Source: an optimization exercise on an open RTL-to-GDS flow (aim: a short achievable clock period and few clock cycles). Production flows keep margins and buffers that such runs may drop. Function was checked by simulation only, so behaviour that the tests miss may differ from the original. Some runs may be left out. An edit can pass the tests and still lose a function that they never use. Power is estimated from default activity; no workload was simulated.

## design/flow/design.v

```verilog
module ALU(
    input [3:0] alu_ctrl,
    input [31:0] alu_in_1,
    input [31:0] alu_in_2,
    output reg [31:0] alu_result
);
always @(*) begin
    case(alu_ctrl)
        4'b0000: alu_result = alu_in_1 + alu_in_2;
        4'b0001: alu_result = alu_in_1 - alu_in_2;
        4'b0010: alu_result = alu_in_1 & alu_in_2;
        4'b0011:  alu_result = alu_in_1 | alu_in_2;
        4'b0100: alu_result = alu_in_1 ^ alu_in_2;
        4'b0101: alu_result = alu_in_1 << alu_in_2;
        4'b0110: alu_result = alu_in_1 >> alu_in_2;
        default:  alu_result = 32'b0;
    endcase
end
endmodule
module ALUControlUnit(
    input [1:0] alu_op,
    input [31:0] inst,
    output reg [3:0] alu_ctrl
);
always @(*) begin
    case(alu_op)
        2'b00: alu_ctrl = 4'b0000;
        2'b01: alu_ctrl = 4'b0001;
        default: begin
            case(inst[6:0])
                7'b0110011: begin
                    case(inst[14:12])
                        3'b000: alu_ctrl = (inst[30]) ? 4'b0001 : 4'b0000;
                        3'b001: alu_ctrl = 4'b0101;
                        3'b101: alu_ctrl = 4'b0110;
                        3'b111: alu_ctrl = 4'b0010;
                        3'b110:  alu_ctrl = 4'b0011;
                        3'b100: alu_ctrl = 4'b0100;
                        default:     alu_ctrl = 4'b0;
                    endcase
                end
                7'b0010011: begin
                    case(inst[14:12])
                        3'b000: alu_ctrl = 4'b0000;
                        3'b001: alu_ctrl = 4'b0101;
                        3'b101: alu_ctrl = 4'b0110;
                        3'b111: alu_ctrl = 4'b0010;
                        3'b110:  alu_ctrl = 4'b0011;
                        3'b100: alu_ctrl = 4'b0100;
                        default:     alu_ctrl = 4'b0;
                    endcase
                end
                7'b1100011: begin
                    case(inst[14:12])
                        3'b000: alu_ctrl = 4'b0111;
                        3'b001: alu_ctrl = 4'b1000;
                        3'b100: alu_ctrl = 4'b1001;
                        3'b101: alu_ctrl = 4'b1010;
                        default:     alu_ctrl = 4'b0;
                    endcase
                end
                7'b0000011:   alu_ctrl = 4'b0000;
                7'b0100011:  alu_ctrl = 4'b0000;
                7'b1101111:    alu_ctrl = 4'b0000;
                7'b1100111:   alu_ctrl = 4'b0000;
                7'b1110011:  alu_ctrl = 4'b0111;
                default: alu_ctrl = 4'b0;
            endcase
        end
    endcase
end
endmodule
module BranchPreFetcher(
    input [2:0] btype,
    input [31:0] rs1_dout,
    input [31:0] rs2_dout,
    output reg bcond
);
always @(*) begin
    case(btype)
        3'b000: bcond = (rs1_dout == rs2_dout);
        3'b001: bcond = (rs1_dout != rs2_dout);
        3'b100: bcond = (rs1_dout  < rs2_dout);
        3'b101: bcond = (rs1_dout >= rs2_dout);
        default: bcond = 0;
    endcase
end
endmodule
module BranchPredict(
  input reset,
  input clk,
  input is_correct,
  input is_control_flow,
  input [31:0] current_pc,
  input [31:0] pc_to_update,
  input [31:0] branch_target,
  output prediction,
  output [31:0] predicted_pc
);
  parameter INDEX_LENGTH = 4;
  parameter ENTRY_NUMBER = 2 ** INDEX_LENGTH;
  parameter TAG_LENGTH = 32 - INDEX_LENGTH - 2;
  reg [31:0] branch_target_buffer[ENTRY_NUMBER - 1: 0];
  reg [1:0] pattern_history_table[ENTRY_NUMBER - 1: 0];
  reg [TAG_LENGTH - 1: 0] tag_table[ENTRY_NUMBER - 1: 0]; 
  wire [INDEX_LENGTH - 1: 0] idx_to_update = pc_to_update[INDEX_LENGTH + 1: 2];
  wire [TAG_LENGTH - 1: 0] new_tag = pc_to_update[31: 32 - TAG_LENGTH];
  wire is_exist = (tag_table[idx_to_update] == new_tag);
  reg [1:0] next_pht;
  always @(*) begin
    case(pattern_history_table[idx_to_update])
    2'b11: next_pht = (is_correct ? 2'b11 : 2'b10);
    2'b10: next_pht = (is_correct ? 2'b11 : 2'b01);
    2'b01: next_pht = (is_correct ? 2'b00 : 2'b10);
    default: next_pht = (is_correct ? 2'b00 : 2'b01);
    endcase
  end
  genvar g;
  generate
    for(g = 0; g < ENTRY_NUMBER; g = g + 1) begin : entry
      always @(posedge clk) begin
        if(reset) begin
          branch_target_buffer[g] <= 0;
          pattern_history_table[g] <= 2'b00;
          tag_table[g] <= 0;
        end else if(is_control_flow && idx_to_update == g) begin
          branch_target_buffer[g] <= branch_target;
          if(is_exist)
            pattern_history_table[g] <= next_pht;
          else begin
            tag_table[g] <= new_tag;
            pattern_history_table[g] <= 2'b00;
          end
        end
      end
    end
  endgenerate
  wire [INDEX_LENGTH - 1: 0] index = current_pc[INDEX_LENGTH + 1: 2];
  wire [TAG_LENGTH - 1: 0] tag = current_pc[31: 32 - TAG_LENGTH];
  wire is_match = (tag_table[index] == tag);
  wire is_taken = pattern_history_table[index][1];
  assign prediction = is_match && is_taken;
  assign predicted_pc = 
    prediction ? branch_target_buffer[index] : (current_pc + 4);
endmodule
module ControlUnit(
    input [31:0] inst,
    input bcond,
    output reg_write,
    output alu_src,
    output mem_read,
    output mem_write,
    output mem_to_reg,
    output pc_to_reg,
    output [1:0] alu_op,
    output is_jalr,
    output is_jal,
    output is_branch,
    output is_ecall
);
    wire [6:0] opcode = inst[6:0];
    wire is_arith = (opcode == 7'b0110011);
    wire is_arith_imm = (opcode == 7'b0010011);
    wire is_load = (opcode == 7'b0000011);
    wire is_store = (opcode == 7'b0100011);
    assign reg_write = !is_store && !is_branch;
    assign alu_src = !is_arith && !is_branch;
    assign mem_read = is_load;
    assign mem_write = is_store;
    assign mem_to_reg = is_load;
    assign pc_to_reg = is_jal || is_jalr;
    assign alu_op[0] = 1'b0;
    assign alu_op[1] = !is_load && !is_store && !is_jalr;
    assign is_jalr = (opcode == 7'b1100111);
    assign is_jal = (opcode == 7'b1101111);
    assign is_branch = (opcode == 7'b1100011);
    assign is_ecall = (opcode == 7'b1110011);
endmodule
module ForwardingUnit(
  input [4:0] ID_rs1,
  input [4:0] ID_rs2,
  input [4:0] EX_rd,
  input [4:0] MEM_rd,
  input [4:0] WB_rd,
  input EX_reg_write,
  input MEM_reg_write,
  input WB_reg_write,
  output reg [1:0] forward_1,
  output reg [1:0] forward_2
);
  always @(*) begin
    if((ID_rs1 != 0) && (ID_rs1 == EX_rd) && EX_reg_write)
      forward_1 = 2'b11;
    else if((ID_rs1 != 0) && (ID_rs1 == MEM_rd) && MEM_reg_write)
      forward_1 = 2'b10;
    else if((ID_rs1 != 0) && (ID_rs1 == WB_rd) && WB_reg_write)
      forward_1 = 2'b01;
    else
      forward_1 = 2'b00;
    if((ID_rs2 != 0) && (ID_rs2 == EX_rd) && EX_reg_write)
      forward_2 = 2'b11;
    else if((ID_rs2 != 0) && (ID_rs2 == MEM_rd) && MEM_reg_write)
      forward_2 = 2'b10;
    else if((ID_rs2 != 0) && (ID_rs2 == WB_rd) && WB_reg_write)
      forward_2 = 2'b01;
    else
      forward_2 = 2'b00;
  end
endmodule
module HazardDetection (
  input bcond,
  input prediction,
  input [6:0] ID_opcode,
  input [4:0] ID_rs1,
  input [4:0] ID_rs2,
  input [4:0] EX_rd,
  input [4:0] MEM_rd,
  input MEM_mem_read,
  input EX_mem_read,
  output is_data_hazard,
  output is_control_hazard
);
  wire is_arith = (ID_opcode == 7'b0110011);
  wire is_store = (ID_opcode == 7'b0100011);
  wire is_branch = (ID_opcode == 7'b1100011);
  wire is_lui = (ID_opcode == 7'b0110111);
  wire is_auipc = (ID_opcode == 7'b0010111);
  wire is_jal = (ID_opcode == 7'b1101111);
  wire is_jalr = (ID_opcode == 7'b1100111);
  wire is_rs1_zero = (ID_rs1 == 5'b0);
  wire is_rs2_zero = (ID_rs2 == 5'b0);
  wire use_rs1 = (!is_lui || !is_auipc || !is_jal) && !is_rs1_zero;
  wire use_rs2 = (is_arith || is_store || is_branch) && !is_rs2_zero;
  wire is_data_hazard_from_EX = 
    ((ID_rs1 == EX_rd) && use_rs1 || (ID_rs2 == EX_rd) && use_rs2) 
      && EX_mem_read;
  wire is_data_hazard_from_MEM = 
    ((ID_rs1 == MEM_rd) && use_rs1 || (ID_rs2 == MEM_rd) && use_rs2)
      && MEM_mem_read;
  assign is_data_hazard = is_data_hazard_from_EX || is_data_hazard_from_MEM;
  assign is_control_hazard = 
    (prediction ^ (is_jalr || is_jal || (is_branch && bcond)));
endmodule
module ImmediateGenerator(
  input [31:0] inst,
  output reg [31:0] immediate
);
  wire [6:0] opcode = inst[6:0];
  always @(*) begin
    case(opcode)
    7'b0010011: immediate = {{20{inst[31]}}, inst[31:20]};
    7'b0000011          : immediate = {{20{inst[31]}}, inst[31:20]};
    7'b0100011: begin
      immediate = {{20{inst[31]}}, inst[31:25], inst[11:7]};
    end
    7'b1100011: begin
      immediate = {
        {19{inst[31]}},
        inst[31],
        inst[7],
        inst[30:25],
        inst[11:8],
        1'b0
      };
    end
    7'b1101111: begin
      immediate = {
        {11{inst[31]}},
        inst[31],
        inst[19:12],
        inst[20],
        inst[30:21],
        1'b0
      };
    end
    7'b1100111  : immediate = {{20{inst[31]}}, inst[31:20]};
    7'b0110111   : immediate = {inst[31:12], 12'b0};
    7'b0010111 : immediate = {inst[31:12], 12'b0};
    default: immediate = {32{1'b0}};
    endcase
  end
endmodule
module PC(
	input reset,
	input clk,
	input pc_write,
	input [31:0] next_pc,
	output reg [31:0] current_pc
);
	always @(posedge clk) begin
		if(reset) 
			current_pc <= 0;
		else if(pc_write)
			current_pc <= next_pc;
	end
endmodule
module RegisterFile(
  input	reset,
  input clk,
  input reg_write,
  input [4:0] rs1,
  input [4:0] rs2,
  input [4:0] rd, 
  input [31:0] din,
  output [31:0] rs1_dout,
  output [31:0] rs2_dout
);
  integer i;
  reg [31:0] rf[0:31];
  assign rs1_dout = rf[rs1];
  assign rs2_dout = rf[rs2];
  always @(posedge clk) begin
    if (reset) begin
      rf[0] <= 32'b0;
      rf[1] <= 32'b0;
      rf[2] <= 32'h2ffc;  
      for (i = 3; i < 32; i = i + 1)
        rf[i] <= 32'b0;
    end
    else if (reg_write & (rd != 0))
      rf[rd] <= din;
  end
endmodule
module cpu(
    input reset,
    input clk,
    output [31:0] imem_addr,
    input [31:0] imem_rdata,
    output [31:0] dmem_addr,
    output [31:0] dmem_wdata,
    output dmem_we,
    input [31:0] dmem_rdata,
    output reg is_halted
);
  wire IF_pc_write;
  wire IF_prediction;
  wire IF_is_stall;
  wire IF_is_flush;
  wire [31:0] IF_next_pc;
  wire [31:0] IF_current_pc;
  wire [31:0] IF_predicted_pc;
  wire [31:0] IF_inst;
  reg IF_ID_prediction;
  reg IF_ID_is_flush;
  reg [31:0] IF_ID_current_pc;
  reg [31:0] IF_ID_predicted_pc;
  reg [31:0] IF_ID_inst;
  PC pc(
    .reset(reset),
    .clk(clk),
    .pc_write(IF_pc_write),
    .next_pc(IF_next_pc),
    .current_pc(IF_current_pc)
  );
  assign imem_addr = IF_current_pc;
  assign IF_inst = imem_rdata;
  BranchPredict branch_predict(
    .reset(reset),
    .clk(clk),
    .is_correct(ID_EX_is_correct),
    .is_control_flow(ID_EX_is_jal || ID_EX_is_branch),
    .current_pc(IF_current_pc),
    .pc_to_update(ID_EX_current_pc),
    .branch_target(ID_EX_branch_target),
    .prediction(IF_prediction),
    .predicted_pc(IF_predicted_pc)
  );
  assign IF_next_pc =
    (ID_is_correct || IF_ID_is_flush) ? IF_predicted_pc : ID_next_pc;
  assign IF_pc_write = !IF_is_stall;
  assign IF_is_stall = ID_is_stall;
  assign IF_is_flush = ID_is_control_hazard && !IF_ID_is_flush;
  always @(posedge clk) begin
    if(reset || !IF_is_stall) begin
      IF_ID_is_flush <= reset ? 0 : IF_is_flush;
      IF_ID_prediction <= reset ? 0 : IF_prediction;
      IF_ID_current_pc <= reset ? 0 : IF_current_pc;
      IF_ID_predicted_pc <= reset ? 0 : IF_predicted_pc;
      IF_ID_inst <= reset ? 0 : IF_inst;
    end
  end
  wire ID_bcond;
  wire ID_is_stall;
  wire ID_is_taken;
  wire ID_reg_write;
  wire ID_alu_src;
  wire ID_mem_read;
  wire ID_mem_write;
  wire ID_mem_to_reg;
  wire ID_pc_to_reg;
  wire [1:0] ID_alu_op;
  wire ID_is_jal;
  wire ID_is_jalr;
  wire ID_is_branch;
  wire ID_is_ecall;
  wire ID_is_data_hazard;
  wire ID_is_control_hazard;
  wire ID_is_correct;
  wire [1:0] ID_forward_1;
  wire [1:0] ID_forward_2;
  wire [4:0] ID_rs1;
  wire [31:0] ID_imm;
  wire [31:0] ID_rs1_dout_rf;
  wire [31:0] ID_rs2_dout_rf;
  wire [31:0] ID_branch_target;
  reg [31:0] ID_next_pc;
  reg [31:0] ID_rs1_dout;
  reg [31:0] ID_rs2_dout;
  reg ID_EX_alu_src;
  reg [1:0] ID_EX_alu_op;
  reg ID_EX_mem_read;
  reg ID_EX_mem_write;
  reg ID_EX_is_jalr;
  reg ID_EX_jalr_wait;
  reg ID_EX_is_jal;
  reg ID_EX_is_branch;
  reg ID_EX_is_correct;
  reg ID_EX_is_halted;
  reg ID_EX_reg_write;
  reg ID_EX_mem_to_reg;
  reg ID_EX_pc_to_reg;
  reg [31:0] ID_EX_inst;
  reg [31:0] ID_EX_current_pc;
  reg [31:0] ID_EX_branch_target;
  reg [31:0] ID_EX_rs1_dout;
  reg [31:0] ID_EX_rs2_dout;
  reg [31:0] ID_EX_imm;
  HazardDetection hazard_detection(
    .bcond(ID_bcond),
    .prediction(IF_ID_prediction),
    .ID_opcode(IF_ID_inst[6:0]),
    .ID_rs1(ID_rs1),
    .ID_rs2(IF_ID_inst[24:20]),
    .EX_rd(ID_EX_inst[11:7]),
    .MEM_rd(EX_MEM_inst[11:7]),
    .MEM_mem_read(EX_MEM_mem_read),
    .EX_mem_read(ID_EX_mem_read),
    .is_data_hazard(ID_is_data_hazard),
    .is_control_hazard(ID_is_control_hazard)
  );
  ControlUnit control_unit(
    .inst(IF_ID_inst),
    .bcond(ID_bcond),
    .reg_write(ID_reg_write),
    .alu_src(ID_alu_src),
    .mem_read(ID_mem_read),
    .mem_write(ID_mem_write),
    .mem_to_reg(ID_mem_to_reg),
    .pc_to_reg(ID_pc_to_reg),
    .alu_op(ID_alu_op),
    .is_jalr(ID_is_jalr),
    .is_jal(ID_is_jal),
    .is_branch(ID_is_branch),
    .is_ecall(ID_is_ecall)
  );
  RegisterFile register_file(
    .reset(reset),
    .clk(clk),
    .reg_write(MEM_WB_reg_write),
    .rs1(ID_rs1),
    .rs2(IF_ID_inst[24:20]),
    .rd(MEM_WB_inst[11:7]),
    .din(WB_din),
    .rs1_dout(ID_rs1_dout_rf),
    .rs2_dout(ID_rs2_dout_rf)
  );
  ImmediateGenerator immediate_generator(
    .inst(IF_ID_inst),
    .immediate(ID_imm)
  );
  ForwardingUnit forwarding_unit(
    .ID_rs1(ID_rs1),
    .ID_rs2(IF_ID_inst[24:20]),
    .EX_rd(ID_EX_inst[11:7]),
    .MEM_rd(EX_MEM_inst[11:7]),
    .WB_rd(MEM_WB_inst[11:7]),
    .EX_reg_write(ID_EX_reg_write),
    .MEM_reg_write(EX_MEM_reg_write),
    .WB_reg_write(MEM_WB_reg_write),
    .forward_1(ID_forward_1),
    .forward_2(ID_forward_2)
  );
  BranchPreFetcher branch_prefetcher(
    .btype(IF_ID_inst[14:12]),
    .rs1_dout(ID_rs1_dout),
    .rs2_dout(ID_rs2_dout),
    .bcond(ID_bcond)
  );
  assign ID_is_stall = ID_is_data_hazard ||
    (ID_is_jalr && !ID_EX_jalr_wait && !IF_ID_is_flush);
  assign ID_is_taken = ID_is_jal || ID_is_jalr || ID_is_branch && ID_bcond; 
  assign ID_rs1 = ID_is_ecall ? 17 : IF_ID_inst[19:15];
  assign ID_branch_target = IF_ID_current_pc + ID_imm; 
  assign ID_is_correct = !(IF_ID_prediction ^ ID_is_taken);
  always @(*) begin
    if(ID_EX_jalr_wait)
      ID_next_pc = EX_alu_result;
    else if(ID_is_jal || ID_is_branch && ID_bcond)
      ID_next_pc = ID_branch_target;
    else
      ID_next_pc = IF_ID_current_pc + 4;
  end
  always @(*) begin
    case(ID_forward_1)
    2'b00: ID_rs1_dout = ID_rs1_dout_rf;
    2'b01: ID_rs1_dout = WB_din;
    2'b10: ID_rs1_dout =
      EX_MEM_pc_to_reg ? EX_MEM_current_pc + 4 : EX_MEM_alu_result;
    2'b11: ID_rs1_dout = 
      ID_EX_pc_to_reg ? ID_EX_current_pc + 4 : EX_alu_result;
    default: ID_rs1_dout = 0;
    endcase
    case(ID_forward_2)
    2'b00: ID_rs2_dout = ID_rs2_dout_rf;
    2'b01: ID_rs2_dout = WB_din;
    2'b10: ID_rs2_dout = 
      EX_MEM_pc_to_reg ? EX_MEM_current_pc + 4 : EX_MEM_alu_result;
    2'b11: ID_rs2_dout = 
      ID_EX_pc_to_reg ? ID_EX_current_pc + 4 : EX_alu_result;
    default: ID_rs2_dout = 0;
    endcase
  end
  always @(posedge clk) begin
    ID_EX_alu_src <= reset ? 0 : ID_alu_src;
    ID_EX_alu_op <= reset ? 0 : ID_alu_op;
    ID_EX_mem_read <=
      (reset || IF_ID_is_flush || ID_is_stall) ? 0 : ID_mem_read;
    ID_EX_mem_write <= 
      (reset || IF_ID_is_flush || ID_is_stall) ? 0 : ID_mem_write;
    ID_EX_is_jalr <= reset ? 0 : ID_is_jalr;
    ID_EX_jalr_wait <= reset ? 0 :
      ID_is_jalr && !IF_ID_is_flush && !ID_is_data_hazard && !ID_EX_jalr_wait;
    ID_EX_is_jal <= reset ? 0 : ID_is_jal;
    ID_EX_is_branch <= reset ? 0 : ID_is_branch;
    ID_EX_is_correct <= reset ? 0 : ID_is_correct;
    ID_EX_is_halted <= (reset || IF_ID_is_flush || ID_is_stall) ? 0 :
      ID_is_ecall && (ID_rs1_dout == 10);
    ID_EX_reg_write <= 
      (reset || IF_ID_is_flush || ID_is_stall) ? 0 : ID_reg_write;
    ID_EX_mem_to_reg <= reset ? 0 : ID_mem_to_reg;
    ID_EX_pc_to_reg <= reset ? 0 : ID_pc_to_reg;
    ID_EX_inst <= reset ? 0 : IF_ID_inst;
    ID_EX_current_pc <= reset ? 0 : IF_ID_current_pc;
    ID_EX_branch_target <= reset ? 0 : ID_branch_target;
    ID_EX_rs1_dout <= reset ? 0 : ID_rs1_dout;
    ID_EX_rs2_dout <= reset ? 0 : ID_rs2_dout;
    ID_EX_imm <= reset ? 0 : ID_imm;
  end
  wire [3:0] EX_alu_ctrl;
  wire [31:0] EX_alu_in_2;
  wire [31:0] EX_alu_result;
  reg EX_MEM_is_jal;
  reg EX_MEM_is_jalr;
  reg EX_MEM_mem_read;
  reg EX_MEM_mem_write;
  reg EX_MEM_reg_write;
  reg EX_MEM_mem_to_reg;
  reg EX_MEM_pc_to_reg;
  reg EX_MEM_is_halted;
  reg [31:0] EX_MEM_inst;
  reg [31:0] EX_MEM_rs2_dout;
  reg [31:0] EX_MEM_current_pc;
  reg [31:0] EX_MEM_alu_result;
  ALU alu(
    .alu_ctrl(EX_alu_ctrl),
    .alu_in_1(ID_EX_rs1_dout),
    .alu_in_2(EX_alu_in_2),
    .alu_result(EX_alu_result)
  );
  ALUControlUnit alu_control_unit(
    .alu_op(ID_EX_alu_op),
    .inst(ID_EX_inst),
    .alu_ctrl(EX_alu_ctrl)
  );
  assign EX_alu_in_2 = ID_EX_alu_src ? ID_EX_imm : ID_EX_rs2_dout; 
  always @(posedge clk) begin
    EX_MEM_is_jal <= reset ? 0 : ID_EX_is_jal;
    EX_MEM_is_jalr <= reset ? 0 : ID_EX_is_jalr;
    EX_MEM_mem_read <= reset ? 0 : ID_EX_mem_read;
    EX_MEM_mem_write <= reset ? 0 : ID_EX_mem_write;
    EX_MEM_reg_write <= reset ? 0 : ID_EX_reg_write;
    EX_MEM_mem_to_reg <= reset ? 0 : ID_EX_mem_to_reg;
    EX_MEM_pc_to_reg <= reset ? 0 : ID_EX_pc_to_reg;
    EX_MEM_is_halted <= reset ? 0 : ID_EX_is_halted;
    EX_MEM_inst <= reset ? 0 : ID_EX_inst;
    EX_MEM_rs2_dout <= reset ? 0 : ID_EX_rs2_dout;
    EX_MEM_current_pc <= reset ? 0 : ID_EX_current_pc;
    EX_MEM_alu_result <= reset ? 0 : EX_alu_result;
  end
  wire [31:0] MEM_dout;
  reg MEM_WB_is_jal;
  reg MEM_WB_is_jalr;
  reg MEM_WB_reg_write;
  reg MEM_WB_mem_to_reg;
  reg MEM_WB_pc_to_reg;
  reg MEM_WB_is_halted;
  reg [31:0] MEM_WB_inst;
  reg [31:0] MEM_WB_dout;
  reg [31:0] MEM_WB_alu_result;
  reg [31:0] MEM_WB_current_pc;
  assign dmem_addr = EX_MEM_alu_result;
  assign dmem_wdata = EX_MEM_rs2_dout;
  assign dmem_we = EX_MEM_mem_write;
  assign MEM_dout = EX_MEM_mem_read ? dmem_rdata : 32'b0;
  always @(posedge clk) begin
    MEM_WB_is_jal <= reset ? 0 : EX_MEM_is_jal;
    MEM_WB_is_jalr <= reset ? 0 : EX_MEM_is_jalr;
    MEM_WB_reg_write <= reset ? 0 : EX_MEM_reg_write;
    MEM_WB_mem_to_reg <= reset ? 0 : EX_MEM_mem_to_reg;
    MEM_WB_pc_to_reg <= reset ? 0 : EX_MEM_pc_to_reg;
    MEM_WB_is_halted <= reset ? 0 : EX_MEM_is_halted;
    MEM_WB_inst <= reset ? 0 : EX_MEM_inst;
    MEM_WB_dout <= reset ? 0 : MEM_dout;
    MEM_WB_alu_result <= reset ? 0 : EX_MEM_alu_result;
    MEM_WB_current_pc <= reset ? 0 : EX_MEM_current_pc;
  end
  reg [31:0] WB_din;
  always @(*) begin
    if(MEM_WB_pc_to_reg)
      WB_din = MEM_WB_current_pc + 4;
    else if(MEM_WB_mem_to_reg)
      WB_din = MEM_WB_dout;
    else
      WB_din = MEM_WB_alu_result;
  end
  always @(posedge clk) begin
    is_halted <= reset ? 0 : MEM_WB_is_halted;
  end
endmodule
```

## design/flow/run.sh

```bash
#!/bin/bash
# synth_recipe.tcl (not shown) runs the flow's synth.tcl, then flattens the netlist and writes it again
# the make line also repeats each setting of config.mk as NAME=value (left out here)
make -C /OpenROAD-flow-scripts/flow DESIGN_CONFIG=/design/flow/config.mk WORK_HOME=/design/flow/orfs CLKGATE_MAP_FILE= SYNTH_SCRIPT=/design/flow/synth_recipe.tcl finish
```

## design/flow/config.mk

```make
export PLATFORM = sky130hd
export DESIGN_NAME = cpu
export DESIGN_NICKNAME = cpu
export VERILOG_FILES = /design/flow/design.v
export SDC_FILE = /design/flow/constraint.sdc
export NUM_CORES = 4
export LEC_CHECK = 0
export CAP_MARGIN = 20
export CORE_MARGIN = 2
export CORE_UTILIZATION = 25
export PLACE_DENSITY = 0.45
export SLEW_MARGIN = 20
```

## design/flow/constraint.sdc

```tcl
create_clock -name core_clock -period 11.0 [get_ports {clk}]
set_input_delay 2.2000 -clock core_clock [delete_from_list [all_inputs] [get_ports {clk}]]
set_output_delay 2.2000 -clock core_clock [all_outputs]
set_load 0.01 [all_outputs]
```

==> flow_metrics.tcl, run 1 <==
set metrics [dict create \
    synth_ff_type "dfxtp_1" \
    synth_area_um2 128300 \
    hold_class "reg2reg" \
    root_buffer "clkbuf_16" \
    num-fill-cells 53816 \
    preCtsSetupSlack_ns 1.202 \
    grt_pass1_wl_mm 935.2 \
    static-leakage-power_nw 49.29 \
    skew_ns 0.06354 \
    stdcell_count 20064 \
    path_depth 31 \
    syn_avg_cell_area_um2 9.625 \
    die_height_um 720.3 \
    p_per_area_nw_per_um2 166.6 \
    dpl.hpwl_mm 445.0 \
    layout.area.seq_um2 60750 \
    run_status "no timing/DRC/antenna violations" \
    slew_headroom_pct 7.141 \
    critPathTopFamily "compound AO/OA/AOI/OAI gates" \
    ctsResizeCount 0 \
    worst-endpoint-arrival_ns 10.88 \
    num-multi-input-gates 9488 \
    finalSetupTns_ns 0 \
    h-tree-depth 5 \
    ys_ff_latch 2488 \
    cp-endpoint "pc.current_pc[30]" \
    cts_buffer_depth 4 \
]
Testbench counts for the RTL of run 1, summed over its fixed seeds: cycles 124,360.
## run 1: cell families after synthesis
logic type	synth area share (%)
simple gates	16.99
compound gates	14.39
flops	47.34
buf+inv	4.236
mux	13.41
xor+xnor	1.933
fa+ha+maj	1.699
other cells	0.002924
## run 1: worst register-to-register path, delay by kind of cell, from the launching register on
family | cells | cell delay, ns
AOI/OAI and AO/OA | 14 | 3.34
and+or+nand+nor | 8 | 2.73
muxes | 4 | 1.60
buffers and inverters | 2 | 0.85
adders and majority gates | 2 | 0.68
DFF | 1 | 0.52
xor gates and xnor gates | 1 | 0.18
## run 1: per-layer routing
metal | GRT usage (%) | vias up | wire length, um
li1 | - | 47546 | -
met1 | 35.95 | 58986 | 295500
met2 | 37.24 | 7317 | 291300
met3 | 5.348 | 1447 | 70950
met4 | 11.78 | 24 | 36730
met5 | 0 | - | 161
## run 1: power breakdown
group | internal (W) | switching, W | leakage [nW]
registers | 0.00988 | 0.000356 | 22.6
logic | 0.00121 | 0.00299 | 21.9
clock network | 0.00581 | 0.00446 | 4.81
**Run 1: signal routing as the flow saved it**

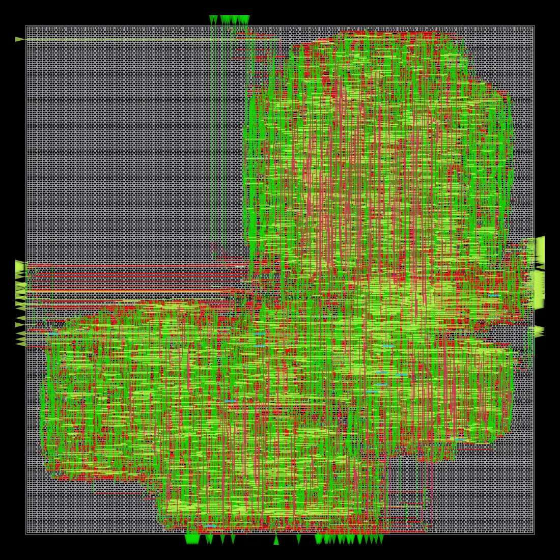
WL met3: 70.95 mm
total wire length: 694.6 mm
GRT Overall Usage: 25.54%
met2 WL post-DR: 291.3 mm

**Run 1: M4 wires**

Drawn at 1 px/um.
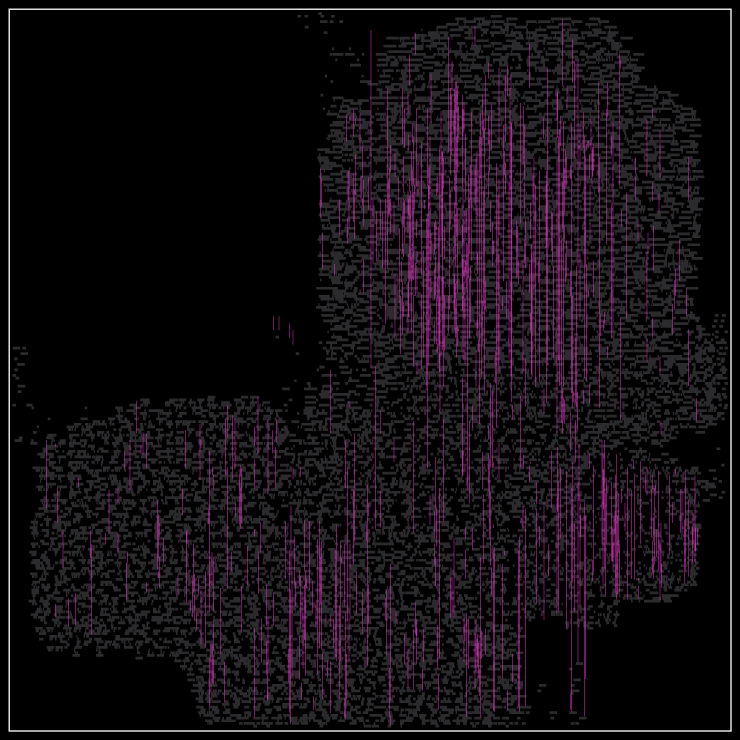
main direction: vertical
share of all routed wire: 5.3%
longest straight run: 337 um
nets with wire on the layer: 418
wire length on this layer: 36.7 mm
via count: 115320

**Run 1: M2 wires**

Drawn at 1 px/um.
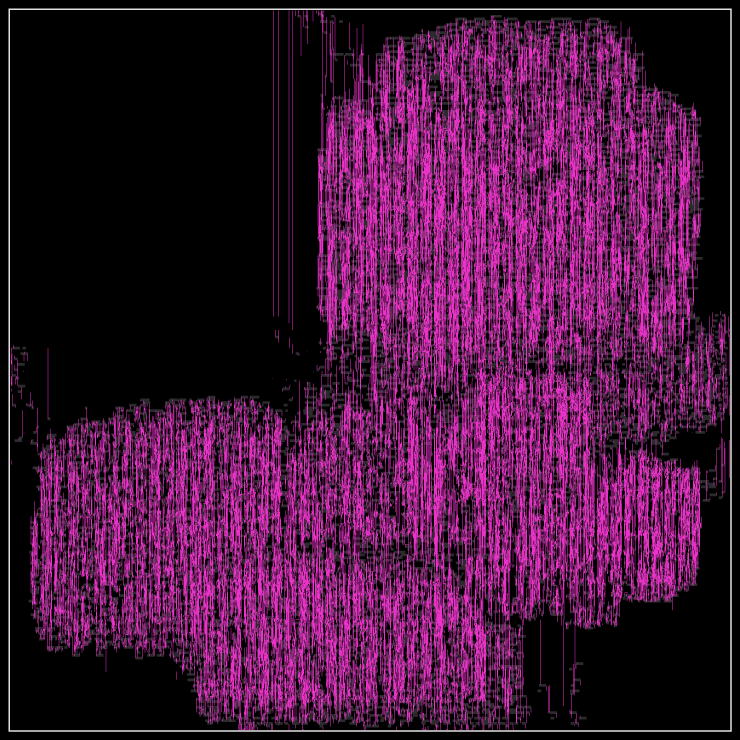
longest straight run: 323 um
main direction: vertical
share of all routed wire: 42%
routing usage on met2: 37.24%

**Run 1: local utilization**

Drawn at 0.5 px/um. The die is cut into 36 by 36 equal tiles; dark blue is low, red is high, 0 to 100% covered.
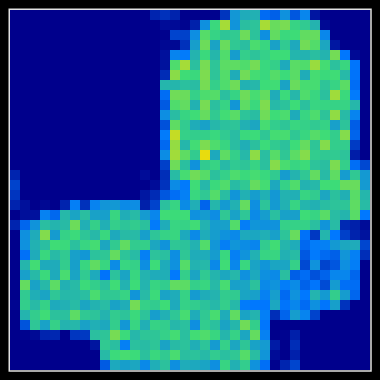

## Run 2: files that changed since run 1, shown whole
removed: design/flow/run.sh
==> design/flow/design.v <==
module cpu(
    input reset,
    input clk,
    output [31:0] imem_addr,
    input [31:0] imem_rdata,
    output [31:0] dmem_addr,
    output [31:0] dmem_wdata,
    output dmem_we,
    input [31:0] dmem_rdata,
    output reg is_halted
);
  integer i;
  localparam [6:0] OP_R = 7'b0110011, OP_I = 7'b0010011, OP_LD = 7'b0000011,
                   OP_ST = 7'b0100011, OP_BR = 7'b1100011, OP_JAL = 7'b1101111,
                   OP_JALR = 7'b1100111, OP_LUI = 7'b0110111,
                   OP_AUIPC = 7'b0010111, OP_SYS = 7'b1110011;
  reg [9:0] pc_f;
  reg        d_v;
  reg [31:0] d_inst;
  reg [9:0]  d_pc, d_btgt, d_pnext;
  reg        d_pt, d_cv;
  reg [1:0]  d_ctr;
  reg        e_wr, e_ldwr, e_st, e_br, e_jalr, e_ecall, e_kill;
  reg [4:0]  e_rd;
  reg [31:0] e_a, e_b, e_sd;
  reg [4:0]  e_sh;
  reg        e_add, e_sub, e_sll, e_srl, e_and, e_or, e_xor, e_link;
  reg        e_beq, e_bne, e_blt, e_bge;
  reg [10:0] e_pc1;
  reg [9:0]  e_pc, e_btgt;
  reg [11:0] e_expa;
  reg        e_pt, e_cv, e_ind;
  reg [1:0]  e_ctr;
  reg        m_we, m_wr, m_ld;
  reg [4:0]  m_rd;
  reg [31:0] m_res, m_sd;
  reg        w_wr;
  reg [4:0]  w_rd;
  reg [31:0] w_val;
  reg        uc_en, ui_en;
  reg [9:0]  u_pc;
  reg [1:0]  uc_ctr;
  reg [9:0]  ui_tgt;
  reg [9:0]  ras;
  reg [127:0] bc_v;
  reg [255:0] bc;
  reg [1:0]   f_ctr;
  reg         f_cv;
  always @(*) begin
    f_ctr = 2'b0;
    f_cv = 1'b0;
    for (i = 0; i < 128; i = i + 1) begin
      f_ctr = f_ctr | ({2{pc_f[6:0] == i}} & bc[i*2 +: 2]);
      f_cv = f_cv | ((pc_f[6:0] == i) & bc_v[i]);
    end
  end
  reg [4:0]  ct_r;
  reg [11:0] ct_v;
  reg [15:0]     it_v;
  reg [16*16-1:0] it;
  reg [15:0]     f_it;
  reg            f_itv;
  always @(*) begin
    f_it = 16'b0;
    f_itv = 1'b0;
    for (i = 0; i < 16; i = i + 1) begin
      f_it = f_it | ({16{pc_f[3:0] == i}} & it[i*16 +: 16]);
      f_itv = f_itv | ((pc_f[3:0] == i) & it_v[i]);
    end
  end
  wire f_ithit = f_itv && f_it[15:10] == pc_f[9:4];
  wire [31:0] ir = imem_rdata;
  wire f_jal  = ir[6:0] == OP_JAL;
  wire f_br   = ir[6:0] == OP_BR;
  wire f_jalr = ir[6:0] == OP_JALR;
  wire f_rs0  = ir[19:15] == 5'd0;
  wire f_ret  = ir[19:15] == 5'd1 && ir[11:7] == 5'd0;
  wire f_call = ir[11:7] == 5'd1;
  wire [9:0] f_jtgt = pc_f + {ir[20], ir[30:22]};
  wire [9:0] f_btgt = pc_f + {ir[7], ir[30:25], ir[11:9]};
  wire [9:0] f_pc1  = pc_f + 10'd1;
  wire [11:0] f_ctgt = ct_v + ir[31:20];
  wire f_ct = ir[19:15] == ct_r;
  wire f_addi0 = ir[6:0] == OP_I && ir[14:12] == 3'b000 && f_rs0;
  wire f_pt = f_cv ? f_ctr[1] : ir[31];
  reg  [9:0] f_pnext;
  always @(*) begin
    if (f_jal)
      f_pnext = f_jtgt;
    else if (f_br && f_pt)
      f_pnext = f_btgt;
    else if (f_jalr && f_rs0)
      f_pnext = ir[31:22];
    else if (f_jalr && f_ret)
      f_pnext = ras;
    else if (f_jalr && f_ithit)
      f_pnext = f_it[9:0];
    else if (f_jalr && f_ct)
      f_pnext = f_ctgt[11:2];
    else
      f_pnext = f_pc1;
  end
  assign imem_addr = {20'b0, pc_f, 2'b00};
  wire [6:0] op  = d_inst[6:0];
  wire [4:0] rd  = d_inst[11:7];
  wire [2:0] f3  = d_inst[14:12];
  wire is_r     = op == OP_R;
  wire is_i     = op == OP_I;
  wire is_ld    = op == OP_LD;
  wire is_st    = op == OP_ST;
  wire is_br    = op == OP_BR;
  wire is_jal   = op == OP_JAL;
  wire is_jalr  = op == OP_JALR;
  wire is_u     = op == OP_LUI || op == OP_AUIPC;
  wire is_ecall = op == OP_SYS;
  wire is_other = !(is_r || is_i || is_ld || is_st || is_br || is_jal ||
                    is_jalr || is_u || is_ecall);
  wire [4:0] rs1 = is_ecall ? 5'd17 : d_inst[19:15];
  wire [4:0] rs2 = d_inst[24:20];
  wire rd_nz = rd != 5'd0;
  wire d_wr  = (is_r || is_i || is_ld || is_jal || is_jalr || is_u ||
                is_other) && rd_nz;
  wire uses1 = !is_jal;
  wire uses2 = is_r || is_st || is_br;
  wire b_reg = is_r || is_br;
  reg [31:0] imm;
  always @(*) begin
    if (is_i || is_ld || is_jalr) imm = {{20{d_inst[31]}}, d_inst[31:20]};
    else if (is_st) imm = {{20{d_inst[31]}}, d_inst[31:25], d_inst[11:7]};
    else if (is_u) imm = {d_inst[31:12], 12'b0};
    else imm = 32'b0;
  end
  wire [10:0] d_pc1 = {1'b0, d_pc} + 11'd1;
  wire stall_d = d_v && e_ldwr &&
    ((uses1 && rs1 == e_rd) || (uses2 && rs2 == e_rd));
  reg [32*32-1:0] rf;
  reg [31:0] rf1, rf2;
  always @(*) begin
    rf1 = 32'b0;
    rf2 = 32'b0;
    for (i = 1; i < 32; i = i + 1) begin
      rf1 = rf1 | ({32{rs1 == i}} & rf[i*32 +: 32]);
      rf2 = rf2 | ({32{rs2 == i}} & rf[i*32 +: 32]);
    end
  end
  wire [31:0] rv1 = (w_wr && w_rd == rs1) ? w_val : rf1;
  wire [31:0] rv2 = (w_wr && w_rd == rs2) ? w_val : rf2;
  wire [31:0] a = e_a;
  wire [31:0] b = e_b;
  wire [31:0] sum = a + b;
  wire [31:0] dif = a - b;
  wire big = |b[31:5];
  wire [31:0] shl = big ? 32'b0 : a << e_sh;
  wire [31:0] shr = big ? 32'b0 : a >> e_sh;
  wire [31:0] res =
    ({32{e_add}} & sum) |
    ({32{e_sub}} & dif) |
    ({32{e_sll}} & shl) |
    ({32{e_srl}} & shr) |
    ({32{e_and}} & (a & b)) |
    ({32{e_or}} & (a | b)) |
    ({32{e_xor}} & (a ^ b)) |
    ({32{e_link}} & {19'b0, e_pc1, 2'b00});
  wire eq = a == b;
  wire lt = a < b;
  wire taken = (e_beq && eq) || (e_bne && !eq) || (e_blt && lt) || (e_bge && !lt);
  wire [11:0] jt = a[11:0] + e_b[11:0];
  wire mis_br = e_br && !e_kill && (taken != e_pt);
  wire mis_j  = e_jalr && !e_kill && (a[11:0] != e_expa);
  wire redirect_e = mis_br || mis_j;
  wire [9:0] tgt_e = e_jalr ? jt[11:2] : taken ? e_btgt : e_pc1[9:0];
  wire halt_e = e_ecall && !e_kill && a == 32'd10;
  wire mv = d_v && !stall_d;
  wire [31:0] mval = m_ld ? dmem_rdata : m_res;
  wire f1_a = e_wr && e_rd == rs1;
  wire f1_2 = e_wr && e_rd == rs2;
  wire f1_b = b_reg && f1_2;
  wire [31:0] alt_a  = (m_wr && m_rd == rs1) ? mval : rv1;
  wire [31:0] alt_sd = (m_wr && m_rd == rs2) ? mval : rv2;
  wire [31:0] alt_b  = b_reg ? alt_sd : imm;
  wire is_shift = (is_r || is_i) && (f3 == 3'b001 || f3 == 3'b101);
  always @(posedge clk) begin
    if (reset)
      pc_f <= 10'd0;
    else if (redirect_e)
      pc_f <= tgt_e;
    else if (!stall_d)
      pc_f <= f_pnext;
    if (reset || redirect_e)
      d_v <= 1'b0;
    else if (!stall_d)
      d_v <= 1'b1;
    if (!stall_d) begin
      d_inst  <= imem_rdata;
      d_pc    <= pc_f;
      d_btgt  <= f_btgt;
      d_pnext <= f_pnext;
      d_pt    <= f_pt;
      d_cv    <= f_cv;
      d_ctr   <= f_ctr;
    end
    e_kill  <= redirect_e;
    e_wr    <= !reset && mv && d_wr;
    e_ldwr  <= !reset && mv && is_ld && rd_nz;
    e_st    <= !reset && mv && is_st;
    e_br    <= !reset && mv && is_br;
    e_jalr  <= !reset && mv && is_jalr;
    e_ecall <= !reset && mv && is_ecall;
    e_rd    <= rd;
    e_a     <= f1_a ? res : alt_a;
    e_b     <= f1_b ? res : alt_b;
    e_sd    <= f1_2 ? res : alt_sd;
    e_sh    <= !is_shift ? 5'b0 : f1_b ? res[4:0] : alt_b[4:0];
    e_sub   <= is_r && f3 == 3'b000 && d_inst[30];
    e_add   <= (is_r && f3 == 3'b000 && !d_inst[30]) ||
               (is_i && f3 == 3'b000) ||
               ((is_r || is_i) && (f3 == 3'b010 || f3 == 3'b011)) ||
               is_ld || is_st || is_u || is_other;
    e_sll   <= (is_r || is_i) && f3 == 3'b001;
    e_srl   <= (is_r || is_i) && f3 == 3'b101;
    e_and   <= (is_r || is_i) && f3 == 3'b111;
    e_or    <= (is_r || is_i) && f3 == 3'b110;
    e_xor   <= (is_r || is_i) && f3 == 3'b100;
    e_link  <= is_jal || is_jalr;
    e_beq   <= f3 == 3'b000;
    e_bne   <= f3 == 3'b001;
    e_blt   <= f3 == 3'b100;
    e_bge   <= f3 == 3'b101;
    e_pc1   <= d_pc1;
    e_pc    <= d_pc;
    e_btgt  <= d_btgt;
    e_expa  <= {d_pnext, 2'b00} - imm[11:0];
    e_pt    <= d_pt;
    e_cv    <= d_cv;
    e_ctr   <= d_ctr;
    e_ind   <= d_inst[19:15] != 5'd0 &&
               !(d_inst[19:15] == 5'd1 && rd == 5'd0);
    m_we  <= !reset && e_st && !e_kill;
    m_wr  <= !reset && e_wr && !e_kill;
    m_ld  <= e_ldwr;
    m_rd  <= e_rd;
    m_res <= res;
    m_sd  <= e_sd;
    w_wr  <= !reset && m_wr;
    w_rd  <= m_rd;
    w_val <= mval;
    if (reset) begin
      rf <= {32*32{1'b0}};
      rf[2*32 +: 32] <= 32'h00002ffc;
    end else if (w_wr) begin
      for (i = 1; i < 32; i = i + 1)
        if (w_rd == i) rf[i*32 +: 32] <= w_val;
    end
    uc_en  <= !reset && e_br && !e_kill;
    ui_en  <= !reset && e_jalr && !e_kill && e_ind;
    u_pc   <= e_pc;
    uc_ctr <= !e_cv ? {2{taken}} :
              taken ? (e_ctr == 2'b11 ? 2'b11 : e_ctr + 2'b01) :
                      (e_ctr == 2'b00 ? 2'b00 : e_ctr - 2'b01);
    ui_tgt <= jt[11:2];
    if (reset)
      bc_v <= 128'b0;
    else if (uc_en)
      bc_v[u_pc[6:0]] <= 1'b1;
    for (i = 0; i < 128; i = i + 1)
      if (uc_en && u_pc[6:0] == i) bc[i*2 +: 2] <= uc_ctr;
    if (reset)
      ct_r <= 5'd0;
    else if (!stall_d && f_addi0)
      ct_r <= ir[11:7];
    if (!stall_d && f_addi0)
      ct_v <= ir[31:20];
    if (reset)
      it_v <= 16'b0;
    else if (ui_en)
      it_v[u_pc[3:0]] <= 1'b1;
    for (i = 0; i < 16; i = i + 1)
      if (ui_en && u_pc[3:0] == i) it[i*16 +: 16] <= {u_pc[9:4], ui_tgt};
    if (reset)
      ras <= 10'd0;
    else if (!stall_d && (f_jal || f_jalr) && f_call)
      ras <= f_pc1;
    is_halted <= !reset && (is_halted || halt_e);
  end
  assign dmem_addr  = m_res;
  assign dmem_wdata = m_sd;
  assign dmem_we    = m_we;
endmodule
==> design/flow/flow/run.sh <==
#!/bin/bash
# The standard layout, with timing repair aiming well below the clock period.
set -uo pipefail
bash standard.sh SETUP_SLACK_MARGIN=7.5 finish > standard_make.log 2>&1
==> design/flow/standard.sh <==
#!/bin/bash
# synth_recipe.tcl (not shown) runs the flow's synth.tcl, then flattens the netlist and writes it again
# the make line also repeats each setting of config.mk as NAME=value (left out here)
make -C /OpenROAD-flow-scripts/flow DESIGN_CONFIG=/design/flow/config.mk WORK_HOME=/design/flow/orfs CLKGATE_MAP_FILE= SYNTH_SCRIPT=/design/flow/synth_recipe.tcl "${@:-finish}"
==> design/flow/config.mk <==
export PLATFORM = sky130hd
export DESIGN_NAME = cpu
export DESIGN_NICKNAME = cpu
export VERILOG_FILES = /design/flow/design.v
export SDC_FILE = /design/flow/constraint.sdc
export NUM_CORES = 4
export LEC_CHECK = 0
export ABC_CLOCK_PERIOD_IN_PS = 2500
export CAP_MARGIN = 20
export CORE_MARGIN = 2
export CORE_UTILIZATION = 25
export PLACE_DENSITY = 0.45
export SLEW_MARGIN = 20
**Run 2: local utilization**

Drawn at 0.5 px/um. The die is cut into 31 by 31 equal tiles; dark blue is low, red is high, 0 to 100% covered.
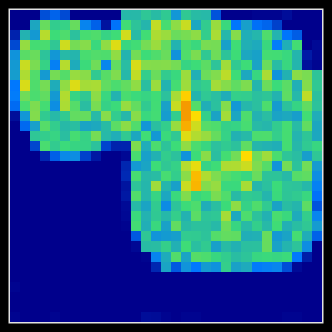
mean over tiles: 30%
fullest tile: 83%
tiles over 75% full: 0.70%

==> run 2 against run 1 <==
Against the previous run: design area fell by 17%; die area fell by 25%; combinational power fell by 57%; setup slack improved by 5.9 ns; flip-flop and latch count fell by 428; sequential share of layout area fell by 2.4 points; register-to-register slack improved by 5.9 ns; clock power fell by 23%; global-route usage rose by 3.3 points; maximum frequency rose by 140%; non-clock buffer count rose by 393; synthesized cell count fell by 18%.
==> flow_metrics.tcl, run 2 <==
set metrics [dict create \
    pg_seq_w 0.00806 \
    grt_pass1_wl_mm 785.3 \
    dpl.hpwl_mm 330.8 \
    slew_headroom_pct 13.70 \
    met1_usage_pct 36.11 \
    ctsResizeCount 1381 \
    syn_avg_cell_area_um2 8.810 \
    h-tree-depth 4 \
    pg_comb_w 0.00180 \
    grt_use_met3_pct 10.17 \
    synth_area_um2 96090 \
    ys_ff_latch 2060 \
    p_comb_share_pct 10.1 \
    maxPowerGroup "registers" \
    root_buffer "clkbuf_16" \
    p_per_area_nw_per_um2 144.7 \
    hold_class "reg2reg" \
    worst-endpoint-arrival_ns 5.05 \
    cts_buffer_depth 4 \
    groute.usage.overall_pct 28.80 \
    p_int_w 0.01295 \
    static-leakage-power_nw 41.64 \
    skew_ns 0.1350 \
    num_vias 98800 \
    critPathTopFamily "simple AND/OR/NAND/NOR gates" \
    finalSetupTns_ns 0 \
    clk-power_w 0.00792 \
    run_status "no timing/DRC/antenna violations" \
    synth_ff_type "dfxtp_1" \
    die_height_um 624.0 \
    p_sw_share_pct 27.15 \
    use_met2_pct 41.06 \
]
Testbench counts for the RTL of run 2, summed over its fixed seeds: cycles 104,744.
**Run 2: M2 wires**

Drawn at 1 px/um.
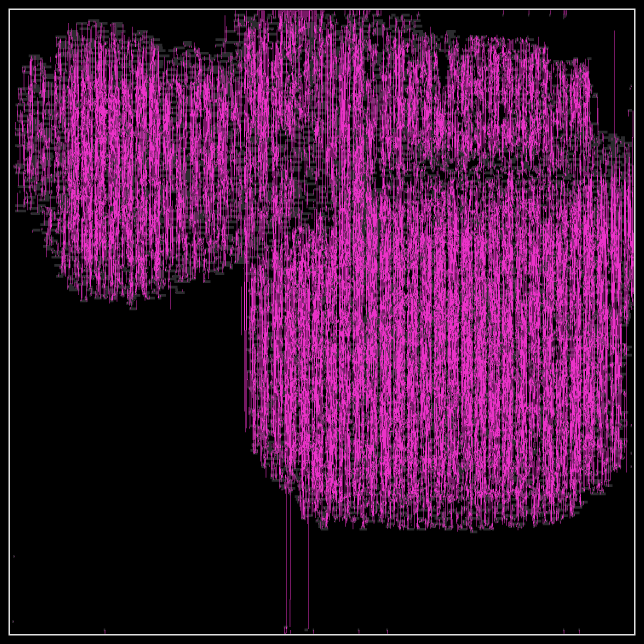
main direction: vertical
share of all routed wire: 41%
wire length on this layer: 240 mm
longest straight run: 243 um

run 2: final timing paths:
| check | start | endpoint | slack [ns] | depth (start not counted) |
|---|---|---|---|---|
| max | pc_f[2] | pc_f[6] | 6.84 | 13 |
| max reg2reg | pc_f[2] | pc_f[6] | 6.84 | 13 |
| min | e_pc[2] | u_pc[2] | 0.33 | 0 |
| min reg2reg | e_pc[2] | u_pc[2] | 0.33 | 0 |
run 2: stage by stage:
step | instances | worst slack (ns)
2_1_floorplan | 10928 | 6.574
3_3_place_gp | 15424 | 5.142
3_5_place_dp | 15425 | 5.065
4_1_cts | 16254 | 6.920
5_1_grt | 16387 | 6.796
6_report | 16412 | 6.835
run 2: logic make-up after synthesis:
logic type | share of synthesized area (%)
AOI/OAI and AO/OA | 22.16
muxes | 3.499
adders and majority gates | 1.880
and+or+nand+nor | 17.62
buffers and inverters | 4.737
DFF | 49.06
other | 0.003903
xor gates and xnor gates | 1.039
run 2: cell type report:
cell class                 count  area [um2]
timing repair buffer         988       11800
clock inverter                97        1010
antenna                       29       72.57
multi-input combinational   7703       49020
inverter                     180       724.4
sequential                  2060       47460
tap                         5038        6304
fill                       39428      259700
clock buffer                 317        6442
**Run 2: signal routing as the flow saved it**

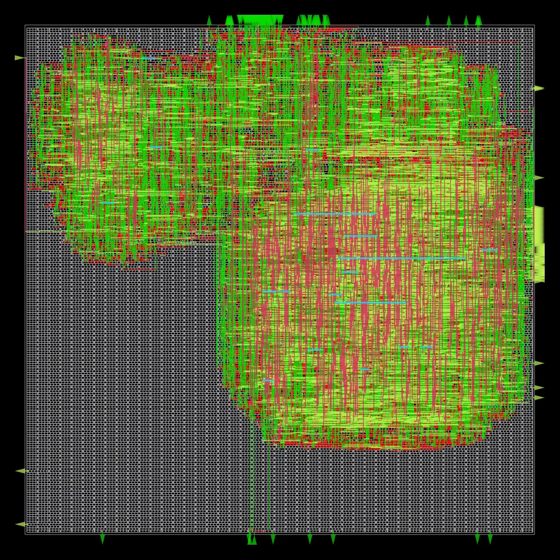

--- run 3 (diff from run 2) ---
--- a/design/flow/config.mk
+++ b/design/flow/config.mk
@@ -11,2 +11,4 @@
 export CORE_UTILIZATION = 25
+export CTS_CLUSTER_DIAMETER = 100
+export CTS_CLUSTER_SIZE = 20
 export PLACE_DENSITY = 0.45
**Run 3: signal routing as the flow saved it**

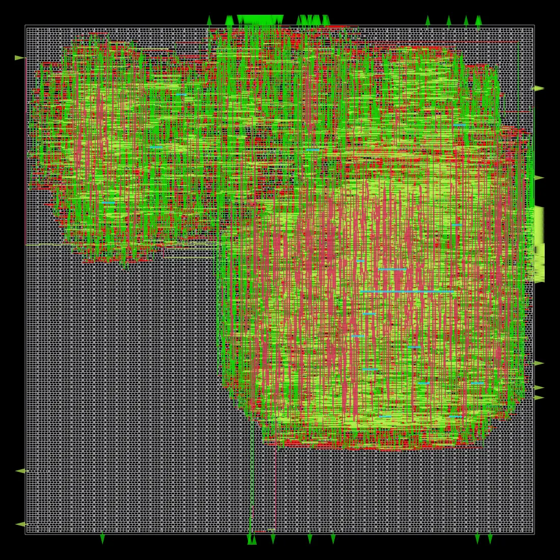
met2 WL post-DR: 238.0 mm
GRT Overall Usage: 28.44%
total wire length: 585.3 mm

==> run 3 against run 2 <==
Against the previous run: still clean; global-route usage decreased by 0.36 points; sequential share of layout area increased by 1.6 points; register-to-register slack improved by 0.02 ns; final cell count decreased by 1.5%; die area unchanged; combinational power about the same; maximum frequency increased by 0.54%; non-clock buffer count decreased by 20; hold slack about the same; largest power group unchanged; clock-buffer cell count decreased by 153; flip-flop and latch count unchanged; synthesized area unchanged.
==> flow_metrics.tcl, run 3 <==
set metrics [dict create \
    run_status "no timing/DRC/antenna violations" \
    min_path_cells 0 \
    r2r-start "pc_f[1]" \
    cts_buffer_depth 4 \
    root_buffer "clkbuf_16" \
    slew_headroom_pct 11.47 \
    place_inst 15425 \
    p_seq_share_pct 54.2 \
    period_minus_slack_ns 4.143 \
    layout_commonest_cell "nand2_1" \
    h-tree-depth 3 \
    p_clk_share_pct 33.7 \
    synth_area_um2 96090 \
    numPortBuffers 141 \
    finalSetupTns_ns 0 \
    p_comb_share_pct 12.0 \
    ys_ff_latch 2060 \
    maxPowerGroup "registers" \
    multiInputGateArea_um2 48660 \
    cp-endpoint "pc_f[1]" \
    grt_pass1_wl_mm 776.0 \
    pg_comb_w 0.00179 \
    stdcell_count 16162 \
    p_int_w 0.01064 \
    met3_length_mm 76.80 \
    layout.area.seq_um2 47460 \
    grt_use_met3_pct 9.394 \
    switchingPower_w 0.004194 \
    use_met2_pct 40.70 \
    highest_layer "met5" \
    syn_avg_cell_area_um2 8.810 \
    io_pins 164 \
    hold_class "reg2reg" \
    pg_seq_w 0.00805 \
    dpl.hpwl_mm 330.8 \
    reg2regPathDepth 16 \
    clk-power_w 0.00500 \
    r2r-end "pc_f[1]" \
    synth_ff_type "dfxtp_1" \
    p_per_area_nw_per_um2 125.6 \
    skew_ns 0.1390 \
    worst-endpoint-arrival_ns 4.98 \
    drt-met1-wl_mm 220.1 \
    synth_edf_count 590 \
    gr-max-usage-layer "met2" \
    antenna_found_initial 42 \
    min_from "e_pc[2]" \
    hold_end "u_pc[2]" \
    path_depth 16 \
    p_sw_share_pct 28.27 \
    num-fill-cells 39726 \
    core-area_um2 382600 \
    met1_usage_pct 36.02 \
]
**Run 3: local utilization**

Drawn at 0.5 px/um. The die is cut into 31 by 31 equal tiles; dark blue is low, red is high, 0 to 100% covered.
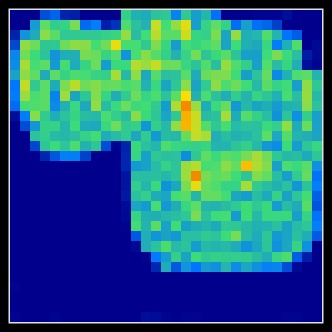
fullest tile: 84%
nearly empty tiles: 34%
densest ninth of the die: top center
mean over tiles: 29%

==> run 3: cell families (layout without fill, tap and decap cells) <==
logic type	count (synthesis)	count (layout)	share of synthesized area, %
compound gates	3208	3208	22.16
xor+xnor	114	114	1.039
fa+ha+maj	142	142	1.880
buf+inv	1167	1327	4.737
flops	2060	2060	49.06
mux	264	264	3.499
other cells	1	56	0.003903
simple gates	3951	3953	17.62
==> run 3: layout make-up <==
| class | instances | share of cell area, % |
|---|---|---|
| multi-input cells | 7703 | 41.21 |
| clock buffers | 164 | 2.754 |
| clock inverters | 15 | 0.1844 |
| repair buffers | 968 | 9.624 |
| inverters | 180 | 0.6157 |
| flip-flops and latches | 2060 | 40.20 |
| diodes | 34 | 0.07207 |
| well taps | 5038 | 5.339 |
==> run 3: per-stage QoR <==
step	setup slack, ns	total power (W)
final	6.857	0.01483
after detailed placement	5.065	0.009568
after global placement	5.142	0.009573
after global routing	6.779	0.01512
after floorplan	6.574	0.008923
after CTS	6.909	0.01469
==> run 3: timing repair <==
action	CTS	global route
pin swaps	214	183
buffers inserted	365	103
gates resized for setup	1340	295
cloned	45	10
endpoints found under the setup margin	975	911
**Run 3: supply network**

Drawn at 0.5 px/um. Pins as bars on the die edge.
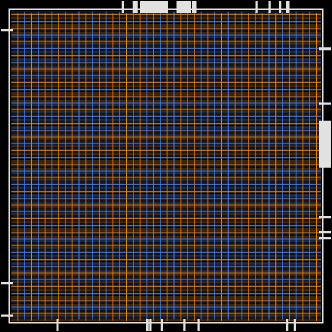

--- run 4 (diff from run 3) ---
--- a/design/flow/design.v
+++ b/design/flow/design.v
@@ -44,4 +44,4 @@
   reg [9:0]  ras;
-  reg [127:0] bc_v;
-  reg [255:0] bc;
+  reg [63:0]  bc_v;
+  reg [127:0] bc;
   reg [1:0]   f_ctr;
@@ -51,5 +51,5 @@
     f_cv = 1'b0;
-    for (i = 0; i < 128; i = i + 1) begin
-      f_ctr = f_ctr | ({2{pc_f[6:0] == i}} & bc[i*2 +: 2]);
-      f_cv = f_cv | ((pc_f[6:0] == i) & bc_v[i]);
+    for (i = 0; i < 64; i = i + 1) begin
+      f_ctr = f_ctr | ({2{pc_f[5:0] == i}} & bc[i*2 +: 2]);
+      f_cv = f_cv | ((pc_f[5:0] == i) & bc_v[i]);
     end
@@ -261,7 +261,7 @@
     if (reset)
-      bc_v <= 128'b0;
+      bc_v <= 64'b0;
     else if (uc_en)
-      bc_v[u_pc[6:0]] <= 1'b1;
-    for (i = 0; i < 128; i = i + 1)
-      if (uc_en && u_pc[6:0] == i) bc[i*2 +: 2] <= uc_ctr;
+      bc_v[u_pc[5:0]] <= 1'b1;
+    for (i = 0; i < 64; i = i + 1)
+      if (uc_en && u_pc[5:0] == i) bc[i*2 +: 2] <= uc_ctr;
     if (reset)
--- a/design/flow/config.mk
+++ b/design/flow/config.mk
@@ -11,4 +11,2 @@
 export CORE_UTILIZATION = 25
-export CTS_CLUSTER_DIAMETER = 100
-export CTS_CLUSTER_SIZE = 20
 export PLACE_DENSITY = 0.45
**Run 4: supply network**

Drawn at 0.5 px/um. Pins as bars on the die edge.
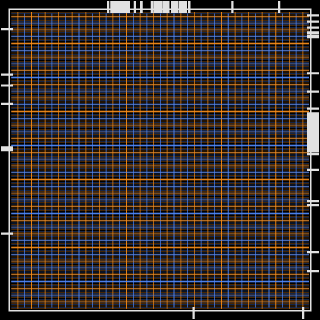
legend:
  orange:
    net: VSS
  blue:
    net: VDD
signal pins: 164
met1 rails: 219
Die W: 600.1 um
die height: 600.1 um
Worst VDD drop: 0.1432 mV

**Run 4: signal routing as the flow saved it**

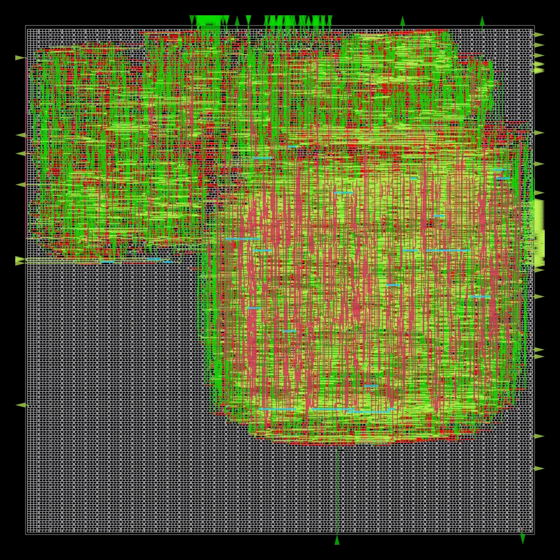
DR top layer: met5
GRT Overall Usage: 29.58%
Routed wire per std cell: 35.97 um
met1 WL: 210.3 mm

==> run 4 against run 3 <==
Against the previous run: still clean on timing, DRC and antenna; clock power grew 51%; synthesized area is 7.6% lower; total power is 11% higher; design area shrank 3.4%; global-route usage is 1.1 points higher; largest power group is now the clock network; highest routed layer unchanged.
==> flow_metrics.tcl, run 4 <==
set metrics [dict create \
    run_status "no timing/DRC/antenna violations" \
    num_vias 95114 \
    period_minus_slack_ns 4.230 \
    synthXorXnorAreaFrac_pct 1.114 \
    h-tree-depth 4 \
    place_inst 14649 \
    switchingPower_w 0.004375 \
    clk-power_w 0.00755 \
    core-area_um2 353200 \
    synth_ff_type "dfxtp_1" \
    min_path_cells 0 \
    preCtsSetupSlack_ns 5.014 \
    wirelength_mm 559.5 \
    synthMuxAreaShare_pct 3.909 \
    layout_commonest_cell "nand2_1" \
    p_sw_share_pct 26.50 \
    setup_ws_ns 6.770 \
    p_comb_share_pct 10.2 \
    synth_compound_area_share_pct 22.76 \
    min_from "d_ctr[0]" \
    p_int_w 0.01213 \
    cts_buffer_depth 4 \
    p_clk_share_pct 45.8 \
    pg_seq_w 0.00727 \
    worst-endpoint-arrival_ns 4.98 \
    synth_area_um2 88830 \
    p_seq_share_pct 44.1 \
    numPortBuffers 141 \
    antenna_found_initial 49 \
    slew_headroom_pct 13.36 \
    synth-simple-area-share_pct 17.99 \
    skew_ns 0.09787 \
    power_w 0.01651 \
    static-leakage-power_nw 39.16 \
]
Testbench counts for the RTL of run 4, summed over its fixed seeds: cycles 104,930.
==> run 4: metal layers <==
metal	part of all wire (%)	global-route usage, %
met2	40	41.40
met5	0.085	0.1337
met3	14	11.01
met1	38	37.51
met4	8.6	19.96
==> run 4: worst max-delay path: cells and delay by family, from the launching register on <==
| kind | cells | cell delay [ns] |
|---|---|---|
| compound gates | 5 | 1.11 |
| simple gates | 5 | 1.47 |
| flops | 1 | 0.47 |
| buf+inv | 4 | 0.96 |
==> run 4: what timing repair did <==
item	4_1_cts	5_1_grt
cloned	32	13
resized for setup	1401	359
pin swaps	195	178
setup endpoints to repair	774	479
buffers inserted	288	157
==> run 4: area by class of cell <==
type	count	area, um2
fill	36312	239100
multi-input combinational	7412	47150
sequential	1868	42310
timing repair buffer	951	10680
clock buffer	284	6033
tap	4730	5918
clock inverter	90	1152
inverter	178	735.7
antenna	41	102.6
timing repair inverter	1	11.26
==> run 4: worst paths after layout <==
| check | end | slack [ns] |
|---|---|---|
| min reg2reg | e_ctr[0] | 0.30 |
| min | e_ctr[0] | 0.30 |
| max | e_a[2] | 6.77 |
| max reg2reg | e_a[2] | 6.77 |
**Run 4: local utilization**

Drawn at 0.5 px/um. The die is cut into 30 by 30 equal tiles; dark blue is low, red is high, 0 to 100% covered.
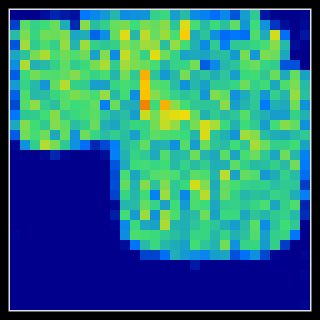

--- run 5 (diff from run 4) ---
--- a/design/flow/config.mk
+++ b/design/flow/config.mk
@@ -11,2 +11,4 @@
 export CORE_UTILIZATION = 25
+export CTS_CLUSTER_DIAMETER = 100
+export CTS_CLUSTER_SIZE = 20
 export PLACE_DENSITY = 0.45
**Run 5: local utilization**

Drawn at 0.5 px/um. The die is cut into 30 by 30 equal tiles; dark blue is low, red is high, 0 to 100% covered.
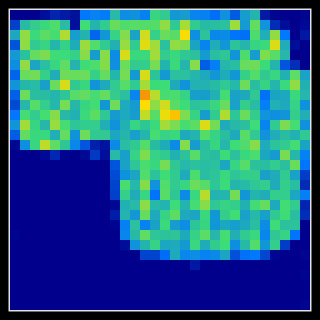
mean over tiles: 29%
fullest tile: 83%
emptiest ninth of the die: lower left
tiles over 75% full: 0.20%
nearly empty tiles: 32%
area of the core: 353200 um2
starting density of the core: 25.15%
utilization after layout: 31.13%

**Run 5: signal routing as the flow saved it**

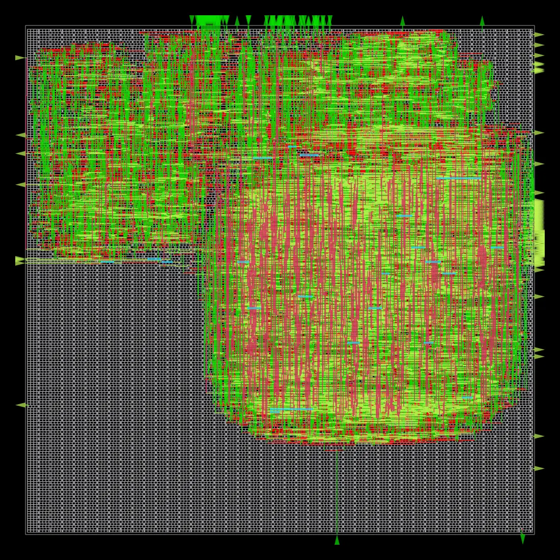
met2 WL post-DR: 222.5 mm
GRT Overall Usage: 29.43%
total wire length: 556.1 mm
WL met3: 77.23 mm
met1 WL: 209.1 mm

==> run 5 against run 4 <==
Against the previous run: routed wire length decreased by 0.61%; final cell count decreased by 1.5%; combinational power about the same; sequential share of layout area increased by 1.4 points; maximum frequency decreased by 1.6%; largest power group is now registers.
==> flow_metrics.tcl, run 5 <==
set metrics [dict create \
    grt_pass1_wl_mm 737.7 \
    skew_ns 0.07810 \
    synth_ff_type "dfxtp_1" \
    multi_input_area_share_pct 42.75 \
    multiInputGateArea_um2 47010 \
    p_clk_share_pct 34.3 \
    ys_ff_latch 1868 \
    synth_top_family_by_area "compound AO/OA/AOI/OAI gates" \
    run_status "no timing/DRC/antenna violations" \
    largest_cell_class "multi-input combinational cells" \
    p_int_w 0.009710 \
    diodes 24 \
    ctsResizeCount 1390 \
    reg2regPathDepth 13 \
    h-tree-depth 3 \
    seq_cell_count 1868 \
    num-multi-input-gates 7412 \
    numPortBuffers 141 \
    num-fill-cells 36597 \
    p_sw_share_pct 28.67 \
    synth_edf_count 462 \
    synth_fa_ha_area_share_pct 2.034 \
    slew_headroom_pct 11.78 \
    clock_buffers 146 \
    die_height_um 600.1 \
    num_vias 93847 \
    p_comb_share_pct 12.4 \
]
run 5: through the flow:
stage | worst slack, ns | power (W) | cell area [um2] | cells | utilization (%)
floorplan | 6.445 | 0.008067 | 89070 | 10386 | -
global placement | 5.004 | 0.008676 | 96090 | 14649 | 27.20
detailed placement | 5.014 | 0.008675 | 96090 | 14649 | 27.20
CTS | 6.795 | 0.01343 | 107100 | 15146 | 30.32
global route | 6.708 | 0.01389 | 109900 | 15295 | 31.12
finish | 6.702 | 0.01361 | 110000 | 15316 | 31.13
run 5: worst paths after layout:
check	start	endpoint	slack, ns
max reg2reg	d_inst[2]	e_a[2]	6.70
max	d_inst[2]	e_a[2]	6.70
min reg2reg	d_ctr[0]	e_ctr[0]	0.33
min	d_ctr[0]	e_ctr[0]	0.33
run 5: per-layer routing:
layer / GRT usage (%) / vias up
met2: 41.58 / 8165
met4: 19.19 / 44
li1: - / 37510
met1: 37.67 / 45805
met5: 0.1471 / -
met3: 10.32 / 2323
run 5: power groups by stage:
stage,logic [W],registers [W],clock network (W)
finish,0.00169,0.00726,0.00466
floorplan,0.000692,0.00737,0
CTS,0.00151,0.00726,0.00467
detailed placement,0.00123,0.00745,0
global placement,0.00123,0.00745,0
global route,0.00172,0.00727,0.00490
**Run 5: M4 wires**

Drawn at 1 px/um.
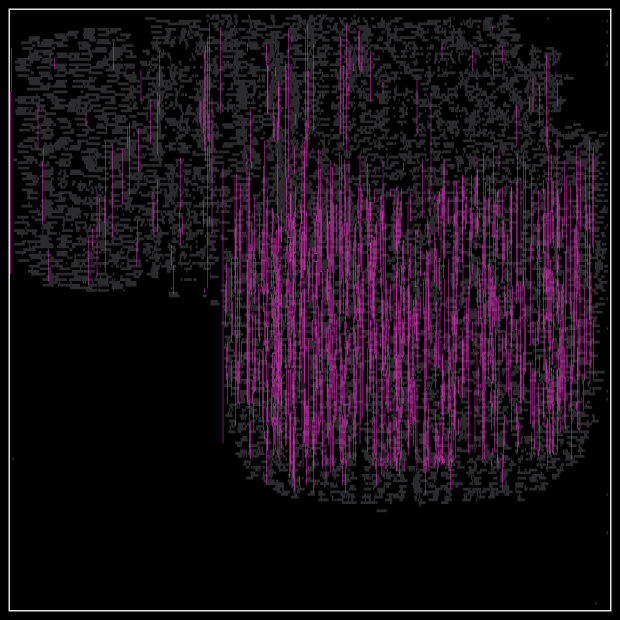

--- run 6 (diff from run 5) ---
--- a/design/flow/config.mk
+++ b/design/flow/config.mk
@@ -10,6 +10,6 @@
 export CORE_MARGIN = 2
-export CORE_UTILIZATION = 25
+export CORE_UTILIZATION = 30
 export CTS_CLUSTER_DIAMETER = 100
 export CTS_CLUSTER_SIZE = 20
-export PLACE_DENSITY = 0.45
+export PLACE_DENSITY = 0.5
 export SLEW_MARGIN = 20
**Run 6: M4 wires**

Drawn at 1 px/um.
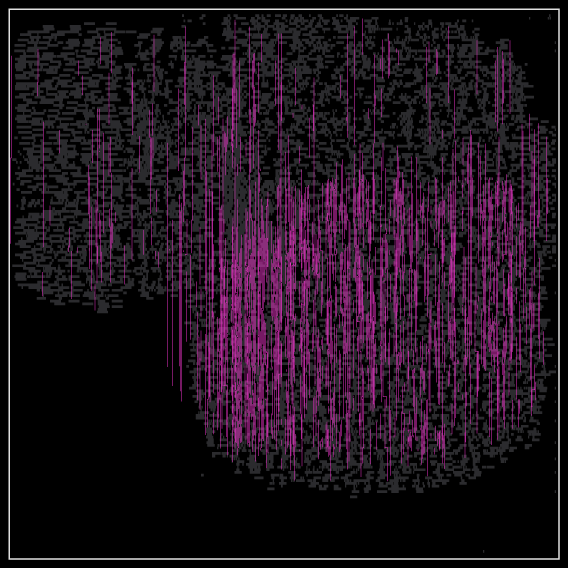
wire length on this layer: 45.2 mm
longest straight run: 267 um
main direction: vertical
total wire length: 536.5 mm
via count: 94875

==> run 6 against run 5 <==
Against the previous run: maximum frequency rose by 4.7%; clock power shrank 2%; global-route usage increased by 4.3 points; critical path depth did not move; hold slack lost 0.0066 ns; routed wire length fell by 3.5%; critical path type unchanged.
==> flow_metrics.tcl, run 6 <==
set metrics [dict create \
    synth_fa_ha_area_share_pct 2.034 \
    largest_reg_flops 992 \
    h-tree-depth 3 \
    synthMuxAreaShare_pct 3.909 \
    worst-endpoint-arrival_ns 4.82 \
    met1_usage_pct 42.62 \
    synth_edf_count 462 \
    use_met2_pct 46.61 \
    synth.most_common_cell "nand2_1" \
    synth_ff_type "dfxtp_1" \
    reg2regPathDepth 13 \
    min_path_cells 0 \
    postCtsSetupBuffers 352 \
    preCtsSetupSlack_ns 4.955 \
    layout.area.seq_um2 42310 \
    groute.usage.overall_pct 33.78 \
    reg2reg_slack_ns 6.90 \
    drt-met1-wl_mm 197.5 \
    ys_ff_latch 1868 \
    dpl.hpwl_mm 307.6 \
    grt_use_met3_pct 13.90 \
    synth_area_um2 88830 \
    highest_layer "met5" \
    min_from "e_pc[0]" \
    cp-endpoint "pc_f[6]" \
    ctsResizeCount 1284 \
    finalSetupTns_ns 0 \
    io_pins 164 \
    rsz0062_at_grt "yes" \
    wl_met2_mm 212.1 \
    numPortBuffers 141 \
    root_buffer "clkbuf_16" \
    multiInputGateArea_um2 47120 \
    static-leakage-power_nw 37.23 \
    skew_ns 0.07607 \
    antenna_found_initial 56 \
    synth-simple-area-share_pct 17.99 \
    synthXorXnorAreaFrac_pct 1.114 \
    hold_class "reg2reg" \
    period_minus_slack_ns 4.104 \
    setup_ws_ns 6.896 \
    run_status "no timing/DRC/antenna violations" \
    syn_avg_cell_area_um2 8.571 \
    synth_top_family_by_area "compound AO/OA/AOI/OAI gates" \
    die_w_um 548.2 \
    hold_end "u_pc[0]" \
    synth_compound_area_share_pct 22.76 \
    grt_pass1_wl_mm 715.4 \
    p_per_area_nw_per_um2 123.2 \
    r2r-start "pc_f[1]" \
    gr-max-usage-layer "met2" \
]
**Run 6: local utilization**

The die is cut into 27 by 27 equal tiles; dark blue is low, red is high, 0 to 100% covered.
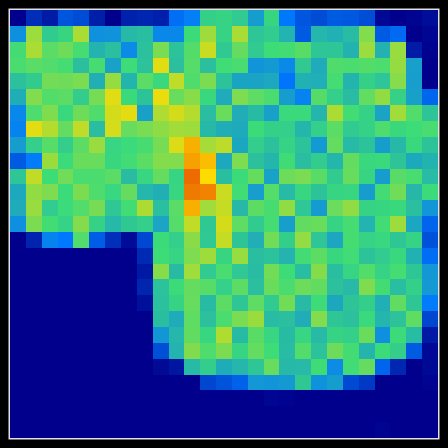
densest ninth of the die: center
tiles over 75% full: 1.0%
nearly empty tiles: 25%
starting density of the core: 30.18%
area of the core: 294300 um2
utilization after layout: 37.06%

[run 6: through the flow]
step	cell area (um2)	power (W)	std cells
6_report	109100	0.01344	14548
5_1_grt	108900	0.01369	14498
4_1_cts	105400	0.01326	14355
3_5_place_dp	95040	0.008666	13829
3_3_place_gp	95000	0.008668	13827
2_1_floorplan	89070	0.008067	10386
[run 6: critical path, cell delays in order (launching register included)]
cell and delay (ns):
dfxtp_4 0.42, clkinvlp_4 0.19, ha_4 0.22, buf_12 0.17
and3b_2 0.26, a221o_1 0.35, o211ai_1 0.27, o2111ai_1 0.16
or4_4 0.58, a31o_4 0.27, and2_4 0.18, a211o_1 0.28
a311o_1 0.35, a221oi_2 0.26
[run 6: power breakdown]
part           switching (W)  internal (W)
Combinational        0.00106      0.000536
Sequential          0.000147       0.00714
Clock                0.00261       0.00194
[run 6: area by class of cell]
class / instances / share of cell area, %
diodes: 53 / 0.1216
clock buffers: 143 / 2.676
clock inverters: 18 / 0.2856
inverters: 178 / 0.6505
multi-input cells: 7411 / 43.21
flip-flops and latches: 1868 / 38.79
well taps: 3919 / 4.496
repair buffers: 958 / 9.771

-- re-timing with driven ports --
In the flow no input, the clock included, has a driving cell. The finished layouts below were timed again as built, in two steps. Step 1, drivers: a clkbuf_16 drives clk and a buf_2 each remaining input, both assumed. Step 2 moves the port delays by t, midway between the first and last clock arrival at a register: inputs arrive t later, outputs are due t later. That takes back most of the time a late clock gives input paths. Slacks: no drivers / after step 1 / after step 2; pairs: no drivers / after step 1.
| run | t (ns) | setup WS [ns] | hold slack, ns | worst setup path after step 2 | cell pins on the clock port's net |
|---|---|---|---|---|---|
| run 1 | 1.085 | 0.919 / 0.919 / 0.919 | 0.440 / 0.440 / 0.440 | register to register | 1 |
| run 2 | 1.026 | 6.835 / 6.835 / 5.989 | 0.326 / 0.326 / 0.326 | input to register | 1 |
| run 3 | 0.998 | 6.857 / 6.857 / 5.962 | 0.326 / 0.326 / 0.326 | input to register | 1 |
| run 4 | 0.973 | 6.770 / 6.770 / 5.934 | 0.300 / 0.300 / 0.300 | input to register | 1 |
| run 5 | 0.912 | 6.702 / 6.702 / 5.909 | 0.327 / 0.327 / 0.327 | input to register | 1 |
| run 6 | 0.897 | 6.896 / 6.896 / 6.094 | 0.320 / 0.320 / 0.320 | input to register | 1 |
After both steps every run listed still meets setup and hold. For run 3, which loses most, drivers alone change the setup slack by 0.000 ns; drivers and shift together by -0.895 ns.
